From an optimization exercise on the open Yosys and OpenROAD flow, aimed at small area, a short achievable clock period and few clock cycles; shortcuts taken in it are not production practice.
Only simulation tests tie the RTL to the original design; equivalence was not proved.
Some runs may be left out. An edit can pass the tests and still lose a function that they never use.

**design.v**
```verilog
module div_fp64(
	input         clock,
	input         reset,
	input         valid_in,
	input  [2:0]  rm,
	input  [63:0] dividend,
	input  [63:0] divisor,
	output        valid_out,
	output [63:0] quotient,
	output        nv,
	output        dz,
	output        of,
	output        uf,
	output        nx
);
wire [10:0] ea = dividend[62:52];
wire [10:0] eb = divisor[62:52];
wire [51:0] fa = dividend[51:0];
wire [51:0] fb = divisor[51:0];
wire a_ez = ~|ea;
wire b_ez = ~|eb;
wire a_eo = &ea;
wire b_eo = &eb;
wire a_fz = ~|fa;
wire b_fz = ~|fb;
wire a_zero = a_ez & a_fz;
wire b_zero = b_ez & b_fz;
wire a_inf  = a_eo & a_fz;
wire b_inf  = b_eo & b_fz;
wire a_nan  = a_eo & ~a_fz;
wire b_nan  = b_eo & ~b_fz;
wire a_snan = a_nan & ~fa[51];
wire b_snan = b_nan & ~fb[51];
wire zero_res = (a_zero & ~b_zero & ~b_nan) | (~a_eo & b_inf);
wire inf_res  = (a_inf & ~b_eo) | (~a_eo & ~a_zero & b_zero);
wire nan_res  = a_nan | b_nan | (a_zero & b_zero) | (a_inf & b_inf);
wire special  = zero_res | inf_res | nan_res;
wire sign     = dividend[63] ^ divisor[63];
wire [52:0] xa  = {~a_ez, fa};
wire [52:0] xb  = {~b_ez, fb};
wire [10:0] ea1 = {ea[10:1], ea[0] | a_ez};
wire [10:0] eb1 = {eb[10:1], eb[0] | b_ez};
reg         s_idle, s_norm, s_iter, s_post, s_shift, s_final;
reg         vout;
reg  [56:0] WS, WC;   
reg  [6:0]  Y;        
reg  [52:0] D;        
reg  [55:0] Q;        
reg  [12:0] E;        
reg         e_lo, e_lo1, e_deep, e_ovf;
reg  [10:0] EB;
reg  [5:0]  cnt;
reg         first;
reg         st;       
reg  [3:0]  rz;       
reg         ng;       
reg         c_spec, c_zero, c_nan, c_qb, c_pa, c_pb, c_nv, c_dz, c_an;
reg         r_near, r_away, r_up;
reg         nv_r, dz_r, of_r, uf_r, nx_r;
reg  [3:0] qs;    
always @(*) begin
	case ({D[51:49], Y})
		10'd0: qs = 4'b0000;
		10'd1: qs = 4'b0000;
		10'd2: qs = 4'b0000;
		10'd3: qs = 4'b0000;
		10'd4: qs = 4'b0100;
		10'd5: qs = 4'b0100;
		10'd6: qs = 4'b0100;
		10'd7: qs = 4'b0100;
		10'd8: qs = 4'b0100;
		10'd9: qs = 4'b0100;
		10'd10: qs = 4'b0100;
		10'd11: qs = 4'b0100;
		10'd12: qs = 4'b1000;
		10'd13: qs = 4'b1000;
		10'd14: qs = 4'b1000;
		10'd15: qs = 4'b1000;
		10'd16: qs = 4'b1000;
		10'd17: qs = 4'b1000;
		10'd18: qs = 4'b1000;
		10'd19: qs = 4'b1000;
		10'd20: qs = 4'b1000;
		10'd21: qs = 4'b1000;
		10'd22: qs = 4'b1000;
		10'd23: qs = 4'b1000;
		10'd24: qs = 4'b1000;
		10'd25: qs = 4'b1000;
		10'd26: qs = 4'b1000;
		10'd27: qs = 4'b1000;
		10'd28: qs = 4'b1000;
		10'd29: qs = 4'b1000;
		10'd30: qs = 4'b1000;
		10'd31: qs = 4'b1000;
		10'd32: qs = 4'b1000;
		10'd33: qs = 4'b1000;
		10'd34: qs = 4'b1000;
		10'd35: qs = 4'b1000;
		10'd36: qs = 4'b1000;
		10'd37: qs = 4'b1000;
		10'd38: qs = 4'b1000;
		10'd39: qs = 4'b1000;
		10'd40: qs = 4'b1000;
		10'd41: qs = 4'b1000;
		10'd42: qs = 4'b1000;
		10'd43: qs = 4'b1000;
		10'd44: qs = 4'b1000;
		10'd45: qs = 4'b1000;
		10'd46: qs = 4'b1000;
		10'd47: qs = 4'b1000;
		10'd48: qs = 4'b1000;
		10'd49: qs = 4'b1000;
		10'd50: qs = 4'b1000;
		10'd51: qs = 4'b1000;
		10'd52: qs = 4'b1000;
		10'd53: qs = 4'b1000;
		10'd54: qs = 4'b1000;
		10'd55: qs = 4'b1000;
		10'd56: qs = 4'b1000;
		10'd57: qs = 4'b1000;
		10'd58: qs = 4'b1000;
		10'd59: qs = 4'b1000;
		10'd60: qs = 4'b1000;
		10'd61: qs = 4'b1000;
		10'd62: qs = 4'b1000;
		10'd63: qs = 4'b1000;
		10'd64: qs = 4'b0001;
		10'd65: qs = 4'b0001;
		10'd66: qs = 4'b0001;
		10'd67: qs = 4'b0001;
		10'd68: qs = 4'b0001;
		10'd69: qs = 4'b0001;
		10'd70: qs = 4'b0001;
		10'd71: qs = 4'b0001;
		10'd72: qs = 4'b0001;
		10'd73: qs = 4'b0001;
		10'd74: qs = 4'b0001;
		10'd75: qs = 4'b0001;
		10'd76: qs = 4'b0001;
		10'd77: qs = 4'b0001;
		10'd78: qs = 4'b0001;
		10'd79: qs = 4'b0001;
		10'd80: qs = 4'b0001;
		10'd81: qs = 4'b0001;
		10'd82: qs = 4'b0001;
		10'd83: qs = 4'b0001;
		10'd84: qs = 4'b0001;
		10'd85: qs = 4'b0001;
		10'd86: qs = 4'b0001;
		10'd87: qs = 4'b0001;
		10'd88: qs = 4'b0001;
		10'd89: qs = 4'b0001;
		10'd90: qs = 4'b0001;
		10'd91: qs = 4'b0001;
		10'd92: qs = 4'b0001;
		10'd93: qs = 4'b0001;
		10'd94: qs = 4'b0001;
		10'd95: qs = 4'b0001;
		10'd96: qs = 4'b0001;
		10'd97: qs = 4'b0001;
		10'd98: qs = 4'b0001;
		10'd99: qs = 4'b0001;
		10'd100: qs = 4'b0001;
		10'd101: qs = 4'b0001;
		10'd102: qs = 4'b0001;
		10'd103: qs = 4'b0001;
		10'd104: qs = 4'b0001;
		10'd105: qs = 4'b0001;
		10'd106: qs = 4'b0001;
		10'd107: qs = 4'b0001;
		10'd108: qs = 4'b0001;
		10'd109: qs = 4'b0001;
		10'd110: qs = 4'b0001;
		10'd111: qs = 4'b0001;
		10'd112: qs = 4'b0001;
		10'd113: qs = 4'b0001;
		10'd114: qs = 4'b0001;
		10'd115: qs = 4'b0010;
		10'd116: qs = 4'b0010;
		10'd117: qs = 4'b0010;
		10'd118: qs = 4'b0010;
		10'd119: qs = 4'b0010;
		10'd120: qs = 4'b0010;
		10'd121: qs = 4'b0010;
		10'd122: qs = 4'b0010;
		10'd123: qs = 4'b0010;
		10'd124: qs = 4'b0000;
		10'd125: qs = 4'b0000;
		10'd126: qs = 4'b0000;
		10'd127: qs = 4'b0000;
		10'd128: qs = 4'b0000;
		10'd129: qs = 4'b0000;
		10'd130: qs = 4'b0000;
		10'd131: qs = 4'b0000;
		10'd132: qs = 4'b0100;
		10'd133: qs = 4'b0100;
		10'd134: qs = 4'b0100;
		10'd135: qs = 4'b0100;
		10'd136: qs = 4'b0100;
		10'd137: qs = 4'b0100;
		10'd138: qs = 4'b0100;
		10'd139: qs = 4'b0100;
		10'd140: qs = 4'b0100;
		10'd141: qs = 4'b0100;
		10'd142: qs = 4'b1000;
		10'd143: qs = 4'b1000;
		10'd144: qs = 4'b1000;
		10'd145: qs = 4'b1000;
		10'd146: qs = 4'b1000;
		10'd147: qs = 4'b1000;
		10'd148: qs = 4'b1000;
		10'd149: qs = 4'b1000;
		10'd150: qs = 4'b1000;
		10'd151: qs = 4'b1000;
		10'd152: qs = 4'b1000;
		10'd153: qs = 4'b1000;
		10'd154: qs = 4'b1000;
		10'd155: qs = 4'b1000;
		10'd156: qs = 4'b1000;
		10'd157: qs = 4'b1000;
		10'd158: qs = 4'b1000;
		10'd159: qs = 4'b1000;
		10'd160: qs = 4'b1000;
		10'd161: qs = 4'b1000;
		10'd162: qs = 4'b1000;
		10'd163: qs = 4'b1000;
		10'd164: qs = 4'b1000;
		10'd165: qs = 4'b1000;
		10'd166: qs = 4'b1000;
		10'd167: qs = 4'b1000;
		10'd168: qs = 4'b1000;
		10'd169: qs = 4'b1000;
		10'd170: qs = 4'b1000;
		10'd171: qs = 4'b1000;
		10'd172: qs = 4'b1000;
		10'd173: qs = 4'b1000;
		10'd174: qs = 4'b1000;
		10'd175: qs = 4'b1000;
		10'd176: qs = 4'b1000;
		10'd177: qs = 4'b1000;
		10'd178: qs = 4'b1000;
		10'd179: qs = 4'b1000;
		10'd180: qs = 4'b1000;
		10'd181: qs = 4'b1000;
		10'd182: qs = 4'b1000;
		10'd183: qs = 4'b1000;
		10'd184: qs = 4'b1000;
		10'd185: qs = 4'b1000;
		10'd186: qs = 4'b1000;
		10'd187: qs = 4'b1000;
		10'd188: qs = 4'b1000;
		10'd189: qs = 4'b1000;
		10'd190: qs = 4'b1000;
		10'd191: qs = 4'b1000;
		10'd192: qs = 4'b0001;
		10'd193: qs = 4'b0001;
		10'd194: qs = 4'b0001;
		10'd195: qs = 4'b0001;
		10'd196: qs = 4'b0001;
		10'd197: qs = 4'b0001;
		10'd198: qs = 4'b0001;
		10'd199: qs = 4'b0001;
		10'd200: qs = 4'b0001;
		10'd201: qs = 4'b0001;
		10'd202: qs = 4'b0001;
		10'd203: qs = 4'b0001;
		10'd204: qs = 4'b0001;
		10'd205: qs = 4'b0001;
		10'd206: qs = 4'b0001;
		10'd207: qs = 4'b0001;
		10'd208: qs = 4'b0001;
		10'd209: qs = 4'b0001;
		10'd210: qs = 4'b0001;
		10'd211: qs = 4'b0001;
		10'd212: qs = 4'b0001;
		10'd213: qs = 4'b0001;
		10'd214: qs = 4'b0001;
		10'd215: qs = 4'b0001;
		10'd216: qs = 4'b0001;
		10'd217: qs = 4'b0001;
		10'd218: qs = 4'b0001;
		10'd219: qs = 4'b0001;
		10'd220: qs = 4'b0001;
		10'd221: qs = 4'b0001;
		10'd222: qs = 4'b0001;
		10'd223: qs = 4'b0001;
		10'd224: qs = 4'b0001;
		10'd225: qs = 4'b0001;
		10'd226: qs = 4'b0001;
		10'd227: qs = 4'b0001;
		10'd228: qs = 4'b0001;
		10'd229: qs = 4'b0001;
		10'd230: qs = 4'b0001;
		10'd231: qs = 4'b0001;
		10'd232: qs = 4'b0001;
		10'd233: qs = 4'b0001;
		10'd234: qs = 4'b0001;
		10'd235: qs = 4'b0001;
		10'd236: qs = 4'b0001;
		10'd237: qs = 4'b0001;
		10'd238: qs = 4'b0001;
		10'd239: qs = 4'b0001;
		10'd240: qs = 4'b0001;
		10'd241: qs = 4'b0010;
		10'd242: qs = 4'b0010;
		10'd243: qs = 4'b0010;
		10'd244: qs = 4'b0010;
		10'd245: qs = 4'b0010;
		10'd246: qs = 4'b0010;
		10'd247: qs = 4'b0010;
		10'd248: qs = 4'b0010;
		10'd249: qs = 4'b0010;
		10'd250: qs = 4'b0010;
		10'd251: qs = 4'b0000;
		10'd252: qs = 4'b0000;
		10'd253: qs = 4'b0000;
		10'd254: qs = 4'b0000;
		10'd255: qs = 4'b0000;
		10'd256: qs = 4'b0000;
		10'd257: qs = 4'b0000;
		10'd258: qs = 4'b0000;
		10'd259: qs = 4'b0000;
		10'd260: qs = 4'b0100;
		10'd261: qs = 4'b0100;
		10'd262: qs = 4'b0100;
		10'd263: qs = 4'b0100;
		10'd264: qs = 4'b0100;
		10'd265: qs = 4'b0100;
		10'd266: qs = 4'b0100;
		10'd267: qs = 4'b0100;
		10'd268: qs = 4'b0100;
		10'd269: qs = 4'b0100;
		10'd270: qs = 4'b0100;
		10'd271: qs = 4'b1000;
		10'd272: qs = 4'b1000;
		10'd273: qs = 4'b1000;
		10'd274: qs = 4'b1000;
		10'd275: qs = 4'b1000;
		10'd276: qs = 4'b1000;
		10'd277: qs = 4'b1000;
		10'd278: qs = 4'b1000;
		10'd279: qs = 4'b1000;
		10'd280: qs = 4'b1000;
		10'd281: qs = 4'b1000;
		10'd282: qs = 4'b1000;
		10'd283: qs = 4'b1000;
		10'd284: qs = 4'b1000;
		10'd285: qs = 4'b1000;
		10'd286: qs = 4'b1000;
		10'd287: qs = 4'b1000;
		10'd288: qs = 4'b1000;
		10'd289: qs = 4'b1000;
		10'd290: qs = 4'b1000;
		10'd291: qs = 4'b1000;
		10'd292: qs = 4'b1000;
		10'd293: qs = 4'b1000;
		10'd294: qs = 4'b1000;
		10'd295: qs = 4'b1000;
		10'd296: qs = 4'b1000;
		10'd297: qs = 4'b1000;
		10'd298: qs = 4'b1000;
		10'd299: qs = 4'b1000;
		10'd300: qs = 4'b1000;
		10'd301: qs = 4'b1000;
		10'd302: qs = 4'b1000;
		10'd303: qs = 4'b1000;
		10'd304: qs = 4'b1000;
		10'd305: qs = 4'b1000;
		10'd306: qs = 4'b1000;
		10'd307: qs = 4'b1000;
		10'd308: qs = 4'b1000;
		10'd309: qs = 4'b1000;
		10'd310: qs = 4'b1000;
		10'd311: qs = 4'b1000;
		10'd312: qs = 4'b1000;
		10'd313: qs = 4'b1000;
		10'd314: qs = 4'b1000;
		10'd315: qs = 4'b1000;
		10'd316: qs = 4'b1000;
		10'd317: qs = 4'b1000;
		10'd318: qs = 4'b1000;
		10'd319: qs = 4'b1000;
		10'd320: qs = 4'b0001;
		10'd321: qs = 4'b0001;
		10'd322: qs = 4'b0001;
		10'd323: qs = 4'b0001;
		10'd324: qs = 4'b0001;
		10'd325: qs = 4'b0001;
		10'd326: qs = 4'b0001;
		10'd327: qs = 4'b0001;
		10'd328: qs = 4'b0001;
		10'd329: qs = 4'b0001;
		10'd330: qs = 4'b0001;
		10'd331: qs = 4'b0001;
		10'd332: qs = 4'b0001;
		10'd333: qs = 4'b0001;
		10'd334: qs = 4'b0001;
		10'd335: qs = 4'b0001;
		10'd336: qs = 4'b0001;
		10'd337: qs = 4'b0001;
		10'd338: qs = 4'b0001;
		10'd339: qs = 4'b0001;
		10'd340: qs = 4'b0001;
		10'd341: qs = 4'b0001;
		10'd342: qs = 4'b0001;
		10'd343: qs = 4'b0001;
		10'd344: qs = 4'b0001;
		10'd345: qs = 4'b0001;
		10'd346: qs = 4'b0001;
		10'd347: qs = 4'b0001;
		10'd348: qs = 4'b0001;
		10'd349: qs = 4'b0001;
		10'd350: qs = 4'b0001;
		10'd351: qs = 4'b0001;
		10'd352: qs = 4'b0001;
		10'd353: qs = 4'b0001;
		10'd354: qs = 4'b0001;
		10'd355: qs = 4'b0001;
		10'd356: qs = 4'b0001;
		10'd357: qs = 4'b0001;
		10'd358: qs = 4'b0001;
		10'd359: qs = 4'b0001;
		10'd360: qs = 4'b0001;
		10'd361: qs = 4'b0001;
		10'd362: qs = 4'b0001;
		10'd363: qs = 4'b0001;
		10'd364: qs = 4'b0001;
		10'd365: qs = 4'b0001;
		10'd366: qs = 4'b0001;
		10'd367: qs = 4'b0001;
		10'd368: qs = 4'b0010;
		10'd369: qs = 4'b0010;
		10'd370: qs = 4'b0010;
		10'd371: qs = 4'b0010;
		10'd372: qs = 4'b0010;
		10'd373: qs = 4'b0010;
		10'd374: qs = 4'b0010;
		10'd375: qs = 4'b0010;
		10'd376: qs = 4'b0010;
		10'd377: qs = 4'b0010;
		10'd378: qs = 4'b0010;
		10'd379: qs = 4'b0000;
		10'd380: qs = 4'b0000;
		10'd381: qs = 4'b0000;
		10'd382: qs = 4'b0000;
		10'd383: qs = 4'b0000;
		10'd384: qs = 4'b0000;
		10'd385: qs = 4'b0000;
		10'd386: qs = 4'b0000;
		10'd387: qs = 4'b0000;
		10'd388: qs = 4'b0100;
		10'd389: qs = 4'b0100;
		10'd390: qs = 4'b0100;
		10'd391: qs = 4'b0100;
		10'd392: qs = 4'b0100;
		10'd393: qs = 4'b0100;
		10'd394: qs = 4'b0100;
		10'd395: qs = 4'b0100;
		10'd396: qs = 4'b0100;
		10'd397: qs = 4'b0100;
		10'd398: qs = 4'b0100;
		10'd399: qs = 4'b0100;
		10'd400: qs = 4'b1000;
		10'd401: qs = 4'b1000;
		10'd402: qs = 4'b1000;
		10'd403: qs = 4'b1000;
		10'd404: qs = 4'b1000;
		10'd405: qs = 4'b1000;
		10'd406: qs = 4'b1000;
		10'd407: qs = 4'b1000;
		10'd408: qs = 4'b1000;
		10'd409: qs = 4'b1000;
		10'd410: qs = 4'b1000;
		10'd411: qs = 4'b1000;
		10'd412: qs = 4'b1000;
		10'd413: qs = 4'b1000;
		10'd414: qs = 4'b1000;
		10'd415: qs = 4'b1000;
		10'd416: qs = 4'b1000;
		10'd417: qs = 4'b1000;
		10'd418: qs = 4'b1000;
		10'd419: qs = 4'b1000;
		10'd420: qs = 4'b1000;
		10'd421: qs = 4'b1000;
		10'd422: qs = 4'b1000;
		10'd423: qs = 4'b1000;
		10'd424: qs = 4'b1000;
		10'd425: qs = 4'b1000;
		10'd426: qs = 4'b1000;
		10'd427: qs = 4'b1000;
		10'd428: qs = 4'b1000;
		10'd429: qs = 4'b1000;
		10'd430: qs = 4'b1000;
		10'd431: qs = 4'b1000;
		10'd432: qs = 4'b1000;
		10'd433: qs = 4'b1000;
		10'd434: qs = 4'b1000;
		10'd435: qs = 4'b1000;
		10'd436: qs = 4'b1000;
		10'd437: qs = 4'b1000;
		10'd438: qs = 4'b1000;
		10'd439: qs = 4'b1000;
		10'd440: qs = 4'b1000;
		10'd441: qs = 4'b1000;
		10'd442: qs = 4'b1000;
		10'd443: qs = 4'b1000;
		10'd444: qs = 4'b1000;
		10'd445: qs = 4'b1000;
		10'd446: qs = 4'b1000;
		10'd447: qs = 4'b1000;
		10'd448: qs = 4'b0001;
		10'd449: qs = 4'b0001;
		10'd450: qs = 4'b0001;
		10'd451: qs = 4'b0001;
		10'd452: qs = 4'b0001;
		10'd453: qs = 4'b0001;
		10'd454: qs = 4'b0001;
		10'd455: qs = 4'b0001;
		10'd456: qs = 4'b0001;
		10'd457: qs = 4'b0001;
		10'd458: qs = 4'b0001;
		10'd459: qs = 4'b0001;
		10'd460: qs = 4'b0001;
		10'd461: qs = 4'b0001;
		10'd462: qs = 4'b0001;
		10'd463: qs = 4'b0001;
		10'd464: qs = 4'b0001;
		10'd465: qs = 4'b0001;
		10'd466: qs = 4'b0001;
		10'd467: qs = 4'b0001;
		10'd468: qs = 4'b0001;
		10'd469: qs = 4'b0001;
		10'd470: qs = 4'b0001;
		10'd471: qs = 4'b0001;
		10'd472: qs = 4'b0001;
		10'd473: qs = 4'b0001;
		10'd474: qs = 4'b0001;
		10'd475: qs = 4'b0001;
		10'd476: qs = 4'b0001;
		10'd477: qs = 4'b0001;
		10'd478: qs = 4'b0001;
		10'd479: qs = 4'b0001;
		10'd480: qs = 4'b0001;
		10'd481: qs = 4'b0001;
		10'd482: qs = 4'b0001;
		10'd483: qs = 4'b0001;
		10'd484: qs = 4'b0001;
		10'd485: qs = 4'b0001;
		10'd486: qs = 4'b0001;
		10'd487: qs = 4'b0001;
		10'd488: qs = 4'b0001;
		10'd489: qs = 4'b0001;
		10'd490: qs = 4'b0001;
		10'd491: qs = 4'b0001;
		10'd492: qs = 4'b0001;
		10'd493: qs = 4'b0001;
		10'd494: qs = 4'b0010;
		10'd495: qs = 4'b0010;
		10'd496: qs = 4'b0010;
		10'd497: qs = 4'b0010;
		10'd498: qs = 4'b0010;
		10'd499: qs = 4'b0010;
		10'd500: qs = 4'b0010;
		10'd501: qs = 4'b0010;
		10'd502: qs = 4'b0010;
		10'd503: qs = 4'b0010;
		10'd504: qs = 4'b0010;
		10'd505: qs = 4'b0010;
		10'd506: qs = 4'b0000;
		10'd507: qs = 4'b0000;
		10'd508: qs = 4'b0000;
		10'd509: qs = 4'b0000;
		10'd510: qs = 4'b0000;
		10'd511: qs = 4'b0000;
		10'd512: qs = 4'b0000;
		10'd513: qs = 4'b0000;
		10'd514: qs = 4'b0000;
		10'd515: qs = 4'b0000;
		10'd516: qs = 4'b0000;
		10'd517: qs = 4'b0000;
		10'd518: qs = 4'b0100;
		10'd519: qs = 4'b0100;
		10'd520: qs = 4'b0100;
		10'd521: qs = 4'b0100;
		10'd522: qs = 4'b0100;
		10'd523: qs = 4'b0100;
		10'd524: qs = 4'b0100;
		10'd525: qs = 4'b0100;
		10'd526: qs = 4'b0100;
		10'd527: qs = 4'b0100;
		10'd528: qs = 4'b0100;
		10'd529: qs = 4'b0100;
		10'd530: qs = 4'b1000;
		10'd531: qs = 4'b1000;
		10'd532: qs = 4'b1000;
		10'd533: qs = 4'b1000;
		10'd534: qs = 4'b1000;
		10'd535: qs = 4'b1000;
		10'd536: qs = 4'b1000;
		10'd537: qs = 4'b1000;
		10'd538: qs = 4'b1000;
		10'd539: qs = 4'b1000;
		10'd540: qs = 4'b1000;
		10'd541: qs = 4'b1000;
		10'd542: qs = 4'b1000;
		10'd543: qs = 4'b1000;
		10'd544: qs = 4'b1000;
		10'd545: qs = 4'b1000;
		10'd546: qs = 4'b1000;
		10'd547: qs = 4'b1000;
		10'd548: qs = 4'b1000;
		10'd549: qs = 4'b1000;
		10'd550: qs = 4'b1000;
		10'd551: qs = 4'b1000;
		10'd552: qs = 4'b1000;
		10'd553: qs = 4'b1000;
		10'd554: qs = 4'b1000;
		10'd555: qs = 4'b1000;
		10'd556: qs = 4'b1000;
		10'd557: qs = 4'b1000;
		10'd558: qs = 4'b1000;
		10'd559: qs = 4'b1000;
		10'd560: qs = 4'b1000;
		10'd561: qs = 4'b1000;
		10'd562: qs = 4'b1000;
		10'd563: qs = 4'b1000;
		10'd564: qs = 4'b1000;
		10'd565: qs = 4'b1000;
		10'd566: qs = 4'b1000;
		10'd567: qs = 4'b1000;
		10'd568: qs = 4'b1000;
		10'd569: qs = 4'b1000;
		10'd570: qs = 4'b1000;
		10'd571: qs = 4'b1000;
		10'd572: qs = 4'b1000;
		10'd573: qs = 4'b1000;
		10'd574: qs = 4'b1000;
		10'd575: qs = 4'b1000;
		10'd576: qs = 4'b0001;
		10'd577: qs = 4'b0001;
		10'd578: qs = 4'b0001;
		10'd579: qs = 4'b0001;
		10'd580: qs = 4'b0001;
		10'd581: qs = 4'b0001;
		10'd582: qs = 4'b0001;
		10'd583: qs = 4'b0001;
		10'd584: qs = 4'b0001;
		10'd585: qs = 4'b0001;
		10'd586: qs = 4'b0001;
		10'd587: qs = 4'b0001;
		10'd588: qs = 4'b0001;
		10'd589: qs = 4'b0001;
		10'd590: qs = 4'b0001;
		10'd591: qs = 4'b0001;
		10'd592: qs = 4'b0001;
		10'd593: qs = 4'b0001;
		10'd594: qs = 4'b0001;
		10'd595: qs = 4'b0001;
		10'd596: qs = 4'b0001;
		10'd597: qs = 4'b0001;
		10'd598: qs = 4'b0001;
		10'd599: qs = 4'b0001;
		10'd600: qs = 4'b0001;
		10'd601: qs = 4'b0001;
		10'd602: qs = 4'b0001;
		10'd603: qs = 4'b0001;
		10'd604: qs = 4'b0001;
		10'd605: qs = 4'b0001;
		10'd606: qs = 4'b0001;
		10'd607: qs = 4'b0001;
		10'd608: qs = 4'b0001;
		10'd609: qs = 4'b0001;
		10'd610: qs = 4'b0001;
		10'd611: qs = 4'b0001;
		10'd612: qs = 4'b0001;
		10'd613: qs = 4'b0001;
		10'd614: qs = 4'b0001;
		10'd615: qs = 4'b0001;
		10'd616: qs = 4'b0001;
		10'd617: qs = 4'b0001;
		10'd618: qs = 4'b0001;
		10'd619: qs = 4'b0001;
		10'd620: qs = 4'b0010;
		10'd621: qs = 4'b0010;
		10'd622: qs = 4'b0010;
		10'd623: qs = 4'b0010;
		10'd624: qs = 4'b0010;
		10'd625: qs = 4'b0010;
		10'd626: qs = 4'b0010;
		10'd627: qs = 4'b0010;
		10'd628: qs = 4'b0010;
		10'd629: qs = 4'b0010;
		10'd630: qs = 4'b0010;
		10'd631: qs = 4'b0010;
		10'd632: qs = 4'b0010;
		10'd633: qs = 4'b0010;
		10'd634: qs = 4'b0000;
		10'd635: qs = 4'b0000;
		10'd636: qs = 4'b0000;
		10'd637: qs = 4'b0000;
		10'd638: qs = 4'b0000;
		10'd639: qs = 4'b0000;
		10'd640: qs = 4'b0000;
		10'd641: qs = 4'b0000;
		10'd642: qs = 4'b0000;
		10'd643: qs = 4'b0000;
		10'd644: qs = 4'b0000;
		10'd645: qs = 4'b0000;
		10'd646: qs = 4'b0100;
		10'd647: qs = 4'b0100;
		10'd648: qs = 4'b0100;
		10'd649: qs = 4'b0100;
		10'd650: qs = 4'b0100;
		10'd651: qs = 4'b0100;
		10'd652: qs = 4'b0100;
		10'd653: qs = 4'b0100;
		10'd654: qs = 4'b0100;
		10'd655: qs = 4'b0100;
		10'd656: qs = 4'b0100;
		10'd657: qs = 4'b0100;
		10'd658: qs = 4'b0100;
		10'd659: qs = 4'b0100;
		10'd660: qs = 4'b1000;
		10'd661: qs = 4'b1000;
		10'd662: qs = 4'b1000;
		10'd663: qs = 4'b1000;
		10'd664: qs = 4'b1000;
		10'd665: qs = 4'b1000;
		10'd666: qs = 4'b1000;
		10'd667: qs = 4'b1000;
		10'd668: qs = 4'b1000;
		10'd669: qs = 4'b1000;
		10'd670: qs = 4'b1000;
		10'd671: qs = 4'b1000;
		10'd672: qs = 4'b1000;
		10'd673: qs = 4'b1000;
		10'd674: qs = 4'b1000;
		10'd675: qs = 4'b1000;
		10'd676: qs = 4'b1000;
		10'd677: qs = 4'b1000;
		10'd678: qs = 4'b1000;
		10'd679: qs = 4'b1000;
		10'd680: qs = 4'b1000;
		10'd681: qs = 4'b1000;
		10'd682: qs = 4'b1000;
		10'd683: qs = 4'b1000;
		10'd684: qs = 4'b1000;
		10'd685: qs = 4'b1000;
		10'd686: qs = 4'b1000;
		10'd687: qs = 4'b1000;
		10'd688: qs = 4'b1000;
		10'd689: qs = 4'b1000;
		10'd690: qs = 4'b1000;
		10'd691: qs = 4'b1000;
		10'd692: qs = 4'b1000;
		10'd693: qs = 4'b1000;
		10'd694: qs = 4'b1000;
		10'd695: qs = 4'b1000;
		10'd696: qs = 4'b1000;
		10'd697: qs = 4'b1000;
		10'd698: qs = 4'b1000;
		10'd699: qs = 4'b1000;
		10'd700: qs = 4'b1000;
		10'd701: qs = 4'b1000;
		10'd702: qs = 4'b1000;
		10'd703: qs = 4'b1000;
		10'd704: qs = 4'b0001;
		10'd705: qs = 4'b0001;
		10'd706: qs = 4'b0001;
		10'd707: qs = 4'b0001;
		10'd708: qs = 4'b0001;
		10'd709: qs = 4'b0001;
		10'd710: qs = 4'b0001;
		10'd711: qs = 4'b0001;
		10'd712: qs = 4'b0001;
		10'd713: qs = 4'b0001;
		10'd714: qs = 4'b0001;
		10'd715: qs = 4'b0001;
		10'd716: qs = 4'b0001;
		10'd717: qs = 4'b0001;
		10'd718: qs = 4'b0001;
		10'd719: qs = 4'b0001;
		10'd720: qs = 4'b0001;
		10'd721: qs = 4'b0001;
		10'd722: qs = 4'b0001;
		10'd723: qs = 4'b0001;
		10'd724: qs = 4'b0001;
		10'd725: qs = 4'b0001;
		10'd726: qs = 4'b0001;
		10'd727: qs = 4'b0001;
		10'd728: qs = 4'b0001;
		10'd729: qs = 4'b0001;
		10'd730: qs = 4'b0001;
		10'd731: qs = 4'b0001;
		10'd732: qs = 4'b0001;
		10'd733: qs = 4'b0001;
		10'd734: qs = 4'b0001;
		10'd735: qs = 4'b0001;
		10'd736: qs = 4'b0001;
		10'd737: qs = 4'b0001;
		10'd738: qs = 4'b0001;
		10'd739: qs = 4'b0001;
		10'd740: qs = 4'b0001;
		10'd741: qs = 4'b0001;
		10'd742: qs = 4'b0001;
		10'd743: qs = 4'b0001;
		10'd744: qs = 4'b0001;
		10'd745: qs = 4'b0001;
		10'd746: qs = 4'b0001;
		10'd747: qs = 4'b0001;
		10'd748: qs = 4'b0010;
		10'd749: qs = 4'b0010;
		10'd750: qs = 4'b0010;
		10'd751: qs = 4'b0010;
		10'd752: qs = 4'b0010;
		10'd753: qs = 4'b0010;
		10'd754: qs = 4'b0010;
		10'd755: qs = 4'b0010;
		10'd756: qs = 4'b0010;
		10'd757: qs = 4'b0010;
		10'd758: qs = 4'b0010;
		10'd759: qs = 4'b0010;
		10'd760: qs = 4'b0010;
		10'd761: qs = 4'b0010;
		10'd762: qs = 4'b0000;
		10'd763: qs = 4'b0000;
		10'd764: qs = 4'b0000;
		10'd765: qs = 4'b0000;
		10'd766: qs = 4'b0000;
		10'd767: qs = 4'b0000;
		10'd768: qs = 4'b0000;
		10'd769: qs = 4'b0000;
		10'd770: qs = 4'b0000;
		10'd771: qs = 4'b0000;
		10'd772: qs = 4'b0000;
		10'd773: qs = 4'b0000;
		10'd774: qs = 4'b0100;
		10'd775: qs = 4'b0100;
		10'd776: qs = 4'b0100;
		10'd777: qs = 4'b0100;
		10'd778: qs = 4'b0100;
		10'd779: qs = 4'b0100;
		10'd780: qs = 4'b0100;
		10'd781: qs = 4'b0100;
		10'd782: qs = 4'b0100;
		10'd783: qs = 4'b0100;
		10'd784: qs = 4'b0100;
		10'd785: qs = 4'b0100;
		10'd786: qs = 4'b0100;
		10'd787: qs = 4'b0100;
		10'd788: qs = 4'b1000;
		10'd789: qs = 4'b1000;
		10'd790: qs = 4'b1000;
		10'd791: qs = 4'b1000;
		10'd792: qs = 4'b1000;
		10'd793: qs = 4'b1000;
		10'd794: qs = 4'b1000;
		10'd795: qs = 4'b1000;
		10'd796: qs = 4'b1000;
		10'd797: qs = 4'b1000;
		10'd798: qs = 4'b1000;
		10'd799: qs = 4'b1000;
		10'd800: qs = 4'b1000;
		10'd801: qs = 4'b1000;
		10'd802: qs = 4'b1000;
		10'd803: qs = 4'b1000;
		10'd804: qs = 4'b1000;
		10'd805: qs = 4'b1000;
		10'd806: qs = 4'b1000;
		10'd807: qs = 4'b1000;
		10'd808: qs = 4'b1000;
		10'd809: qs = 4'b1000;
		10'd810: qs = 4'b1000;
		10'd811: qs = 4'b1000;
		10'd812: qs = 4'b1000;
		10'd813: qs = 4'b1000;
		10'd814: qs = 4'b1000;
		10'd815: qs = 4'b1000;
		10'd816: qs = 4'b1000;
		10'd817: qs = 4'b1000;
		10'd818: qs = 4'b1000;
		10'd819: qs = 4'b1000;
		10'd820: qs = 4'b1000;
		10'd821: qs = 4'b1000;
		10'd822: qs = 4'b1000;
		10'd823: qs = 4'b1000;
		10'd824: qs = 4'b1000;
		10'd825: qs = 4'b1000;
		10'd826: qs = 4'b1000;
		10'd827: qs = 4'b1000;
		10'd828: qs = 4'b1000;
		10'd829: qs = 4'b1000;
		10'd830: qs = 4'b1000;
		10'd831: qs = 4'b1000;
		10'd832: qs = 4'b0001;
		10'd833: qs = 4'b0001;
		10'd834: qs = 4'b0001;
		10'd835: qs = 4'b0001;
		10'd836: qs = 4'b0001;
		10'd837: qs = 4'b0001;
		10'd838: qs = 4'b0001;
		10'd839: qs = 4'b0001;
		10'd840: qs = 4'b0001;
		10'd841: qs = 4'b0001;
		10'd842: qs = 4'b0001;
		10'd843: qs = 4'b0001;
		10'd844: qs = 4'b0001;
		10'd845: qs = 4'b0001;
		10'd846: qs = 4'b0001;
		10'd847: qs = 4'b0001;
		10'd848: qs = 4'b0001;
		10'd849: qs = 4'b0001;
		10'd850: qs = 4'b0001;
		10'd851: qs = 4'b0001;
		10'd852: qs = 4'b0001;
		10'd853: qs = 4'b0001;
		10'd854: qs = 4'b0001;
		10'd855: qs = 4'b0001;
		10'd856: qs = 4'b0001;
		10'd857: qs = 4'b0001;
		10'd858: qs = 4'b0001;
		10'd859: qs = 4'b0001;
		10'd860: qs = 4'b0001;
		10'd861: qs = 4'b0001;
		10'd862: qs = 4'b0001;
		10'd863: qs = 4'b0001;
		10'd864: qs = 4'b0001;
		10'd865: qs = 4'b0001;
		10'd866: qs = 4'b0001;
		10'd867: qs = 4'b0001;
		10'd868: qs = 4'b0001;
		10'd869: qs = 4'b0001;
		10'd870: qs = 4'b0001;
		10'd871: qs = 4'b0001;
		10'd872: qs = 4'b0001;
		10'd873: qs = 4'b0001;
		10'd874: qs = 4'b0010;
		10'd875: qs = 4'b0010;
		10'd876: qs = 4'b0010;
		10'd877: qs = 4'b0010;
		10'd878: qs = 4'b0010;
		10'd879: qs = 4'b0010;
		10'd880: qs = 4'b0010;
		10'd881: qs = 4'b0010;
		10'd882: qs = 4'b0010;
		10'd883: qs = 4'b0010;
		10'd884: qs = 4'b0010;
		10'd885: qs = 4'b0010;
		10'd886: qs = 4'b0010;
		10'd887: qs = 4'b0010;
		10'd888: qs = 4'b0010;
		10'd889: qs = 4'b0010;
		10'd890: qs = 4'b0000;
		10'd891: qs = 4'b0000;
		10'd892: qs = 4'b0000;
		10'd893: qs = 4'b0000;
		10'd894: qs = 4'b0000;
		10'd895: qs = 4'b0000;
		10'd896: qs = 4'b0000;
		10'd897: qs = 4'b0000;
		10'd898: qs = 4'b0000;
		10'd899: qs = 4'b0000;
		10'd900: qs = 4'b0000;
		10'd901: qs = 4'b0000;
		10'd902: qs = 4'b0000;
		10'd903: qs = 4'b0000;
		10'd904: qs = 4'b0100;
		10'd905: qs = 4'b0100;
		10'd906: qs = 4'b0100;
		10'd907: qs = 4'b0100;
		10'd908: qs = 4'b0100;
		10'd909: qs = 4'b0100;
		10'd910: qs = 4'b0100;
		10'd911: qs = 4'b0100;
		10'd912: qs = 4'b0100;
		10'd913: qs = 4'b0100;
		10'd914: qs = 4'b0100;
		10'd915: qs = 4'b0100;
		10'd916: qs = 4'b0100;
		10'd917: qs = 4'b0100;
		10'd918: qs = 4'b0100;
		10'd919: qs = 4'b0100;
		10'd920: qs = 4'b1000;
		10'd921: qs = 4'b1000;
		10'd922: qs = 4'b1000;
		10'd923: qs = 4'b1000;
		10'd924: qs = 4'b1000;
		10'd925: qs = 4'b1000;
		10'd926: qs = 4'b1000;
		10'd927: qs = 4'b1000;
		10'd928: qs = 4'b1000;
		10'd929: qs = 4'b1000;
		10'd930: qs = 4'b1000;
		10'd931: qs = 4'b1000;
		10'd932: qs = 4'b1000;
		10'd933: qs = 4'b1000;
		10'd934: qs = 4'b1000;
		10'd935: qs = 4'b1000;
		10'd936: qs = 4'b1000;
		10'd937: qs = 4'b1000;
		10'd938: qs = 4'b1000;
		10'd939: qs = 4'b1000;
		10'd940: qs = 4'b1000;
		10'd941: qs = 4'b1000;
		10'd942: qs = 4'b1000;
		10'd943: qs = 4'b1000;
		10'd944: qs = 4'b1000;
		10'd945: qs = 4'b1000;
		10'd946: qs = 4'b1000;
		10'd947: qs = 4'b1000;
		10'd948: qs = 4'b1000;
		10'd949: qs = 4'b1000;
		10'd950: qs = 4'b1000;
		10'd951: qs = 4'b1000;
		10'd952: qs = 4'b1000;
		10'd953: qs = 4'b1000;
		10'd954: qs = 4'b1000;
		10'd955: qs = 4'b1000;
		10'd956: qs = 4'b1000;
		10'd957: qs = 4'b1000;
		10'd958: qs = 4'b1000;
		10'd959: qs = 4'b1000;
		10'd960: qs = 4'b0001;
		10'd961: qs = 4'b0001;
		10'd962: qs = 4'b0001;
		10'd963: qs = 4'b0001;
		10'd964: qs = 4'b0001;
		10'd965: qs = 4'b0001;
		10'd966: qs = 4'b0001;
		10'd967: qs = 4'b0001;
		10'd968: qs = 4'b0001;
		10'd969: qs = 4'b0001;
		10'd970: qs = 4'b0001;
		10'd971: qs = 4'b0001;
		10'd972: qs = 4'b0001;
		10'd973: qs = 4'b0001;
		10'd974: qs = 4'b0001;
		10'd975: qs = 4'b0001;
		10'd976: qs = 4'b0001;
		10'd977: qs = 4'b0001;
		10'd978: qs = 4'b0001;
		10'd979: qs = 4'b0001;
		10'd980: qs = 4'b0001;
		10'd981: qs = 4'b0001;
		10'd982: qs = 4'b0001;
		10'd983: qs = 4'b0001;
		10'd984: qs = 4'b0001;
		10'd985: qs = 4'b0001;
		10'd986: qs = 4'b0001;
		10'd987: qs = 4'b0001;
		10'd988: qs = 4'b0001;
		10'd989: qs = 4'b0001;
		10'd990: qs = 4'b0001;
		10'd991: qs = 4'b0001;
		10'd992: qs = 4'b0001;
		10'd993: qs = 4'b0001;
		10'd994: qs = 4'b0001;
		10'd995: qs = 4'b0001;
		10'd996: qs = 4'b0001;
		10'd997: qs = 4'b0001;
		10'd998: qs = 4'b0001;
		10'd999: qs = 4'b0001;
		10'd1000: qs = 4'b0010;
		10'd1001: qs = 4'b0010;
		10'd1002: qs = 4'b0010;
		10'd1003: qs = 4'b0010;
		10'd1004: qs = 4'b0010;
		10'd1005: qs = 4'b0010;
		10'd1006: qs = 4'b0010;
		10'd1007: qs = 4'b0010;
		10'd1008: qs = 4'b0010;
		10'd1009: qs = 4'b0010;
		10'd1010: qs = 4'b0010;
		10'd1011: qs = 4'b0010;
		10'd1012: qs = 4'b0010;
		10'd1013: qs = 4'b0010;
		10'd1014: qs = 4'b0010;
		10'd1015: qs = 4'b0010;
		10'd1016: qs = 4'b0000;
		10'd1017: qs = 4'b0000;
		10'd1018: qs = 4'b0000;
		10'd1019: qs = 4'b0000;
		10'd1020: qs = 4'b0000;
		10'd1021: qs = 4'b0000;
		10'd1022: qs = 4'b0000;
		10'd1023: qs = 4'b0000;
		default: qs = 4'b0000;
	endcase
end
wire qp2 = qs[3];
wire qp1 = qs[2];
wire qn1 = qs[1];
wire qn2 = qs[0];
wire qpos = qp2 | qp1;
wire qneg = qn1 | qn2;
wire [57:0] d4 = {3'b0, D, 2'b0};
wire [57:0] d8 = {2'b0, D, 3'b0};
wire [57:0] mop = ({58{qp1}} & ~d4) | ({58{qp2}} & ~d8) | ({58{qn1}} & d4) | ({58{qn2}} & d8);
wire [57:0] wa = {WS[55:0], 2'b0};
wire [57:0] wb = {WC[55:0], 2'b0};
wire [57:0] ws_n = wa ^ wb ^ mop;
wire [57:0] wc_n = {((wa & wb) | (wa & mop) | (wb & mop)), qpos};
function [6:0] est;
	input [7:0] a, b, m;    
	reg   [6:0] s, c;
	begin
		s   = a[7:1] ^ b[7:1] ^ m[7:1];
		c   = (a[6:0] & b[6:0]) | (a[6:0] & m[6:0]) | (b[6:0] & m[6:0]);
		est = s + c;
	end
endfunction
wire [7:0] ea8 = wa[55:48];
wire [7:0] eb8 = wb[55:48];
wire [6:0] y_p2 = est(ea8, eb8, ~d8[55:48]);
wire [6:0] y_p1 = est(ea8, eb8, ~d4[55:48]);
wire [6:0] y_z  = est(ea8, eb8, 8'd0);
wire [6:0] y_m1 = est(ea8, eb8, d4[55:48]);
wire [6:0] y_m2 = est(ea8, eb8, d8[55:48]);
wire [6:0] y_n  = ({7{qp2}} & y_p2) | ({7{qp1}} & y_p1) | ({7{~qpos & ~qneg}} & y_z) |
                  ({7{qn1}} & y_m1) | ({7{qn2}} & y_m2);
wire [53:0] qdec = Q[53:0] - 54'd1;
wire [1:0]  qd   = {qp2 | qn2 | qn1, qp1 | qn1};
wire [55:0] q_it = {(qneg ? qdec : Q[53:0]), qd};
wire        stop = ((cnt == 6'd27) & c_an) | q_it[55] | q_it[54];
wire [56:0] wsum  = WS + WC;
wire        wneg  = wsum[56];
wire [3:0]  wnz   = {|wsum[56:43], |wsum[42:29], |wsum[28:15], |wsum[14:0]};
function lt_c;
	input [12:0] e;
	input [12:0] c;
	integer i;
	reg lt, eq;
	reg [12:0] u, v;
	begin
		u = e ^ 13'h1000;
		v = c ^ 13'h1000;
		lt = 1'b0;
		eq = 1'b1;
		for (i = 12; i >= 0; i = i - 1) begin
			lt = lt | (eq & ~u[i] & v[i]);
			eq = eq & (u[i] == v[i]);
		end
		lt_c = lt;
	end
endfunction
wire        shift_post = Q[55] | Q[54] | e_lo;
wire        sh_more    = s_post ? (shift_post & (Q[55] | e_lo1)) : (~e_deep & (e_lo1 | Q[55]));
reg         m_sub, m_dec;    
reg  [12:0] e_inc, e_dec;
integer j;
always @(*) begin
	for (j = 0; j < 13; j = j + 1) begin
		e_inc[j] = E[j] ^ (&(E | ~((13'd1 << j) - 13'd1)));
		e_dec[j] = (j == 0) ? E[0] : (E[j] ^ ~|(E & ((13'd1 << j) - 13'd2)));
	end
end
wire [12:0] e_sub = E - {2'b0, EB};
wire        m_inc = s_norm | (s_post & shift_post) | (s_shift & ~e_deep);
reg  [12:0] e_nx;      
always @(*) begin
	if (m_sub)
		e_nx = e_sub;
	else if (m_dec)
		e_nx = e_dec;
	else if (m_inc)
		e_nx = e_inc;
	else if (s_shift)
		e_nx = -13'sd1075;
	else
		e_nx = E;
end
wire        borrow = ng & ~Q[0];
wire        rb   = Q[0] ^ ng;
wire        lsb  = Q[1] ^ borrow;
wire        stk  = st | (|rz) | ng;
wire        inx  = rb | stk;
wire        up   = r_near ? (rb & (stk | lsb | r_away)) : (r_up & inx);
wire        inc  = up & ~borrow;
wire        dec  = ~up & borrow;
wire [10:0] ebias = E[10:0] + 11'd1076;
wire [10:0] ef   = Q[53] ? ebias : 11'd0;
wire [62:0] pk   = {ef, Q[52:1]};
reg  [62:0] ones, zeros;    
integer k;
always @(*) begin
	ones[0] = 1'b1;
	zeros[0] = 1'b1;
	for (k = 1; k < 63; k = k + 1) begin
		ones[k]  = ones[k-1] & pk[k-1];
		zeros[k] = zeros[k-1] & ~pk[k-1];
	end
end
wire [62:0] sum  = pk ^ ({63{inc}} & ones) ^ ({63{dec}} & zeros);
wire        ovf  = e_ovf | (inc & ones[52] & (ef == 11'h7fe));
wire        unf  = ((ef == 11'd0) & ~(inc & ones[52])) | ((ef == 11'd1) & dec & zeros[52]);
wire [50:0] payload = ({51{c_pa}} & fa[50:0]) | ({51{c_pb}} & fb[50:0]) | {50'd0, ~c_pa & ~c_pb};
wire [63:0] res_special = {sign, {11{~c_zero}}, (c_nan ? {c_qb, payload} : 52'd0)};
wire [63:0] res_normal  = ovf ? {sign, 11'h7ff, 52'd0} : {sign, sum};
wire [63:0] res = c_spec ? res_special : res_normal;
always @(posedge clock or posedge reset) begin
	if (reset) begin
		s_idle  <= 1'b1;
		s_norm  <= 1'b0;
		s_iter  <= 1'b0;
		s_post  <= 1'b0;
		s_shift <= 1'b0;
		s_final <= 1'b0;
		vout    <= 1'b0;
	end else begin
		vout    <= s_final;
		s_idle  <= (s_idle & ~valid_in) | s_final;
		s_norm  <= (s_idle & valid_in & ~xb[52]) | (s_norm & ~c_spec & ~D[51]);
		s_iter  <= (s_idle & valid_in & xb[52]) | (s_norm & ~c_spec & D[51]) | (s_iter & ~c_spec & ~stop);
		s_post  <= s_iter & ~c_spec & stop;
		s_shift <= (s_post | s_shift) & sh_more;
		s_final <= (s_norm & c_spec) | (s_iter & c_spec) | ((s_post | s_shift) & ~sh_more);
	end
end
always @(posedge clock) begin
	c_spec <= special;
	c_an   <= ~a_ez;
	c_zero <= zero_res;
	c_nan  <= nan_res;
	c_qb   <= ~(a_snan | b_snan);
	c_pa   <= a_nan;
	c_pb   <= ~a_nan & b_nan;
	c_nv   <= nan_res;
	c_dz   <= ~a_eo & ~a_zero & b_zero;
	r_near <= (rm == 3'd0) | (rm == 3'd4);
	r_away <= rm[2];
	r_up   <= ((rm == 3'd3) & ~sign) | ((rm == 3'd2) & sign);
	EB     <= eb1;
	first  <= s_idle | s_norm;
	m_sub  <= (s_idle & valid_in & xb[52]) | (s_norm & D[51]);
	m_dec  <= s_iter & ~stop;
	nv_r   <= c_nv;
	dz_r   <= c_dz;
	of_r   <= ~c_spec & ovf;
	uf_r   <= ~c_spec & ~ovf & unf & inx;
	nx_r   <= ~c_spec & (ovf | inx);
	E      <= s_idle ? {2'b0, ea1} : e_nx;
	e_lo   <= lt_c(e_nx, -13'sd1075);      
	e_lo1  <= lt_c(e_nx, -13'sd1076);      
	e_deep <= lt_c(e_nx, -13'sd1140);      
	e_ovf  <= ~lt_c(e_nx, 13'sd971);       
	if (s_iter) begin
		WS <= ws_n[56:0];
		WC <= wc_n[56:0];
		Y  <= y_n;
	end else if (s_final) begin
		WS <= res[56:0];
		WC <= {50'd0, res[63:57]};
		Y  <= {3'b0, xa[52:49]};
	end else begin
		WS <= {4'b0, xa};
		WC <= 57'd0;
		Y  <= {3'b0, xa[52:49]};
	end
	if (s_idle)
		D <= xb;
	else if (s_norm)
		D <= {D[51:0], 1'b0};
	if (s_idle) begin
		Q   <= 56'd0;
		cnt <= 6'd0;
	end
	if (s_iter) begin
		Q   <= q_it;
		cnt <= cnt + 6'd1;
	end
	if (s_post) begin
		rz <= wnz;
		if (shift_post) begin
			Q  <= {1'b0, Q[55:1]};
			st <= Q[0];
			ng <= wneg & ~Q[0];
		end else begin
			st <= 1'b0;
			ng <= wneg;
		end
	end
	if (s_shift) begin
		if (e_deep) begin
			Q  <= 56'd0;
			st <= 1'b1;
			ng <= 1'b0;
		end else begin
			Q  <= {1'b0, Q[55:1]};
			st <= st | Q[0];
			ng <= ng & ~Q[0];
		end
	end
end
assign valid_out = vout;
assign quotient  = {WC[6:0], WS};
assign nv = nv_r;
assign dz = dz_r;
assign of = of_r;
assign uf = uf_r;
assign nx = nx_r;
endmodule
```
**run.sh**
```bash
#!/bin/bash
# synth_recipe.tcl (not shown) runs the flow's synth.tcl, then flattens the netlist and writes it again
# the make line also repeats each setting of config.mk as NAME=value (left out here)
make -C /OpenROAD-flow-scripts/flow DESIGN_CONFIG=/design/flow/config.mk WORK_HOME=/design/flow/orfs CLKGATE_MAP_FILE= SYNTH_SCRIPT=/design/flow/synth_recipe.tcl finish
```
**config.mk**
```make
export PLATFORM = sky130hd
export DESIGN_NAME = div_fp64
export DESIGN_NICKNAME = div_fp64
export VERILOG_FILES = /design/flow/design.v
export SDC_FILE = /design/flow/constraint.sdc
export NUM_CORES = 8
export LEC_CHECK = 0
export CAP_MARGIN = 20
export CORE_MARGIN = 2
export CORE_UTILIZATION = 40
export SETUP_SLACK_MARGIN = 0.2
export SLEW_MARGIN = 20
```
**constraint.sdc**
```tcl
create_clock -name core_clock -period 11.0 [get_ports {clock}]
set_input_delay 2.2000 -clock core_clock [delete_from_list [all_inputs] [get_ports {clock}]]
set_output_delay 2.2000 -clock core_clock [all_outputs]
set_load 0.01 [all_outputs]
```
==> tab_implementation.tex, run 1 <==
\begin{tabular}{lr}
\hline
Metric & Value \\
\hline
\multicolumn{2}{l}{\textbf{Detailed routing}} \\
\quad Antenna Violating Nets Remaining & 0 \\
\quad Via density per instance & 6.047 \\
\quad Remaining routing DRC violations & 0 \\
\quad Length of routed met2 wiring & 45.30 mm \\
\quad Routed length on met1 & 39.93 mm \\
\quad Number of vias after detailed routing & 24300 \\
\quad Met3 wire length & 5.983 mm \\
\quad Top routing layer in use & met4 \\
\quad Wire length per cell & 23.59 um \\
\quad Number of detailed-route iterations in the first pass & 7 \\
\quad WL final & 94.77 mm \\
\quad Detailed router's first-iteration violation count & 2295 \\
\multicolumn{2}{l}{\textbf{Clock tree}} \\
\quad Root Driver & sky130\_fd\_sc\_hd\_\_clkbuf\_16 \\
\quad Buffers from clock root to sink, at most & 3 \\
\quad CTS HTree Levels & 2 \\
\quad Inserted Clock Buffers & 38 \\
\quad Clock tree from TritonCTS & done \\
\quad Setup Buffers After CTS & 0 \\
\quad Clock-pin slew on the worst setup and hold paths & 0.06 ns \\
\quad \# resized after CTS & 0 \\
\quad Hold buffer count at cts & 0 \\
\multicolumn{2}{l}{\textbf{Critical path}} \\
\quad CP startpoint kind & primary input \\
\quad Cell with the largest stage delay on the worst path & sky130\_fd\_sc\_hd\_\_nor4\_1 \\
\quad Cell-by-cell trace of the critical path & clkdlybuf4s50\_1, nor4\_1, buf\_4, nand4\_1, nor4\_1, and2\_1, a21oi\_1, mux2i\_1 \\
\quad FF-to-FF Start & D[49] \\
\quad Endpoint kind of the worst setup timing path & register \\
\quad Critical path launch point & dividend[6] \\
\quad Crit path required time & 11.49 ns \\
\quad Largest fanout on the critical path & 4 \\
\quad Largest stage delay on the critical path & 0.96 ns \\
\quad Most frequent CP cell & sky130\_fd\_sc\_hd\_\_nor4\_1 \\
\quad Crit path arrival time & 5.18 ns \\
\quad Setup CP Type & in2reg \\
\multicolumn{2}{l}{\textbf{Layout}} \\
\quad Area of combinational cells with multiple inputs & 16480 um2 \\
\quad Leading registers by flop count & WC: 57 flops, WS: 57 flops, Q: 56 flops \\
\quad Portion of the layout cell area used by non-clock buffers & 7.923\% \\
\quad Number of non-clock inverters & 237 \\
\quad Largest class & multi-input gates \\
\quad Register area & 6603 um2 \\
\quad Most common cell after layout, fill and taps aside & sky130\_fd\_sc\_hd\_\_nor2\_1 \\
\quad Sequential cell count & 295 \\
\quad Fraction of area in clock buffers and inverters & 4.050\% \\
\quad Top library cells by usage in the layout, fill and taps aside & sky130\_fd\_sc\_hd\_\_nor2\_1 (395), sky130\_fd\_sc\_hd\_\_a21oi\_1 (260), sky130\_fd\_sc\_hd\_\_inv\_1 (233) \\
\quad ANT cells & 1 \\
\quad Layout overhead on the synthesized area & 14.27\% \\
\quad Fill count & 6080 \\
\quad Fraction of area in multi-input gates & 58.12\% \\
\quad Number of signal-net buffers in the layout & 229 \\
\quad \#MultiIn Comb & 2397 \\
\quad Share of cells above drive strength 1 & 5.454\% \\
\quad Layout clock buffers & 51 \\
\quad Number of nets in the final layout & 3538 \\
\multicolumn{2}{l}{\textbf{Global routing}} \\
\quad GRT busiest layer & met2 \\
\quad Met3 global-route usage & 3.670\% \\
\quad Total grt overflow & 0 \\
\quad Vias in the first global route & 23650 \\
\quad Met1 Use GR & 37.72\% \\
\quad GR met2 Demand/Resource & 49.10\% \\
\quad Total routing resource utilization after global routing & 28.96\% \\
\quad Antenna violations before repair & 1 \\
\quad Pin count of the biggest net entering global routing & 61 \\
\quad Global-route wire length before repair & 143.2 mm \\
\multicolumn{2}{l}{\textbf{Logic synthesis}} \\
\quad Area share of the leading cell type in the synthesized netlist & 17.99\% \\
\quad Library cell with the largest summed area after synthesis & sky130\_fd\_sc\_hd\_\_dfxtp\_1 \\
\quad Cell with the most instances after synthesis & sky130\_fd\_sc\_hd\_\_nor2\_1 \\
\quad Commonest cells post-synth & sky130\_fd\_sc\_hd\_\_nor2\_1 (397), sky130\_fd\_sc\_hd\_\_a21oi\_1 (260), sky130\_fd\_sc\_hd\_\_inv\_1 (234) \\
\quad Synthesis Warnings & 1 \\
\quad Post-synthesis sequential area ratio & 26.56\% \\
\quad Instance count of the mapped netlist & 3141 \\
\quad Synthesized netlist net count & 3481 \\
\quad Share of flip-flops with an asynchronous set or reset after synthesis & 2.373\% \\
\quad Number of synthesized flops with an enable pin & 65 \\
\quad Area contributors post-synth & sky130\_fd\_sc\_hd\_\_dfxtp\_1 (18\%), sky130\_fd\_sc\_hd\_\_edfxtp\_1 (7.9\%), sky130\_fd\_sc\_hd\_\_fa\_1 (7.4\%) \\
\quad Dominant register cell in the synthesized netlist & sky130\_fd\_sc\_hd\_\_dfxtp\_1 \\
\quad Syn\_area\_per\_cell & 7.902 um2 \\
\quad Post-synthesis sequential element count & 295 \\
\quad Synth cell types & 89 \\
\quad Mapped cell area & 24820 um2 \\
\multicolumn{2}{l}{\textbf{Run status}} \\
\quad Run status & timing/DRC/antenna clean \\
\multicolumn{2}{l}{\textbf{Place}} \\
\quad DP HPWL & 71.33 mm \\
\quad Placer's final routability congestion estimate & 0.9751 \\
\quad Port Buf Inserts & 203 \\
\quad Cell area reported after detailed placement & 27210 um2 \\
\multicolumn{2}{l}{\textbf{Floorplanning}} \\
\quad Initial Utilization & 40.37\% \\
\quad Number of I/O pins & 204 \\
\quad Vertical die dimension & 253.1 um \\
\quad Chip width & 253.1 um \\
\quad DIE AREA & 64050 um2 \\
\quad \# Taps & 790 \\
\multicolumn{2}{l}{\textbf{STA}} \\
\quad Relative slew slack & 26.38\% \\
\quad Achievable clock frequency & 0.2134 GHz \\
\quad Max-slew violation total from the final report & 0 \\
\quad Final cycle utilization of the critical path & 42.61\% \\
\quad Setup repair after global routing missed its margin & false \\
\quad Shortest clock period the worst path allows after layout & 4.687 ns \\
\quad Tightest Pin Transition & 1.102 ns \\
\quad Final sum of negative setup slack & 0 ns \\
\quad Setup Viol. Count Final & 0 \\
\quad Worst hold-check slack & 0.3373 ns \\
\quad Fin. Hold Viols & 0 \\
\multicolumn{2}{l}{\textbf{Job}} \\
\quad Total of max-cap violations & 0 \\
\multicolumn{2}{l}{\textbf{Hold path}} \\
\quad Worst hold-check path type & reg2reg \\
\quad Source of the worst hold timing path & c\_dz \\
\hline
\end{tabular}
Testbench counts for the RTL of run 1, summed over its fixed seeds: cycles 379,545.
run 1: final timing paths:
check	endpoint	slack [ns]	cells after the start
max reg2reg	WS[9]	6.60	10
min in group asynchronous	s_norm	1.90	2
min reg2reg	dz_r	0.34	0
min	dz_r	0.34	0
max	c_zero	6.31	8
max in group asynchronous	s_iter	8.79	2
run 1: cell families after synthesis:
family          after synthesis  synth area share (%)
compound gates              940                 24.17
xor+xnor                    199                 7.023
fa+ha+maj                   207                 13.21
buf+inv                     449                 7.209
flops                       295                 26.56
mux                          64                 2.828
simple gates                987                 19.00
run 1: through the flow:
stage | setup slack (ns) | instances
finish | 6.313 | 4018
global route | 6.124 | 4018
CTS | 6.292 | 4017
detailed placement | 5.712 | 3948
global placement | 5.741 | 3947
floorplan | 7.500 | 3141
run 1: worst max-delay path: cells and delay by family:
family	cells	cell delay, ns
multiplexers	1	0.17
AO/OA/AOI/OAI	1	0.09
buffers and inverters	2	0.77
AND/OR/NAND/NOR	4	1.93
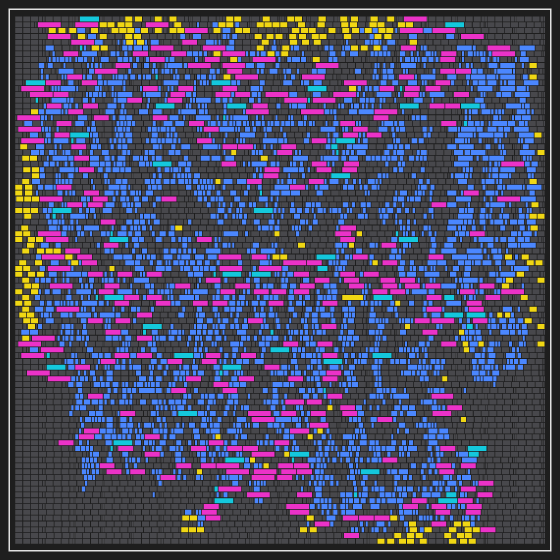
**Above:** run 1 (placement by cell class).
Fill, decap, tap and diode cells in gray.
[other buffers and delay cells] yellow | cells: 229
[clock drivers and dummy loads] cyan | cells: 69
[flip-flops] magenta | cells: 295
[all other logic] blue | cells: 2634
site row count: 91
floorplan core area: 61480 um2
Finished Cell Area: 28360 um2
final core utilization: 46.13%
fraction of area in registers: 23.28%

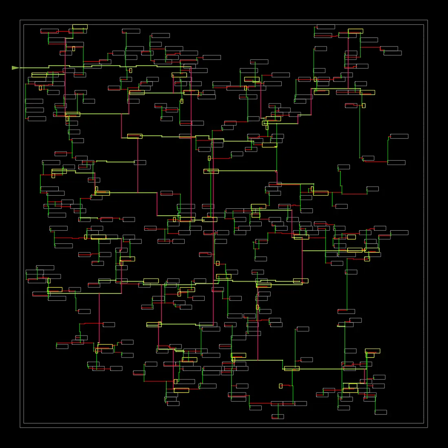
**Above:** run 1 (clock nets).
final setup skew: 0.02355 ns
clock insertion delay at the later pin of the skew report: 0.57 ns
sinks on the clock net: 295

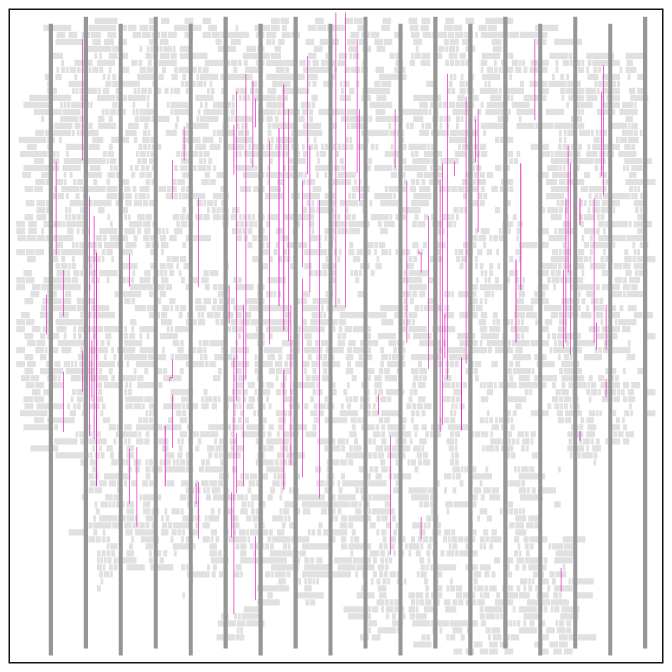
**Above:** run 1 (met4 routing).
Supply wires on this layer in gray. Cells faint in the background.
share of all routed wire: 3.8%
nets with wire on the layer: 58

--- run 2 (diff from run 1) ---
==> flow/run.sh (new file) <==
#!/bin/bash
set -euo pipefail
cd "$(dirname "$0")/.."
bash standard.sh synth > flow_synth.log 2>&1
bash standard.sh finish 'BUFFER_PORTS_ARGS=-buffer_cell sky130_fd_sc_hd__buf_1' SETUP_SLACK_MARGIN=7.5 > flow_layout.log 2>&1
==> standard.sh (new file) <==
#!/bin/bash
# synth_recipe.tcl (not shown) runs the flow's synth.tcl, then flattens the netlist and writes it again
# the make line also repeats each setting of config.mk as NAME=value (left out here)
make -C /OpenROAD-flow-scripts/flow DESIGN_CONFIG=/design/flow/config.mk WORK_HOME=/design/flow/orfs CLKGATE_MAP_FILE= SYNTH_SCRIPT=/design/flow/synth_recipe.tcl "${@:-finish}"
removed: run.sh
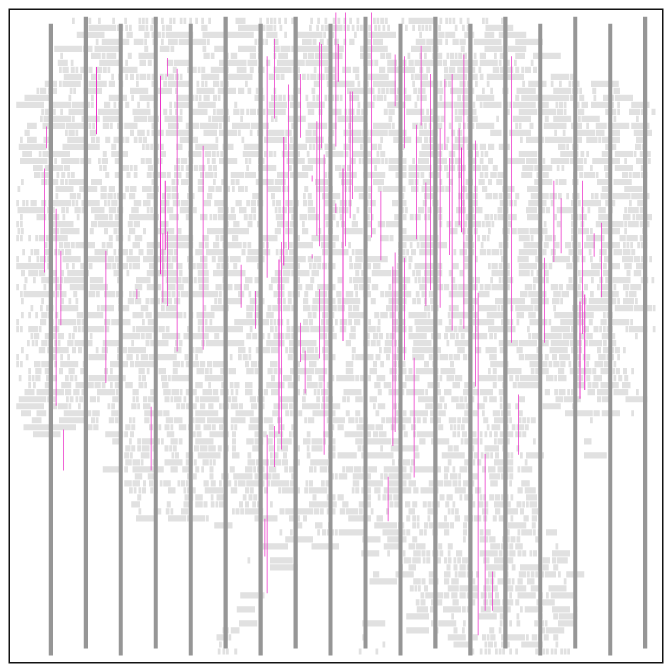
**Above:** run 2 (met4 routing).
Supply wires on this layer in gray. Cells faint in the background.
longest straight run: 133 um
nets with wire on the layer: 61

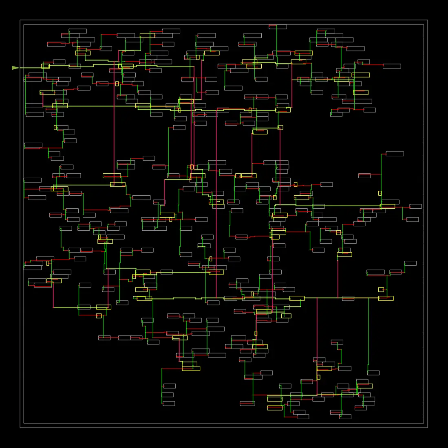
**Above:** run 2 (clock nets).
Inserted Clock Buffers: 40
sequential cell count: 295
Layout clock buffers: 49

==> tab_implementation.tex, run 2 <==
\begin{tabular}{lr}
\hline
Metric & Value \\
\hline
\multicolumn{2}{l}{\textbf{Logic synthesis}} \\
\quad Cell with the most instances after synthesis & sky130\_fd\_sc\_hd\_\_nor2\_1 \\
\quad Synthesis Warnings & 1 (unchanged) \\
\quad Number of synthesized flops with an enable pin & 65 (unchanged) \\
\quad Commonest cells post-synth & sky130\_fd\_sc\_hd\_\_nor2\_1 (397), sky130\_fd\_sc\_hd\_\_a21oi\_1 (260), sky130\_fd\_sc\_hd\_\_inv\_1 (234) \\
\quad Post-synthesis sequential area ratio & 26.56\% (unchanged) \\
\quad Area contributors post-synth & sky130\_fd\_sc\_hd\_\_dfxtp\_1 (18\%), sky130\_fd\_sc\_hd\_\_edfxtp\_1 (7.9\%), sky130\_fd\_sc\_hd\_\_fa\_1 (7.4\%) \\
\quad Post-synthesis sequential element count & 295 (unchanged) \\
\quad Main combinational cell family by area after synthesis & compound AO/OA/AOI/OAI gates \\
\quad Share of flip-flops with an asynchronous set or reset after synthesis & 2.373\% (unchanged) \\
\quad Adder-cell area share of the yosys netlist & 13.21\% (unchanged) \\
\quad Multiplexer area fraction after synthesis & 2.828\% (unchanged) \\
\quad Mapped cell area & 24820 um2 (unchanged) \\
\quad Instance count of the mapped netlist & 3141 (unchanged) \\
\quad Xor-xnor portion of the synthesized cell area & 7.023\% (unchanged) \\
\quad Dominant register cell in the synthesized netlist & sky130\_fd\_sc\_hd\_\_dfxtp\_1 \\
\quad Share of synthesized cell area in and, or, nand and nor gates & 19.00\% (unchanged) \\
\quad Complex-gate fraction of the synthesized area & 24.17\% (unchanged) \\
\quad Area share of the leading cell type in the synthesized netlist & 17.99\% (unchanged) \\
\quad Synth cell types & 89 (unchanged) \\
\quad Library cell with the largest summed area after synthesis & sky130\_fd\_sc\_hd\_\_dfxtp\_1 \\
\multicolumn{2}{l}{\textbf{Layout}} \\
\quad Area of combinational cells with multiple inputs & 17110 um2 (+3.8\%) \\
\quad Top library cells by usage in the layout, fill and taps aside & sky130\_fd\_sc\_hd\_\_nor2\_1 (392), sky130\_fd\_sc\_hd\_\_a21oi\_1 (245), sky130\_fd\_sc\_hd\_\_inv\_1 (229) \\
\quad Final core utilization & 46.21\% (+0.083 points) \\
\quad Final non-filler cell total & 4066 (+1.2\%) \\
\quad Share of cells above drive strength 1 & 11.60\% (+6.1 points) \\
\quad Fill count & 6147 (+1.1\%) \\
\quad ANT cells & 0 (-1) \\
\quad Most common cell after layout, fill and taps aside & sky130\_fd\_sc\_hd\_\_nor2\_1 \\
\quad Leading registers by flop count & WC: 57 flops, WS: 57 flops, Q: 56 flops \\
\quad Number of nets in the final layout & 3584 (+1.3\%) \\
\quad Register area & 6645 um2 (+0.64\%) \\
\multicolumn{2}{l}{\textbf{Run status}} \\
\quad Run status & timing/DRC/antenna clean \\
\multicolumn{2}{l}{\textbf{Floorplanning}} \\
\quad Number of I/O pins & 204 (unchanged) \\
\quad DIE AREA & 64050 um2 (unchanged) \\
\quad Site row count & 91 (unchanged) \\
\quad Chip width & 253.1 um (unchanged) \\
\quad Vertical die dimension & 253.1 um (unchanged) \\
\quad Initial Utilization & 40.37\% (unchanged) \\
\quad Floorplan core area & 61480 um2 (unchanged) \\
\multicolumn{2}{l}{\textbf{Global routing}} \\
\quad Global-route wire length before repair & 138.6 mm (-3.3\%) \\
\quad GRT busiest layer & met2 \\
\quad Antenna violations before repair & 2 (+1) \\
\quad GR met2 Demand/Resource & 44.89\% (-4.2 points) \\
\quad Total routing resource utilization after global routing & 27.90\% (-1.1 points) \\
\quad Met1 Use GR & 38.07\% (+0.35 points) \\
\quad Pin count of the biggest net entering global routing & 65 (+6.6\%) \\
\quad Met3 global-route usage & 3.947\% (+0.28 points) \\
\multicolumn{2}{l}{\textbf{Place}} \\
\quad Placer's final routability congestion estimate & 0.9321 (-4.4\%) \\
\quad Placement-stage worst setup slack & 6.319 ns (+0.6076 ns) \\
\quad Port Buf Inserts & 203 (unchanged) \\
\quad Cell area reported after detailed placement & 25920 um2 (-4.7\%) \\
\quad DP HPWL & 66.24 mm (-7.1\%) \\
\multicolumn{2}{l}{\textbf{STA}} \\
\quad Relative slew slack & 25.06\% (-1.3 points) \\
\quad Achievable clock frequency & 0.2866 GHz (+34\%) \\
\quad Final cycle utilization of the critical path & 31.72\% (-11 points) \\
\quad Final sum of negative setup slack & 0 ns (unchanged) \\
\quad Setup repair after global routing missed its margin & true \\
\quad Max-slew violation total from the final report & 0 (unchanged) \\
\quad Shortest clock period the worst path allows after layout & 3.490 ns (-1.197 ns) \\
\quad Fin. Hold Viols & 0 (unchanged) \\
\quad Setup Viol. Count Final & 0 (unchanged) \\
\quad Worst hold-check slack & 0.4270 ns (+0.08971 ns) \\
\quad Tightest Pin Transition & 1.122 ns (+0.01988 ns) \\
\quad Final setup skew & 0.04084 ns (+0.01729 ns) \\
\multicolumn{2}{l}{\textbf{Detailed routing}} \\
\quad Detailed router's first-iteration violation count & 2429 (+5.8\%) \\
\quad Wire length per cell & 22.63 um (-4.1\%) \\
\quad Met3 wire length & 6.902 mm (+15\%) \\
\quad Number of vias after detailed routing & 24280 (-0.058\%) \\
\quad Antenna Violating Nets Remaining & 0 (unchanged) \\
\quad Via density per instance & 5.972 (-1.2\%) \\
\quad Number of detailed-route iterations in the first pass & 8 (+1) \\
\quad Remaining routing DRC violations & 0 (unchanged) \\
\quad WL final & 92.01 mm (-2.9\%) \\
\quad Routed length on met1 & 39.32 mm (-1.5\%) \\
\quad Top routing layer in use & met5 \\
\quad Length of routed met2 wiring & 42.23 mm (-6.8\%) \\
\multicolumn{2}{l}{\textbf{Clock tree}} \\
\quad CTS HTree Levels & 2 (unchanged) \\
\quad Root Driver & sky130\_fd\_sc\_hd\_\_clkbuf\_16 \\
\quad Sinks on the clock net & 295 (unchanged) \\
\quad Clock-pin slew on the worst setup and hold paths & 0.06 ns (about the same) \\
\quad Clock tree from TritonCTS & done \\
\quad Buffers from clock root to sink, at most & 3 (unchanged) \\
\multicolumn{2}{l}{\textbf{Critical path}} \\
\quad Crit path required time & 8.80 ns (-2.69 ns) \\
\quad FF-to-FF Start & WS[0] \\
\quad Endpoint kind of the worst setup timing path & output port \\
\quad Worst reg2reg endpoint & rz[3] \\
\quad Largest fanout on the critical path & 3 (-1) \\
\quad Number of cells traversed by the worst register-to-register path & 12 (+2) \\
\quad Crit path arrival time & 1.29 ns (-3.89 ns) \\
\quad CP startpoint kind & register \\
\quad Cell with the largest stage delay on the worst path & sky130\_fd\_sc\_hd\_\_dfxtp\_1 \\
\quad Top cell family by delay on the critical path & flip-flops \\
\quad Minimum setup slack among reg-to-reg paths & 7.53 ns (+0.93 ns) \\
\quad Largest stage delay on the critical path & 0.42 ns (-0.54 ns) \\
\multicolumn{2}{l}{\textbf{Hold path}} \\
\quad Hold worst-path end & dz\_r \\
\quad Hold Path Stages & 0 (unchanged) \\
\quad Worst hold-check path type & reg2reg \\
\quad Source of the worst hold timing path & c\_dz \\
\multicolumn{2}{l}{\textbf{Job}} \\
\quad Total of max-cap violations & 0 (unchanged) \\
\hline
\end{tabular}
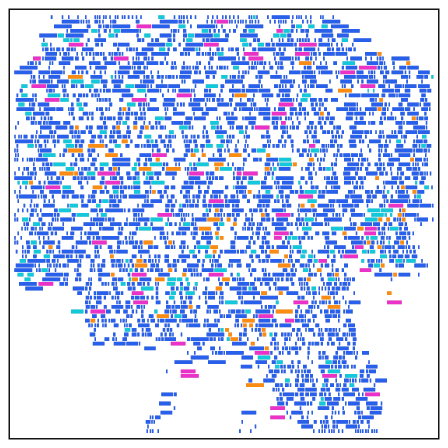
**Above:** run 2 (cell sizes after repair).
[drive 2] cyan | cells: 213
[drive 3 to 4] orange | cells: 105
[drive 1 or less] blue | cells: 2896
[drive 6 and up] magenta | cells: 62
post-route worst setup slack: 7.510 ns
Finished Cell Area: 28410 um2
layout overhead on the synthesized area: 14.48%
number of signal-net buffers in the layout: 273

run 2: worst max-delay path by stage:
stage,start,end,cells after the start
final,WC[3],quotient[60],1
after CTS,WS[2],rz[3],11
after global placement,divisor[3],c_qb,6
after global routing,dividend[0],c_dz,9
after floorplan,dividend[51],c_dz,7
after detailed placement,divisor[3],c_qb,6
run 2: layout make-up:
type / instances / share of cell area (%)
clock buffers: 49 / 3.862
well taps: 790 / 3.479
multi-input cells: 2397 / 60.22
inverters: 237 / 3.153
clock inverters: 25 / 0.9248
flip-flops and latches: 295 / 23.39
repair buffers: 273 / 4.972
run 2: what timing repair did:
item | CTS | global route
hold buffers | 0 | 0
setup buffers | 19 | 22
cloned | 0 | 2
setup endpoints to repair | 165 | 126
resized for setup | 81 | 131
pin swaps | 18 | 31
run 2: cell families (layout without fill, tap and decap cells):
kind of cell | Yosys count | in the layout
AOI/OAI and AO/OA | 940 | 940
buffers and inverters | 449 | 584
adders and majority gates | 207 | 207
DFF | 295 | 295
xor gates and xnor gates | 199 | 199
and+or+nand+nor | 987 | 987
muxes | 64 | 64
--- run 3 (diff from run 2) ---
--- a/design.v
+++ b/design.v
@@ -1121,10 +1121,24 @@
 wire [53:0] qdec = Q[53:0] - 54'd1;
 wire [1:0]  qd   = {qp2 | qn2 | qn1, qp1 | qn1};
 wire [55:0] q_it = {(qneg ? qdec : Q[53:0]), qd};
-wire        stop = ((cnt == 6'd27) & c_an) | q_it[55] | q_it[54];
-wire [56:0] wsum  = WS + WC;
-wire        wneg  = wsum[56];
-wire [3:0]  wnz   = {|wsum[56:43], |wsum[42:29], |wsum[28:15], |wsum[14:0]};
+wire        stop = ((cnt == 6'd27) & c_an) | q_it[55] | q_it[54] | (e_le3 & ~first);
+wire [56:0] rp = WS ^ WC;
+wire [56:0] rg = WS & WC;
+wire [56:0] rt = WS | WC;
+wire [56:0] zc = rp ^ {rt[55:0], 1'b0};
+reg  [63:0] tg, tp;
+integer lv, ix;
+always @(*) begin
+	tg = {8'd0, rg[55:0]};
+	tp = {8'hff, rt[55:0]};
+	for (lv = 1; lv < 64; lv = lv * 2)
+		for (ix = 0; ix < 64; ix = ix + 2 * lv) begin
+			tg[ix + 2*lv - 1] = tg[ix + 2*lv - 1] | (tp[ix + 2*lv - 1] & tg[ix + lv - 1]);
+			tp[ix + 2*lv - 1] = tp[ix + 2*lv - 1] & tp[ix + lv - 1];
+		end
+end
+wire        wneg  = rp[56] ^ tg[63];
+wire [3:0]  wnz   = {|zc[56:43], |zc[42:29], |zc[28:15], |zc[14:0]};
 function lt_c;
 	input [12:0] e;
 	input [12:0] c;
@@ -1169,6 +1183,11 @@
 	else
 		e_nx = E;
 end
+wire        eo_ovf = ~lt_c(e_nx, 13'sd1025);      
+wire        eo_unf = lt_c(e_nx, -13'sd1075);      
+wire        i_out  = c_spec | (m_sub & (eo_ovf | eo_unf));
+reg         x_ovf, x_unf;
+reg         e_le3;
 wire        borrow = ng & ~Q[0];
 wire        rb   = Q[0] ^ ng;
 wire        lsb  = Q[1] ^ borrow;
@@ -1196,7 +1215,9 @@
 wire [50:0] payload = ({51{c_pa}} & fa[50:0]) | ({51{c_pb}} & fb[50:0]) | {50'd0, ~c_pa & ~c_pb};
 wire [63:0] res_special = {sign, {11{~c_zero}}, (c_nan ? {c_qb, payload} : 52'd0)};
 wire [63:0] res_normal  = ovf ? {sign, 11'h7ff, 52'd0} : {sign, sum};
-wire [63:0] res = c_spec ? res_special : res_normal;
+wire [63:0] res_ovf = {sign, 11'h7ff, 52'd0};
+wire [63:0] res_unf = {sign, 11'd0, 51'd0, r_up};
+wire [63:0] res = c_spec ? res_special : (x_ovf ? res_ovf : (x_unf ? res_unf : res_normal));
 always @(posedge clock or posedge reset) begin
 	if (reset) begin
 		s_idle  <= 1'b1;
@@ -1210,10 +1231,10 @@
 		vout    <= s_final;
 		s_idle  <= (s_idle & ~valid_in) | s_final;
 		s_norm  <= (s_idle & valid_in & ~xb[52]) | (s_norm & ~c_spec & ~D[51]);
-		s_iter  <= (s_idle & valid_in & xb[52]) | (s_norm & ~c_spec & D[51]) | (s_iter & ~c_spec & ~stop);
-		s_post  <= s_iter & ~c_spec & stop;
+		s_iter  <= (s_idle & valid_in & xb[52]) | (s_norm & ~c_spec & D[51]) | (s_iter & ~i_out & ~stop);
+		s_post  <= s_iter & ~i_out & stop;
 		s_shift <= (s_post | s_shift) & sh_more;
-		s_final <= (s_norm & c_spec) | (s_iter & c_spec) | ((s_post | s_shift) & ~sh_more);
+		s_final <= (s_norm & c_spec) | (s_iter & i_out) | ((s_post | s_shift) & ~sh_more);
 	end
 end
 always @(posedge clock) begin
@@ -1235,11 +1256,14 @@
 	m_dec  <= s_iter & ~stop;
 	nv_r   <= c_nv;
 	dz_r   <= c_dz;
-	of_r   <= ~c_spec & ovf;
-	uf_r   <= ~c_spec & ~ovf & unf & inx;
-	nx_r   <= ~c_spec & (ovf | inx);
+	of_r   <= ~c_spec & (x_ovf | (~x_unf & ovf));
+	uf_r   <= ~c_spec & (x_unf | (~x_ovf & ~ovf & unf & inx));
+	nx_r   <= ~c_spec & (x_ovf | x_unf | ovf | inx);
+	x_ovf  <= s_iter & m_sub & eo_ovf;
+	x_unf  <= s_iter & m_sub & eo_unf;
 	E      <= s_idle ? {2'b0, ea1} : e_nx;
 	e_lo   <= lt_c(e_nx, -13'sd1075);      
+	e_le3  <= lt_c(e_nx, -13'sd1072);      
 	e_lo1  <= lt_c(e_nx, -13'sd1076);      
 	e_deep <= lt_c(e_nx, -13'sd1140);      
 	e_ovf  <= ~lt_c(e_nx, 13'sd971);       
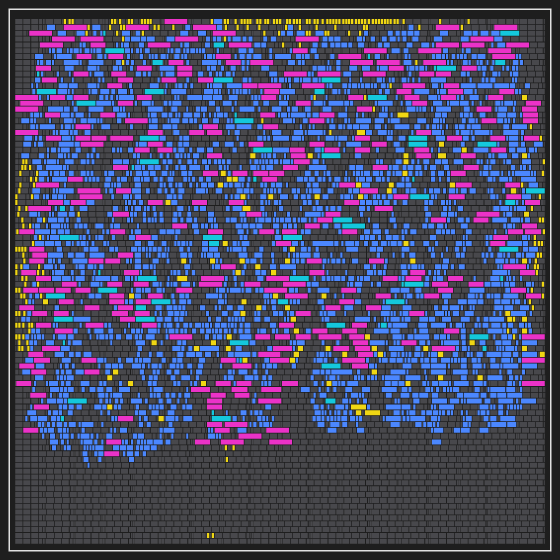
**Above:** run 3 (placement by cell class).
Fill, decap, tap and diode cells in gray.
[all other logic] blue | cells: 2481
[other buffers and delay cells] yellow | cells: 291
[clock drivers and dummy loads] cyan | cells: 68
[flip-flops] magenta | cells: 299

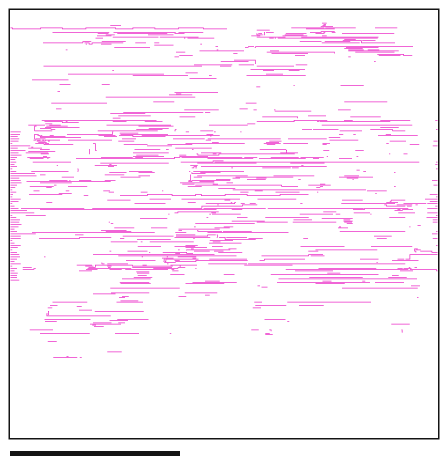
**Above:** run 3 (signal wires on met3).
Bar = 100 um.
share of all routed wire: 9.7%
main direction: horizontal
wire length on this layer: 9070 um
number of vias after detailed routing: 23990
met3 global-route usage: 5.643%
WL final: 93.62 mm

==> tab_implementation.tex, run 3 <==
\begin{tabular}{lr}
\hline
Metric & Value \\
\hline
\multicolumn{2}{l}{\textbf{Critical path}} \\
\quad Number of cells traversed by the worst register-to-register path & 8 (-4) \\
\quad CP Buf/Inv Count & 2 \\
\quad FF-to-FF Start & Y[5] \\
\quad Endpoint kind of the worst setup timing path & register \\
\quad Crit path required time & 11.46 ns (+2.66 ns) \\
\quad Crit path depth & 8 (+7) \\
\quad Crit path arrival time & 3.98 ns (+2.69 ns) \\
\quad Critical path launch point & dividend[12] \\
\quad Largest stage delay on the critical path & 0.58 ns (+0.16 ns) \\
\quad Setup CP Type & in2reg \\
\quad Cell with the largest stage delay on the worst path & sky130\_fd\_sc\_hd\_\_nor4\_2 \\
\quad Top cell family by delay on the critical path & simple AND/OR/NAND/NOR gates \\
\quad CP startpoint kind & primary input \\
\quad Cell-by-cell trace of the critical path & buf\_1, nor4\_2, nand4\_1, nor4\_4, and2\_1, inv\_1, nand2\_1, nor2\_1 \\
\quad Largest fanout on the critical path & 4 (+1) \\
\multicolumn{2}{l}{\textbf{Layout}} \\
\quad Final core utilization & 46.10\% (-0.11 points) \\
\quad Portion of the layout cell area used by non-clock buffers & 5.283\% (+0.31 points) \\
\quad Fill count & 5922 (-3.7\%) \\
\quad \#MultiIn Comb & 2233 (-6.8\%) \\
\quad Area of combinational cells with multiple inputs & 16540 um2 (-3.3\%) \\
\quad Finished Cell Area & 27880 um2 (-1.9\%) \\
\quad Share of cells above drive strength 1 & 10.51\% (-1.1 points) \\
\quad Number of nets in the final layout & 3501 (-2.3\%) \\
\quad Largest class & multi-input gates \\
\quad Final non-filler cell total & 3922 (-3.5\%) \\
\quad Fraction of area in clock buffers and inverters & 4.363\% (-0.42 points) \\
\quad ANT cells & 1 (+1) \\
\quad Layout clock buffers & 60 (+22\%) \\
\quad Most common cell after layout, fill and taps aside & sky130\_fd\_sc\_hd\_\_nor2\_1 \\
\quad Fraction of area in registers & 24.11\% (+0.72 points) \\
\quad Top library cells by usage in the layout, fill and taps aside & sky130\_fd\_sc\_hd\_\_nor2\_1 (290), sky130\_fd\_sc\_hd\_\_inv\_1 (240), sky130\_fd\_sc\_hd\_\_dfxtp\_1 (205) \\
\quad Number of signal-net buffers in the layout & 291 (+6.6\%) \\
\quad Layout overhead on the synthesized area & 13.74\% \\
\quad Sequential cell count & 299 (+1.4\%) \\
\quad Fraction of area in multi-input gates & 59.35\% (-0.87 points) \\
\quad Number of non-clock inverters & 248 (+4.6\%) \\
\quad Register area & 6721 um2 (+1.1\%) \\
\quad Leading registers by flop count & WC: 57 flops, WS: 57 flops, Q: 56 flops \\
\multicolumn{2}{l}{\textbf{Floorplanning}} \\
\quad Vertical die dimension & 251.5 um (-0.61\%) \\
\quad Chip width & 251.5 um (-0.61\%) \\
\quad Floorplan core area & 60470 um2 (-1.6\%) \\
\quad Number of I/O pins & 204 (unchanged) \\
\quad Initial Utilization & 40.53\% (+0.17 points) \\
\quad Site row count & 90 (-1.1\%) \\
\quad \# Taps & 782 (-1.0\%) \\
\quad DIE AREA & 63270 um2 (-1.2\%) \\
\multicolumn{2}{l}{\textbf{Detailed routing}} \\
\quad Remaining routing DRC violations & 0 (unchanged) \\
\quad Wire length per cell & 23.87 um (+5.5\%) \\
\quad Routed length on met1 & 40.12 mm (+2.0\%) \\
\quad Detailed router's first-iteration violation count & 2697 (+11\%) \\
\quad Length of routed met2 wiring & 41.45 mm (-1.9\%) \\
\quad Antenna Violating Nets Remaining & 0 (unchanged) \\
\quad Top routing layer in use & met5 \\
\quad Number of detailed-route iterations in the first pass & 6 (-2) \\
\quad Met3 wire length & 9.066 mm (+31\%) \\
\quad Via density per instance & 6.116 (+2.4\%) \\
\multicolumn{2}{l}{\textbf{Logic synthesis}} \\
\quad Area contributors post-synth & sky130\_fd\_sc\_hd\_\_dfxtp\_1 (19\%), sky130\_fd\_sc\_hd\_\_ha\_1 (8.6\%), sky130\_fd\_sc\_hd\_\_edfxtp\_1 (8.0\%) \\
\quad Number of synthesized flops with an enable pin & 65 (unchanged) \\
\quad Share of synthesized cell area in and, or, nand and nor gates & 17.95\% (-1.0 points) \\
\quad Commonest cells post-synth & sky130\_fd\_sc\_hd\_\_nor2\_1 (298), sky130\_fd\_sc\_hd\_\_inv\_1 (246), sky130\_fd\_sc\_hd\_\_dfxtp\_1 (227) \\
\quad Synthesized netlist net count & 3375 \\
\quad Synthesis Warnings & 1 (unchanged) \\
\quad Syn\_area\_per\_cell & 8.214 um2 \\
\quad Dominant register cell in the synthesized netlist & sky130\_fd\_sc\_hd\_\_dfxtp\_1 \\
\quad Synth cell types & 90 (+1.1\%) \\
\quad Multiplexer area fraction after synthesis & 2.884\% (+0.056 points) \\
\quad Cell with the most instances after synthesis & sky130\_fd\_sc\_hd\_\_nor2\_1 \\
\quad Complex-gate fraction of the synthesized area & 21.15\% (-3.0 points) \\
\quad Post-synthesis sequential area ratio & 27.22\% (+0.66 points) \\
\quad Adder-cell area share of the yosys netlist & 15.81\% (+2.6 points) \\
\quad Post-synthesis sequential element count & 299 (+1.4\%) \\
\quad Library cell with the largest summed area after synthesis & sky130\_fd\_sc\_hd\_\_dfxtp\_1 \\
\quad Area share of the leading cell type in the synthesized netlist & 18.54\% (+0.55 points) \\
\quad Main combinational cell family by area after synthesis & compound AO/OA/AOI/OAI gates \\
\quad Mapped cell area & 24510 um2 (-1.2\%) \\
\quad Share of flip-flops with an asynchronous set or reset after synthesis & 2.341\% (-0.032 points) \\
\quad Instance count of the mapped netlist & 2984 (-5.0\%) \\
\quad Xor-xnor portion of the synthesized cell area & 7.821\% (+0.80 points) \\
\multicolumn{2}{l}{\textbf{Place}} \\
\quad DP HPWL & 68.67 mm (+3.7\%) \\
\quad Port Buf Inserts & 203 (unchanged) \\
\quad Number of placed instances, taps included & 3797 \\
\quad Cell area reported after detailed placement & 25740 um2 (-0.68\%) \\
\quad Placer's final routability congestion estimate & 0.9777 (+4.9\%) \\
\quad Placement-stage worst setup slack & 6.606 ns (+0.2866 ns) \\
\multicolumn{2}{l}{\textbf{Hold path}} \\
\quad Hold Path Stages & 0 (unchanged) \\
\quad Worst hold-check path type & reg2reg \\
\quad Source of the worst hold timing path & c\_nan \\
\multicolumn{2}{l}{\textbf{Global routing}} \\
\quad Pin count of the biggest net entering global routing & 79 (+22\%) \\
\quad Global-route wire length before repair & 140.2 mm (+1.2\%) \\
\quad Total routing resource utilization after global routing & 28.63\% (+0.73 points) \\
\quad Antenna violations before repair & 4 (+2) \\
\quad Vias in the first global route & 22960 \\
\quad Total grt overflow & 0 \\
\multicolumn{2}{l}{\textbf{STA}} \\
\quad Setup repair after global routing missed its margin & false \\
\quad Worst hold-check slack & 0.4923 ns (+0.06527 ns) \\
\quad Shortest clock period the worst path allows after layout & 3.527 ns (+0.03781 ns) \\
\quad Final sum of negative setup slack & 0 ns (unchanged) \\
\quad Setup Viol. Count Final & 0 (unchanged) \\
\quad Max-slew violation total from the final report & 0 (unchanged) \\
\quad Achievable clock frequency & 0.2835 GHz (-1.1\%) \\
\quad Final cycle utilization of the critical path & 32.07\% (+0.34 points) \\
\quad Fin. Hold Viols & 0 (unchanged) \\
\quad Final setup skew & 0.02172 ns (-0.01911 ns) \\
\quad Tightest Pin Transition & 1.064 ns (-0.05749 ns) \\
\quad Relative slew slack & 28.87\% (+3.8 points) \\
\quad Post-route worst setup slack & 7.473 ns (-0.03781 ns) \\
\multicolumn{2}{l}{\textbf{Run status}} \\
\quad Run status & timing/DRC/antenna clean \\
\multicolumn{2}{l}{\textbf{Clock tree}} \\
\quad Clock insertion delay at the later pin of the skew report & 0.56 ns \\
\quad Clock-pin slew on the worst setup and hold paths & 0.06 ns (about the same) \\
\quad Root Driver & sky130\_fd\_sc\_hd\_\_clkbuf\_16 \\
\quad Buffers from clock root to sink, at most & 3 (unchanged) \\
\quad Clock tree from TritonCTS & done \\
\quad CTS HTree Levels & 2 (unchanged) \\
\quad \# resized after CTS & 54 (-33\%) \\
\quad Setup Buffers After CTS & 23 (+4) \\
\quad Inserted Clock Buffers & 37 (-7.5\%) \\
\quad Hold buffer count at cts & 0 (unchanged) \\
\multicolumn{2}{l}{\textbf{Job}} \\
\quad Total of max-cap violations & 0 (unchanged) \\
\hline
\end{tabular}
Testbench counts for the RTL of run 3, summed over its fixed seeds: cycles 289,191.
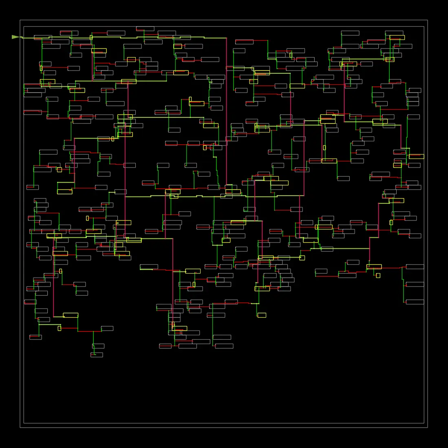
**Above:** run 3 (clock nets).
sinks on the clock net: 299

==> run 3: cell count changes in the layout (fill, tap and decap cells not counted), moves of 22 or more <==
cell,change
sky130_fd_sc_hd__ha_1,+70
sky130_fd_sc_hd__nor2_1,-102
sky130_fd_sc_hd__nand2_1,+34
sky130_fd_sc_hd__nor4_1,+25
sky130_fd_sc_hd__a21oi_1,-82
sky130_fd_sc_hd__a211oi_1,-22
==> run 3: worst paths after layout <==
path	endpoint	slack, ns
min reg2reg	nv_r	0.49
max	c_dz	7.47
min	nv_r	0.49
min in group asynchronous	s_norm	1.63
max reg2reg	Y[1]	7.53
max in group asynchronous	s_iter	9.02
==> run 3: per-layer routing <==
| layer | GRT usage, % | up-vias |
|---|---|---|
| li1 | - | 10890 |
| met1 | 40.24 | 11650 |
| met2 | 44.26 | 1252 |
| met3 | 5.643 | 197 |
| met4 | 8.656 | 6 |
| met5 | 0 | - |
--- run 4 (diff from run 3) ---
--- a/design.v
+++ b/design.v
@@ -52,7 +52,6 @@
 reg  [5:0]  cnt;
 reg         first;
 reg         st;       
-reg  [3:0]  rz;       
 reg         ng;       
 reg         c_spec, c_zero, c_nan, c_qb, c_pa, c_pb, c_nv, c_dz, c_an;
 reg         r_near, r_away, r_up;
@@ -1100,45 +1099,37 @@
 wire [57:0] wb = {WC[55:0], 2'b0};
 wire [57:0] ws_n = wa ^ wb ^ mop;
 wire [57:0] wc_n = {((wa & wb) | (wa & mop) | (wb & mop)), qpos};
+wire [7:0] ea8 = wa[55:48];
+wire [7:0] eb8 = wb[55:48];
+wire [6:0] y_ab = ea8[7:1] + eb8[7:1];
 function [6:0] est;
+	input [6:0] s;
 	input [7:0] a, b, m;    
-	reg   [6:0] s, c;
 	begin
-		s   = a[7:1] ^ b[7:1] ^ m[7:1];
-		c   = (a[6:0] & b[6:0]) | (a[6:0] & m[6:0]) | (b[6:0] & m[6:0]);
-		est = s + c;
+		est = s + m[7:1] + {6'd0, (a[0] & b[0]) | (a[0] & m[0]) | (b[0] & m[0])};
 	end
 endfunction
-wire [7:0] ea8 = wa[55:48];
-wire [7:0] eb8 = wb[55:48];
-wire [6:0] y_p2 = est(ea8, eb8, ~d8[55:48]);
-wire [6:0] y_p1 = est(ea8, eb8, ~d4[55:48]);
-wire [6:0] y_z  = est(ea8, eb8, 8'd0);
-wire [6:0] y_m1 = est(ea8, eb8, d4[55:48]);
-wire [6:0] y_m2 = est(ea8, eb8, d8[55:48]);
+wire [6:0] y_p2 = est(y_ab, ea8, eb8, ~d8[55:48]);
+wire [6:0] y_p1 = est(y_ab, ea8, eb8, ~d4[55:48]);
+wire [6:0] y_z  = est(y_ab, ea8, eb8, 8'd0);
+wire [6:0] y_m1 = est(y_ab, ea8, eb8, d4[55:48]);
+wire [6:0] y_m2 = est(y_ab, ea8, eb8, d8[55:48]);
 wire [6:0] y_n  = ({7{qp2}} & y_p2) | ({7{qp1}} & y_p1) | ({7{~qpos & ~qneg}} & y_z) |
                   ({7{qn1}} & y_m1) | ({7{qn2}} & y_m2);
 wire [53:0] qdec = Q[53:0] - 54'd1;
 wire [1:0]  qd   = {qp2 | qn2 | qn1, qp1 | qn1};
 wire [55:0] q_it = {(qneg ? qdec : Q[53:0]), qd};
 wire        stop = ((cnt == 6'd27) & c_an) | q_it[55] | q_it[54] | (e_le3 & ~first);
-wire [56:0] rp = WS ^ WC;
-wire [56:0] rg = WS & WC;
-wire [56:0] rt = WS | WC;
-wire [56:0] zc = rp ^ {rt[55:0], 1'b0};
-reg  [63:0] tg, tp;
-integer lv, ix;
-always @(*) begin
-	tg = {8'd0, rg[55:0]};
-	tp = {8'hff, rt[55:0]};
-	for (lv = 1; lv < 64; lv = lv * 2)
-		for (ix = 0; ix < 64; ix = ix + 2 * lv) begin
-			tg[ix + 2*lv - 1] = tg[ix + 2*lv - 1] | (tp[ix + 2*lv - 1] & tg[ix + lv - 1]);
-			tp[ix + 2*lv - 1] = tp[ix + 2*lv - 1] & tp[ix + lv - 1];
-		end
-end
-wire        wneg  = rp[56] ^ tg[63];
-wire [3:0]  wnz   = {|zc[56:43], |zc[42:29], |zc[28:15], |zc[14:0]};
+function y_clear_f;
+	input [6:0] y;
+	y_clear_f = y[6] ? (y <= 7'h7d) : (y != 7'd0);
+endfunction
+reg         yc;
+wire        y_clear = yc;
+wire        xtra    = s_post & ~y_clear & ~lim;
+reg         lim;      
+wire        rem_nz  = y_clear;
+wire        rem_neg = y_clear & Y[6];
 function lt_c;
 	input [12:0] e;
 	input [12:0] c;
@@ -1169,7 +1160,7 @@
 	end
 end
 wire [12:0] e_sub = E - {2'b0, EB};
-wire        m_inc = s_norm | (s_post & shift_post) | (s_shift & ~e_deep);
+wire        m_inc = s_norm | (s_post & ~xtra & shift_post) | (s_shift & ~e_deep);
 reg  [12:0] e_nx;      
 always @(*) begin
 	if (m_sub)
@@ -1188,10 +1179,12 @@
 wire        i_out  = c_spec | (m_sub & (eo_ovf | eo_unf));
 reg         x_ovf, x_unf;
 reg         e_le3;
-wire        borrow = ng & ~Q[0];
-wire        rb   = Q[0] ^ ng;
+wire        fast = s_post & ~xtra & ~Q[55] & ~Q[54] & ~e_lo;
+wire        ngx  = fast ? rem_neg : ng;
+wire        borrow = ngx & ~Q[0];
+wire        rb   = Q[0] ^ ngx;
 wire        lsb  = Q[1] ^ borrow;
-wire        stk  = st | (|rz) | ng;
+wire        stk  = fast ? rem_nz : (st | ng);
 wire        inx  = rb | stk;
 wire        up   = r_near ? (rb & (stk | lsb | r_away)) : (r_up & inx);
 wire        inc  = up & ~borrow;
@@ -1199,25 +1192,27 @@
 wire [10:0] ebias = E[10:0] + 11'd1076;
 wire [10:0] ef   = Q[53] ? ebias : 11'd0;
 wire [62:0] pk   = {ef, Q[52:1]};
-reg  [62:0] ones, zeros;    
+reg  [62:0] ones;    
 integer k;
 always @(*) begin
 	ones[0] = 1'b1;
-	zeros[0] = 1'b1;
-	for (k = 1; k < 63; k = k + 1) begin
-		ones[k]  = ones[k-1] & pk[k-1];
-		zeros[k] = zeros[k-1] & ~pk[k-1];
-	end
+	for (k = 1; k < 63; k = k + 1)
+		ones[k] = ones[k-1] & pk[k-1];
 end
-wire [62:0] sum  = pk ^ ({63{inc}} & ones) ^ ({63{dec}} & zeros);
+wire        fz   = ~|Q[52:1];
+wire [10:0] ef_d = ef - {10'd0, fz};
+wire [62:0] sum  = dec ? {ef_d, qdec[52:1]} : (pk ^ ({63{inc}} & ones));
 wire        ovf  = e_ovf | (inc & ones[52] & (ef == 11'h7fe));
-wire        unf  = ((ef == 11'd0) & ~(inc & ones[52])) | ((ef == 11'd1) & dec & zeros[52]);
+wire        unf  = ((ef == 11'd0) & ~(inc & ones[52])) | ((ef == 11'd1) & dec & fz);
 wire [50:0] payload = ({51{c_pa}} & fa[50:0]) | ({51{c_pb}} & fb[50:0]) | {50'd0, ~c_pa & ~c_pb};
 wire [63:0] res_special = {sign, {11{~c_zero}}, (c_nan ? {c_qb, payload} : 52'd0)};
 wire [63:0] res_normal  = ovf ? {sign, 11'h7ff, 52'd0} : {sign, sum};
 wire [63:0] res_ovf = {sign, 11'h7ff, 52'd0};
 wire [63:0] res_unf = {sign, 11'd0, 51'd0, r_up};
 wire [63:0] res = c_spec ? res_special : (x_ovf ? res_ovf : (x_unf ? res_unf : res_normal));
+wire       yc_n = (qp2 & y_clear_f(y_p2)) | (qp1 & y_clear_f(y_p1)) | (~qpos & ~qneg & y_clear_f(y_z)) |
+                  (qn1 & y_clear_f(y_m1)) | (qn2 & y_clear_f(y_m2));
+wire [6:0] y_d = (s_iter | xtra) ? y_n : {3'b0, xa[52:49]};
 always @(posedge clock or posedge reset) begin
 	if (reset) begin
 		s_idle  <= 1'b1;
@@ -1228,13 +1223,13 @@
 		s_final <= 1'b0;
 		vout    <= 1'b0;
 	end else begin
-		vout    <= s_final;
-		s_idle  <= (s_idle & ~valid_in) | s_final;
+		vout    <= s_final | fast;
+		s_idle  <= (s_idle & ~valid_in) | s_final | fast;
 		s_norm  <= (s_idle & valid_in & ~xb[52]) | (s_norm & ~c_spec & ~D[51]);
 		s_iter  <= (s_idle & valid_in & xb[52]) | (s_norm & ~c_spec & D[51]) | (s_iter & ~i_out & ~stop);
-		s_post  <= s_iter & ~i_out & stop;
-		s_shift <= (s_post | s_shift) & sh_more;
-		s_final <= (s_norm & c_spec) | (s_iter & i_out) | ((s_post | s_shift) & ~sh_more);
+		s_post  <= (s_iter & ~i_out & stop) | xtra;
+		s_shift <= ((s_post & ~xtra & ~fast) | s_shift) & sh_more;
+		s_final <= (s_norm & c_spec) | (s_iter & i_out) | (((s_post & ~xtra & ~fast) | s_shift) & ~sh_more);
 	end
 end
 always @(posedge clock) begin
@@ -1267,18 +1262,17 @@
 	e_lo1  <= lt_c(e_nx, -13'sd1076);      
 	e_deep <= lt_c(e_nx, -13'sd1140);      
 	e_ovf  <= ~lt_c(e_nx, 13'sd971);       
-	if (s_iter) begin
+	Y  <= y_d;
+	yc <= (s_iter | xtra) ? yc_n : y_clear_f({3'b0, xa[52:49]});
+	if (s_iter | xtra) begin
 		WS <= ws_n[56:0];
 		WC <= wc_n[56:0];
-		Y  <= y_n;
-	end else if (s_final) begin
+	end else if (s_final | fast) begin
 		WS <= res[56:0];
 		WC <= {50'd0, res[63:57]};
-		Y  <= {3'b0, xa[52:49]};
 	end else begin
 		WS <= {4'b0, xa};
 		WC <= 57'd0;
-		Y  <= {3'b0, xa[52:49]};
 	end
 	if (s_idle)
 		D <= xb;
@@ -1290,17 +1284,21 @@
 	end
 	if (s_iter) begin
 		Q   <= q_it;
+		cnt <= stop ? 6'd0 : cnt + 6'd1;
+		lim <= 1'b0;
+	end
+	if (xtra) begin
 		cnt <= cnt + 6'd1;
+		lim <= (cnt == 6'd26);
 	end
-	if (s_post) begin
-		rz <= wnz;
+	if (s_post & ~xtra) begin
 		if (shift_post) begin
 			Q  <= {1'b0, Q[55:1]};
-			st <= Q[0];
-			ng <= wneg & ~Q[0];
+			st <= rem_nz | Q[0];
+			ng <= rem_neg & ~Q[0];
 		end else begin
-			st <= 1'b0;
-			ng <= wneg;
+			st <= rem_nz;
+			ng <= rem_neg;
 		end
 	end
 	if (s_shift) begin
==> flow/run.sh (replaced) <==
#!/bin/bash
set -euo pipefail
cd "$(dirname "$0")/.."
bash standard.sh synth > flow_synth.log 2>&1
bash standard.sh finish 'BUFFER_PORTS_ARGS=-buffer_cell sky130_fd_sc_hd__buf_1' SETUP_SLACK_MARGIN=7.5 \
	CTS_CLUSTER_SIZE=20 CTS_CLUSTER_DIAMETER=100 > flow_layout.log 2>&1
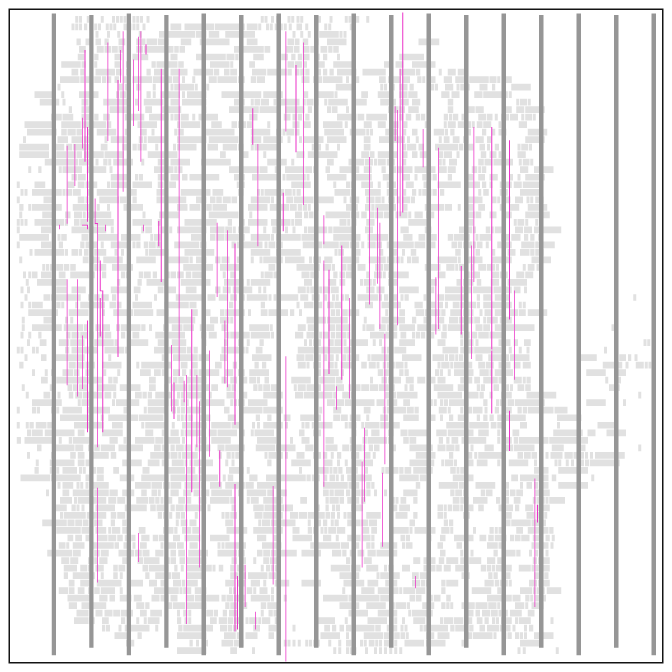
**Above:** run 4 (met4 routing).
Supply wires on this layer in gray. Cells faint in the background.
WL final: 87.13 mm
number of vias after detailed routing: 22020

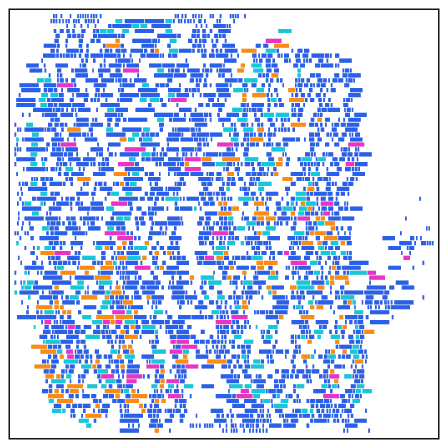
**Above:** run 4 (cell sizes after repair).
[drive 1 or less] blue | cells: 2297
[drive 2] cyan | cells: 224
[drive 3 to 4] orange | cells: 162
[drive 6 and up] magenta | cells: 51
Finished Cell Area: 25270 um2
layout overhead on the synthesized area: 17.41%
number of signal-net buffers in the layout: 313
post-route worst setup slack: 7.417 ns

==> tab_implementation.tex, run 4 <==
\begin{tabular}{lr}
\hline
Metric & Value \\
\hline
\multicolumn{2}{l}{\textbf{Run status}} \\
\quad Run status & timing/DRC/antenna clean \\
\multicolumn{2}{l}{\textbf{Place}} \\
\quad Port Buf Inserts & 203 (unchanged) \\
\quad Cell area reported after detailed placement & 22580 um2 (-12\%) \\
\quad DP HPWL & 59.83 mm (-13\%) \\
\quad Placer's final routability congestion estimate & 0.9386 (-4.0\%) \\
\quad Number of placed instances, taps included & 3311 (-13\%) \\
\quad Placement-stage worst setup slack & 6.140 ns (-0.4655 ns) \\
\multicolumn{2}{l}{\textbf{STA}} \\
\quad Setup repair after global routing missed its margin & true \\
\quad Max-slew violation total from the final report & 0 (unchanged) \\
\quad Tightest Pin Transition & 1.198 ns (+0.1339 ns) \\
\quad Setup Viol. Count Final & 0 (unchanged) \\
\quad Achievable clock frequency & 0.2791 GHz (-1.5\%) \\
\quad Shortest clock period the worst path allows after layout & 3.583 ns (+0.05553 ns) \\
\quad Fin. Hold Viols & 0 (unchanged) \\
\quad Final cycle utilization of the critical path & 32.57\% (+0.50 points) \\
\quad Relative slew slack & 19.50\% (-9.4 points) \\
\quad Final sum of negative setup slack & 0 ns (unchanged) \\
\quad Worst hold-check slack & 0.3579 ns (-0.1343 ns) \\
\multicolumn{2}{l}{\textbf{Logic synthesis}} \\
\quad Synthesis Warnings & 1 (unchanged) \\
\quad Mapped cell area & 21520 um2 (-12\%) \\
\quad Cell with the most instances after synthesis & sky130\_fd\_sc\_hd\_\_nor2\_1 \\
\quad Dominant register cell in the synthesized netlist & sky130\_fd\_sc\_hd\_\_dfxtp\_1 \\
\quad Synthesized netlist net count & 2863 (-15\%) \\
\quad Post-synthesis sequential area ratio & 30.49\% (+3.3 points) \\
\quad Area contributors post-synth & sky130\_fd\_sc\_hd\_\_dfxtp\_1 (21\%), sky130\_fd\_sc\_hd\_\_edfxtp\_1 (8.7\%), sky130\_fd\_sc\_hd\_\_fa\_1 (5.8\%) \\
\quad Share of flip-flops with an asynchronous set or reset after synthesis & 2.373\% (+0.032 points) \\
\quad Synth cell types & 95 (+5.6\%) \\
\quad Syn\_area\_per\_cell & 8.262 um2 (+0.59\%) \\
\quad Library cell with the largest summed area after synthesis & sky130\_fd\_sc\_hd\_\_dfxtp\_1 \\
\quad Instance count of the mapped netlist & 2605 (-13\%) \\
\quad Area share of the leading cell type in the synthesized netlist & 21.02\% (+2.5 points) \\
\quad Commonest cells post-synth & sky130\_fd\_sc\_hd\_\_nor2\_1 (229), sky130\_fd\_sc\_hd\_\_dfxtp\_1 (226), sky130\_fd\_sc\_hd\_\_inv\_1 (195) \\
\quad Post-synthesis sequential element count & 295 (-1.3\%) \\
\quad Number of synthesized flops with an enable pin & 62 (-4.6\%) \\
\multicolumn{2}{l}{\textbf{Critical path}} \\
\quad CP startpoint kind & register \\
\quad Cell-by-cell trace of the critical path & ha\_4, fa\_2, xor2\_4, buf\_12, ha\_4, buf\_4, xor2\_1, and3\_1, nand3\_1, or4\_1, a32o\_2, a31oi\_4, a21oi\_4 \\
\quad FF-to-FF Start & WS[47] \\
\quad Critical path launch point & WS[47] \\
\quad Number of cells traversed by the worst register-to-register path & 13 (+5) \\
\quad Top cell family by delay on the critical path & adder cells \\
\quad Worst reg2reg endpoint & yc \\
\quad Largest fanout on the critical path & 5 (+1) \\
\quad Endpoint kind of the worst setup timing path & register \\
\quad Crit path required time & 11.42 ns (-0.04 ns) \\
\quad Destination of the critical timing path & yc \\
\quad Crit path arrival time & 4.00 ns (+0.02 ns) \\
\quad Setup CP Type & reg2reg \\
\quad Largest stage delay on the critical path & 0.52 ns (-0.06 ns) \\
\quad Crit path depth & 13 (+5) \\
\quad CP Buf/Inv Count & 2 (unchanged) \\
\quad Most frequent CP cell & sky130\_fd\_sc\_hd\_\_ha\_4 \\
\quad Cell with the largest stage delay on the worst path & sky130\_fd\_sc\_hd\_\_or4\_1 \\
\quad Minimum setup slack among reg-to-reg paths & 7.42 ns (-0.11 ns) \\
\multicolumn{2}{l}{\textbf{Detailed routing}} \\
\quad Length of routed met2 wiring & 38.85 mm (-6.3\%) \\
\quad Wire length per cell & 25.39 um (+6.4\%) \\
\quad Antenna Violating Nets Remaining & 0 (unchanged) \\
\quad Met3 wire length & 9.071 mm (about the same) \\
\quad Number of detailed-route iterations in the first pass & 6 (unchanged) \\
\quad Via density per instance & 6.419 (+4.9\%) \\
\quad Top routing layer in use & met5 \\
\quad Remaining routing DRC violations & 0 (unchanged) \\
\quad Routed length on met1 & 36.07 mm (-10\%) \\
\quad Detailed router's first-iteration violation count & 2108 (-22\%) \\
\multicolumn{2}{l}{\textbf{Floorplanning}} \\
\quad Vertical die dimension & 236.0 um (-6.2\%) \\
\quad Initial Utilization & 40.23\% (-0.30 points) \\
\quad Chip width & 236.0 um (-6.2\%) \\
\quad Floorplan core area & 53500 um2 (-12\%) \\
\quad Number of I/O pins & 204 (unchanged) \\
\quad \# Taps & 696 (-11\%) \\
\quad Site row count & 85 (-5.6\%) \\
\quad DIE AREA & 55680 um2 (-12\%) \\
\multicolumn{2}{l}{\textbf{Layout}} \\
\quad \#MultiIn Comb & 1894 (-15\%) \\
\quad Final non-filler cell total & 3431 (-13\%) \\
\quad Largest class & multi-input gates \\
\quad Fraction of area in registers & 26.21\% (+2.1 points) \\
\quad ANT cells & 1 (unchanged) \\
\quad Register area & 6623 um2 (-1.5\%) \\
\quad Number of non-clock inverters & 196 (-21\%) \\
\quad Sequential cell count & 295 (-1.3\%) \\
\quad Most common cell after layout, fill and taps aside & sky130\_fd\_sc\_hd\_\_nor2\_1 \\
\quad Max reg flops & 57 \\
\quad Number of nets in the final layout & 2978 (-15\%) \\
\quad Fraction of area in multi-input gates & 57.50\% (-1.9 points) \\
\quad Fraction of area in clock buffers and inverters & 2.520\% (-1.8 points) \\
\quad Fill count & 5193 (-12\%) \\
\quad Leading registers by flop count & WS: 57 flops, Q: 56 flops, WC: 55 flops \\
\quad Portion of the layout cell area used by non-clock buffers & 7.358\% (+2.1 points) \\
\quad Register containing the most flip-flops in the final layout & WS \\
\quad Area of combinational cells with multiple inputs & 14530 um2 (-12\%) \\
\quad Top library cells by usage in the layout, fill and taps aside & sky130\_fd\_sc\_hd\_\_nor2\_1 (218), sky130\_fd\_sc\_hd\_\_dfxtp\_1 (195), sky130\_fd\_sc\_hd\_\_buf\_1 (191) \\
\quad Share of cells above drive strength 1 & 15.98\% (+5.5 points) \\
\quad Final core utilization & 47.24\% (+1.1 points) \\
\multicolumn{2}{l}{\textbf{Job}} \\
\quad Total of max-cap violations & 0 (unchanged) \\
\multicolumn{2}{l}{\textbf{Global routing}} \\
\quad Vias in the first global route & 20550 (-10\%) \\
\quad Global-route wire length before repair & 128.8 mm (-8.1\%) \\
\quad GR met2 Demand/Resource & 46.16\% (+1.9 points) \\
\quad Met1 Use GR & 41.19\% (+0.95 points) \\
\quad Total grt overflow & 0 (unchanged) \\
\quad Total routing resource utilization after global routing & 29.59\% (+0.97 points) \\
\quad Antenna violations before repair & 5 (+1) \\
\quad Met3 global-route usage & 6.085\% (+0.44 points) \\
\quad Pin count of the biggest net entering global routing & 70 (-11\%) \\
\quad GRT busiest layer & met2 \\
\multicolumn{2}{l}{\textbf{Clock tree}} \\
\quad CTS HTree Levels & 1 (-1) \\
\quad Clock tree from TritonCTS & done \\
\quad Buffers from clock root to sink, at most & 3 (unchanged) \\
\quad Hold buffer count at cts & 0 (unchanged) \\
\quad \# resized after CTS & 137 (+150\%) \\
\quad Root Driver & sky130\_fd\_sc\_hd\_\_clkbuf\_16 \\
\quad Sinks on the clock net & 295 (-1.3\%) \\
\quad Setup Buffers After CTS & 42 (+83\%) \\
\quad Clock insertion delay at the later pin of the skew report & 0.57 ns (about the same) \\
\quad Clock-pin slew on the worst setup and hold paths & 0.09 ns (+0.03 ns) \\
\multicolumn{2}{l}{\textbf{Hold path}} \\
\quad Worst hold-check path type & reg2reg \\
\quad Hold worst-path end & dz\_r \\
\quad Hold Path Stages & 0 (unchanged) \\
\quad Source of the worst hold timing path & c\_dz \\
\hline
\end{tabular}
Testbench counts for the RTL of run 4, summed over its fixed seeds: cycles 285,462.
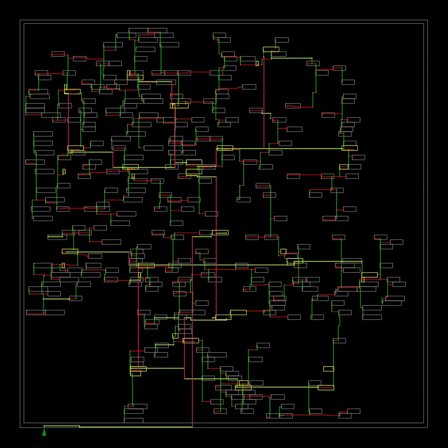
**Above:** run 4 (clock nets).
final setup skew: 0.02169 ns
Inserted Clock Buffers: 20
Layout clock buffers: 32

==> run 4: changes by cell type after synthesis, moves of 26 or more <==
cell / previous run / this run
sky130_fd_sc_hd__a21oi_1: 167 / 114
sky130_fd_sc_hd__nor2_1: 298 / 229
sky130_fd_sc_hd__o21ai_0: 197 / 137
sky130_fd_sc_hd__ha_1: 169 / 62
sky130_fd_sc_hd__inv_1: 246 / 195
sky130_fd_sc_hd__nand2_1: 194 / 146
sky130_fd_sc_hd__nor3_1: 59 / 101
sky130_fd_sc_hd__a221oi_1: 37 / 101
sky130_fd_sc_hd__a211oi_1: 92 / 56
sky130_fd_sc_hd__xnor2_1: 154 / 128
sky130_fd_sc_hd__fa_1: 88 / 62
sky130_fd_sc_hd__o22ai_1: 11 / 64
==> run 4: cell families after synthesis <==
logic type	Yosys count	share of synthesized area, %
AOI/OAI and AO/OA	758	24.60
xor gates and xnor gates	167	6.831
adders and majority gates	125	9.417
buffers and inverters	418	7.580
DFF	295	30.49
muxes	55	2.854
and+or+nand+nor	787	18.23
--- run 5 (diff from run 4) ---
--- a/design.v
+++ b/design.v
@@ -1180,15 +1180,24 @@
 reg         x_ovf, x_unf;
 reg         e_le3;
 wire        fast = s_post & ~xtra & ~Q[55] & ~Q[54] & ~e_lo;
-wire        ngx  = fast ? rem_neg : ng;
-wire        borrow = ngx & ~Q[0];
-wire        rb   = Q[0] ^ ngx;
-wire        lsb  = Q[1] ^ borrow;
-wire        stk  = fast ? rem_nz : (st | ng);
-wire        inx  = rb | stk;
-wire        up   = r_near ? (rb & (stk | lsb | r_away)) : (r_up & inx);
-wire        inc  = up & ~borrow;
-wire        dec  = ~up & borrow;
+function [3:0] rnd;       
+	input q0, q1, n, sk;
+	reg b, r, l, k, u;
+	begin
+		b   = n & ~q0;
+		r   = q0 ^ n;
+		l   = q1 ^ b;
+		k   = sk | n;
+		u   = r_near ? (r & (k | l | r_away)) : (r_up & (r | k));
+		rnd = {u & ~b, ~u & b, r | k, b};
+	end
+endfunction
+wire [3:0]  rd_f = rnd(Q[0], Q[1], rem_neg, rem_nz);
+wire [3:0]  rd_n = rnd(Q[0], Q[1], ng, st);
+wire [3:0]  rd   = fast ? rd_f : rd_n;
+wire        inc  = rd[3];
+wire        dec  = rd[2];
+wire        inx  = rd[1];
 wire [10:0] ebias = E[10:0] + 11'd1076;
 wire [10:0] ef   = Q[53] ? ebias : 11'd0;
 wire [62:0] pk   = {ef, Q[52:1]};
==> flow/run.sh (replaced) <==
#!/bin/bash
set -euo pipefail
cd "$(dirname "$0")/.."
bash standard.sh synth > flow_synth.log 2>&1
bash standard.sh finish 'BUFFER_PORTS_ARGS=-buffer_cell sky130_fd_sc_hd__buf_1' SETUP_SLACK_MARGIN=7.5 \
	CTS_CLUSTER_SIZE=20 CTS_CLUSTER_DIAMETER=100 CORE_UTILIZATION=60 > flow_layout.log 2>&1
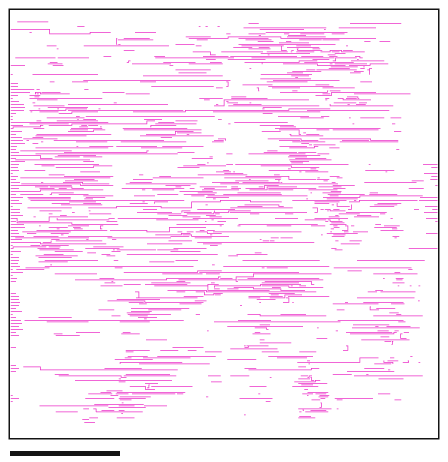
**Above:** run 5 (signal wires on met3).
Bar = 50 um.
longest straight run: 72.0 um
nets with wire on the layer: 566

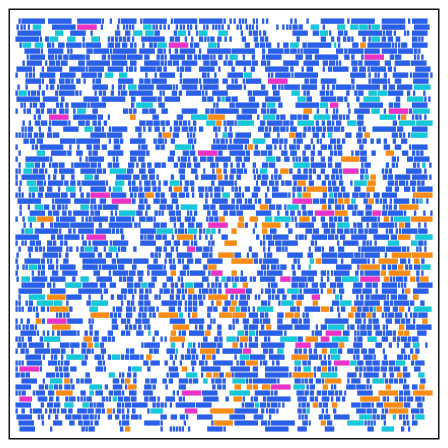
**Above:** run 5 (cell sizes after repair).
layout overhead on the synthesized area: 12.34%
post-route worst setup slack: 7.504 ns
number of signal-net buffers in the layout: 292

==> tab_implementation.tex, run 5 <==
\begin{tabular}{lr}
\hline
Metric & Value \\
\hline
\multicolumn{2}{l}{\textbf{Run status}} \\
\quad Run status & timing/DRC/antenna clean \\
\multicolumn{2}{l}{\textbf{Layout}} \\
\quad Fraction of area in registers & 27.23\% (+1.0 points) \\
\quad Fraction of area in clock buffers and inverters & 2.240\% (-0.28 points) \\
\quad Largest class & multi-input gates \\
\quad Fraction of area in multi-input gates & 59.00\% (+1.5 points) \\
\quad Leading registers by flop count & WS: 57 flops, Q: 56 flops, WC: 55 flops \\
\quad Most common cell after layout, fill and taps aside & sky130\_fd\_sc\_hd\_\_nor2\_1 \\
\quad Sequential cell count & 295 (unchanged) \\
\quad Final non-filler cell total & 3210 (-6.4\%) \\
\quad Portion of the layout cell area used by non-clock buffers & 6.231\% (-1.1 points) \\
\quad Number of nets in the final layout & 2998 (+0.67\%) \\
\quad Layout clock buffers & 29 (-9.4\%) \\
\multicolumn{2}{l}{\textbf{STA}} \\
\quad Tightest Pin Transition & 1.157 ns (-0.04096 ns) \\
\quad Final cycle utilization of the critical path & 31.78\% (-0.79 points) \\
\quad Shortest clock period the worst path allows after layout & 3.496 ns (-0.08714 ns) \\
\quad Worst hold-check slack & 0.3907 ns (+0.03277 ns) \\
\quad Fin. Hold Viols & 0 (unchanged) \\
\quad Setup Viol. Count Final & 0 (unchanged) \\
\multicolumn{2}{l}{\textbf{Logic synthesis}} \\
\quad Area contributors post-synth & sky130\_fd\_sc\_hd\_\_dfxtp\_1 (21\%), sky130\_fd\_sc\_hd\_\_edfxtp\_1 (8.6\%), sky130\_fd\_sc\_hd\_\_fa\_1 (5.7\%) \\
\quad Instance count of the mapped netlist & 2652 (+1.8\%) \\
\quad Commonest cells post-synth & sky130\_fd\_sc\_hd\_\_nor2\_1 (244), sky130\_fd\_sc\_hd\_\_dfxtp\_1 (226), sky130\_fd\_sc\_hd\_\_clkbuf\_1 (192) \\
\quad Synthesis Warnings & 1 (unchanged) \\
\quad Xor-xnor portion of the synthesized cell area & 6.383\% (-0.45 points) \\
\quad Multiplexer area fraction after synthesis & 2.966\% (+0.11 points) \\
\quad Dominant register cell in the synthesized netlist & sky130\_fd\_sc\_hd\_\_dfxtp\_1 \\
\quad Share of synthesized cell area in and, or, nand and nor gates & 18.23\% (about the same) \\
\quad Synth cell types & 91 (-4.2\%) \\
\quad Complex-gate fraction of the synthesized area & 25.33\% (+0.74 points) \\
\quad Syn\_area\_per\_cell & 8.175 um2 (-1.1\%) \\
\quad Main combinational cell family by area after synthesis & compound AO/OA/AOI/OAI gates \\
\quad Mapped cell area & 21680 um2 (+0.73\%) \\
\quad Library cell with the largest summed area after synthesis & sky130\_fd\_sc\_hd\_\_dfxtp\_1 \\
\quad Number of synthesized flops with an enable pin & 62 (unchanged) \\
\quad Post-synthesis sequential element count & 295 (unchanged) \\
\quad Adder-cell area share of the yosys netlist & 9.407\% (-0.011 points) \\
\quad Post-synthesis sequential area ratio & 30.27\% (-0.22 points) \\
\multicolumn{2}{l}{\textbf{Detailed routing}} \\
\quad Number of vias after detailed routing & 22710 (+3.1\%) \\
\quad Via density per instance & 7.074 (+10\%) \\
\quad WL final & 82.75 mm (-5.0\%) \\
\quad Wire length per cell & 25.78 um (+1.5\%) \\
\quad Number of detailed-route iterations in the first pass & 7 (+1) \\
\multicolumn{2}{l}{\textbf{Floorplanning}} \\
\quad Vertical die dimension & 194.1 um (-18\%) \\
\quad Initial Utilization & 60.95\% (+21 points) \\
\quad \# Taps & 461 (-34\%) \\
\quad DIE AREA & 37670 um2 (-32\%) \\
\multicolumn{2}{l}{\textbf{Clock tree}} \\
\quad Inserted Clock Buffers & 19 (-5.0\%) \\
\quad Clock insertion delay at the later pin of the skew report & 0.57 ns (about the same) \\
\multicolumn{2}{l}{\textbf{Critical path}} \\
\quad Cell-by-cell trace of the critical path & inv\_1, a31oi\_1, o21ai\_0, a221oi\_4, a31oi\_4, buf\_12, clkinvlp\_4, mux2i\_1, nor2\_1, fa\_1, o22ai\_1 \\
\quad CP startpoint kind & register \\
\quad Largest stage delay on the critical path & 0.56 ns (+0.04 ns) \\
\quad Cell with the largest stage delay on the worst path & sky130\_fd\_sc\_hd\_\_edfxtp\_1 \\
\quad Endpoint kind of the worst setup timing path & register \\
\quad Crit path arrival time & 3.89 ns (-0.11 ns) \\
\quad Crit path required time & 11.40 ns (-0.02 ns) \\
\multicolumn{2}{l}{\textbf{Global routing}} \\
\quad Total routing resource utilization after global routing & 41.52\% (+12 points) \\
\multicolumn{2}{l}{\textbf{Job}} \\
\quad Total of max-cap violations & 0 (unchanged) \\
\multicolumn{2}{l}{\textbf{Place}} \\
\quad Cell area reported after detailed placement & 22440 um2 (-0.60\%) \\
\hline
\end{tabular}
Testbench counts for the RTL of run 5, summed over its fixed seeds: cycles 285,462.
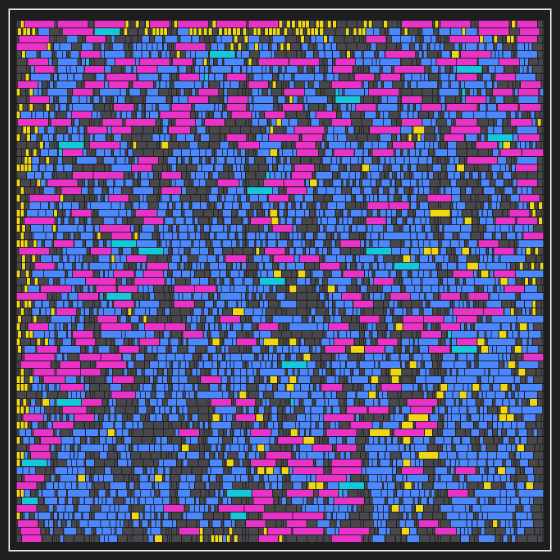
**Above:** run 5 (placement by cell class).
Fill, decap, tap and diode cells in gray.
[clock drivers and dummy loads] cyan | cells: 31
[all other logic] blue | cells: 2131
[other buffers and delay cells] yellow | cells: 292
[flip-flops] magenta | cells: 295
final core utilization: 68.48%
floorplan core area: 35570 um2

-- run 5: worst paths after layout --
kind                        from      to  depth (start not counted)
max                        D[49]   WS[2]                         11
min                        c_nan    nv_r                          0
max reg2reg                D[49]   WS[2]                         11
min reg2reg                c_nan    nv_r                          0
max in group asynchronous  reset  s_idle                          2
min in group asynchronous  reset  s_norm                          2
-- run 5: timing repair --
item / CTS / global route
buffers inserted: 25 / 33
hold buffers: 0 / 0
resized for setup: 110 / 112
pin swaps: 15 / 31
endpoints found under the setup margin: 186 / 120
hold endpoints to repair: 0 / 0
-- run 5: routing by layer --
layer / part of all wire, % / global-route usage (%) / routed length (um) / vias up
met1: 39 / 57.85 / 32010 / 10800
met2: 44 / 63.49 / 36060 / 1702
met3: 13 / 9.062 / 10860 / 290
li1: - / - / - / 9921
met5: 0 / 0 / 0 / -
met4: 4.6 / 14.90 / 3817 / 0

==> notes/layouts.md <==
Pictures saved along the way, in no particular order.

Signal wires on met3.
Plate I
Bar = 100 um.
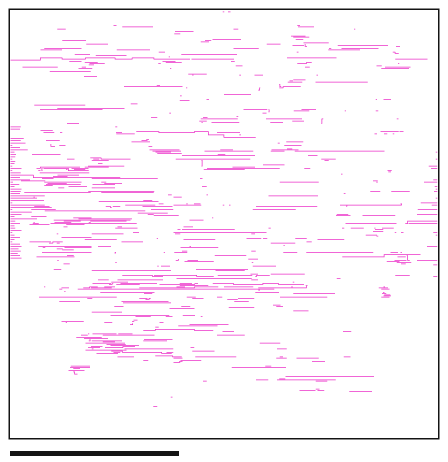
Plate II
Bar = 50 um.
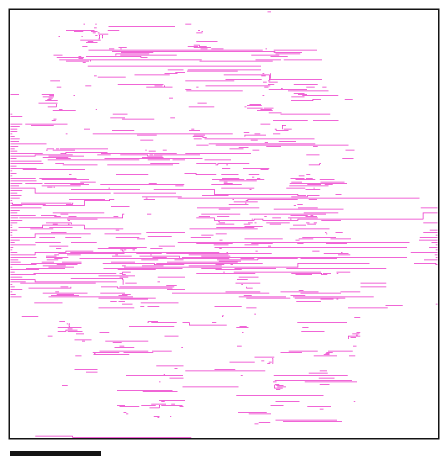
Plate III
Bar = 100 um.
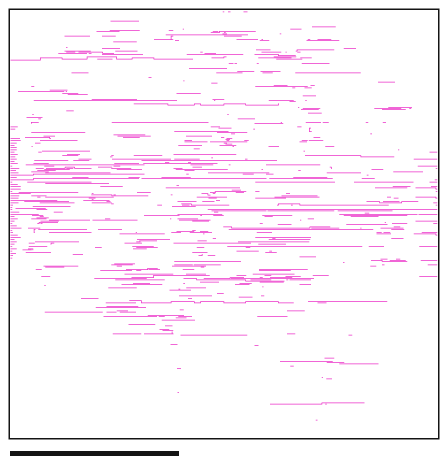
- run 1 = Plate I
- run 4 = Plate II
- run 2 = Plate III
The one with the smallest die is Plate II.

Key to Plate III:
wire length on this layer: 6900 um
nets with wire on the layer: 331
main direction: horizontal
share of all routed wire: 7.5%

==> static timing again, ports no longer ideal <==
Ports are ideal in the flow. The routed layouts listed here were re-timed in OpenROAD. Step 1, drivers: a clkbuf_16 drives clock and a buf_2 each remaining input, both assumed. Step 2 times the ports against the registers' clock, not the clock port: input delays grow and output delays shrink by t, the midpoint of the rising clock arrivals with the driver on. a / b / c = ideal ports / drivers / drivers and shift; a / b = the first two.
run | shift t [ns] | setup slack, ns | worst slew at a driven data input, ns
run 1 | 0.620 | 6.313 / 6.352 / 5.732 | 0.09
run 2 | 0.639 | 7.510 / 7.451 / 6.926 | 0.06
run 3 | 0.617 | 7.473 / 7.508 / 6.895 | 0.06
run 4 | 0.613 | 7.417 / 7.417 / 6.849 | 0.08
run 5 | 0.599 | 7.504 / 7.482 / 6.944 | 0.07
After both steps every run listed still meets setup and hold. For run 2, which loses most, drivers alone change the setup slack by -0.059 ns; drivers and shift together by -0.584 ns.
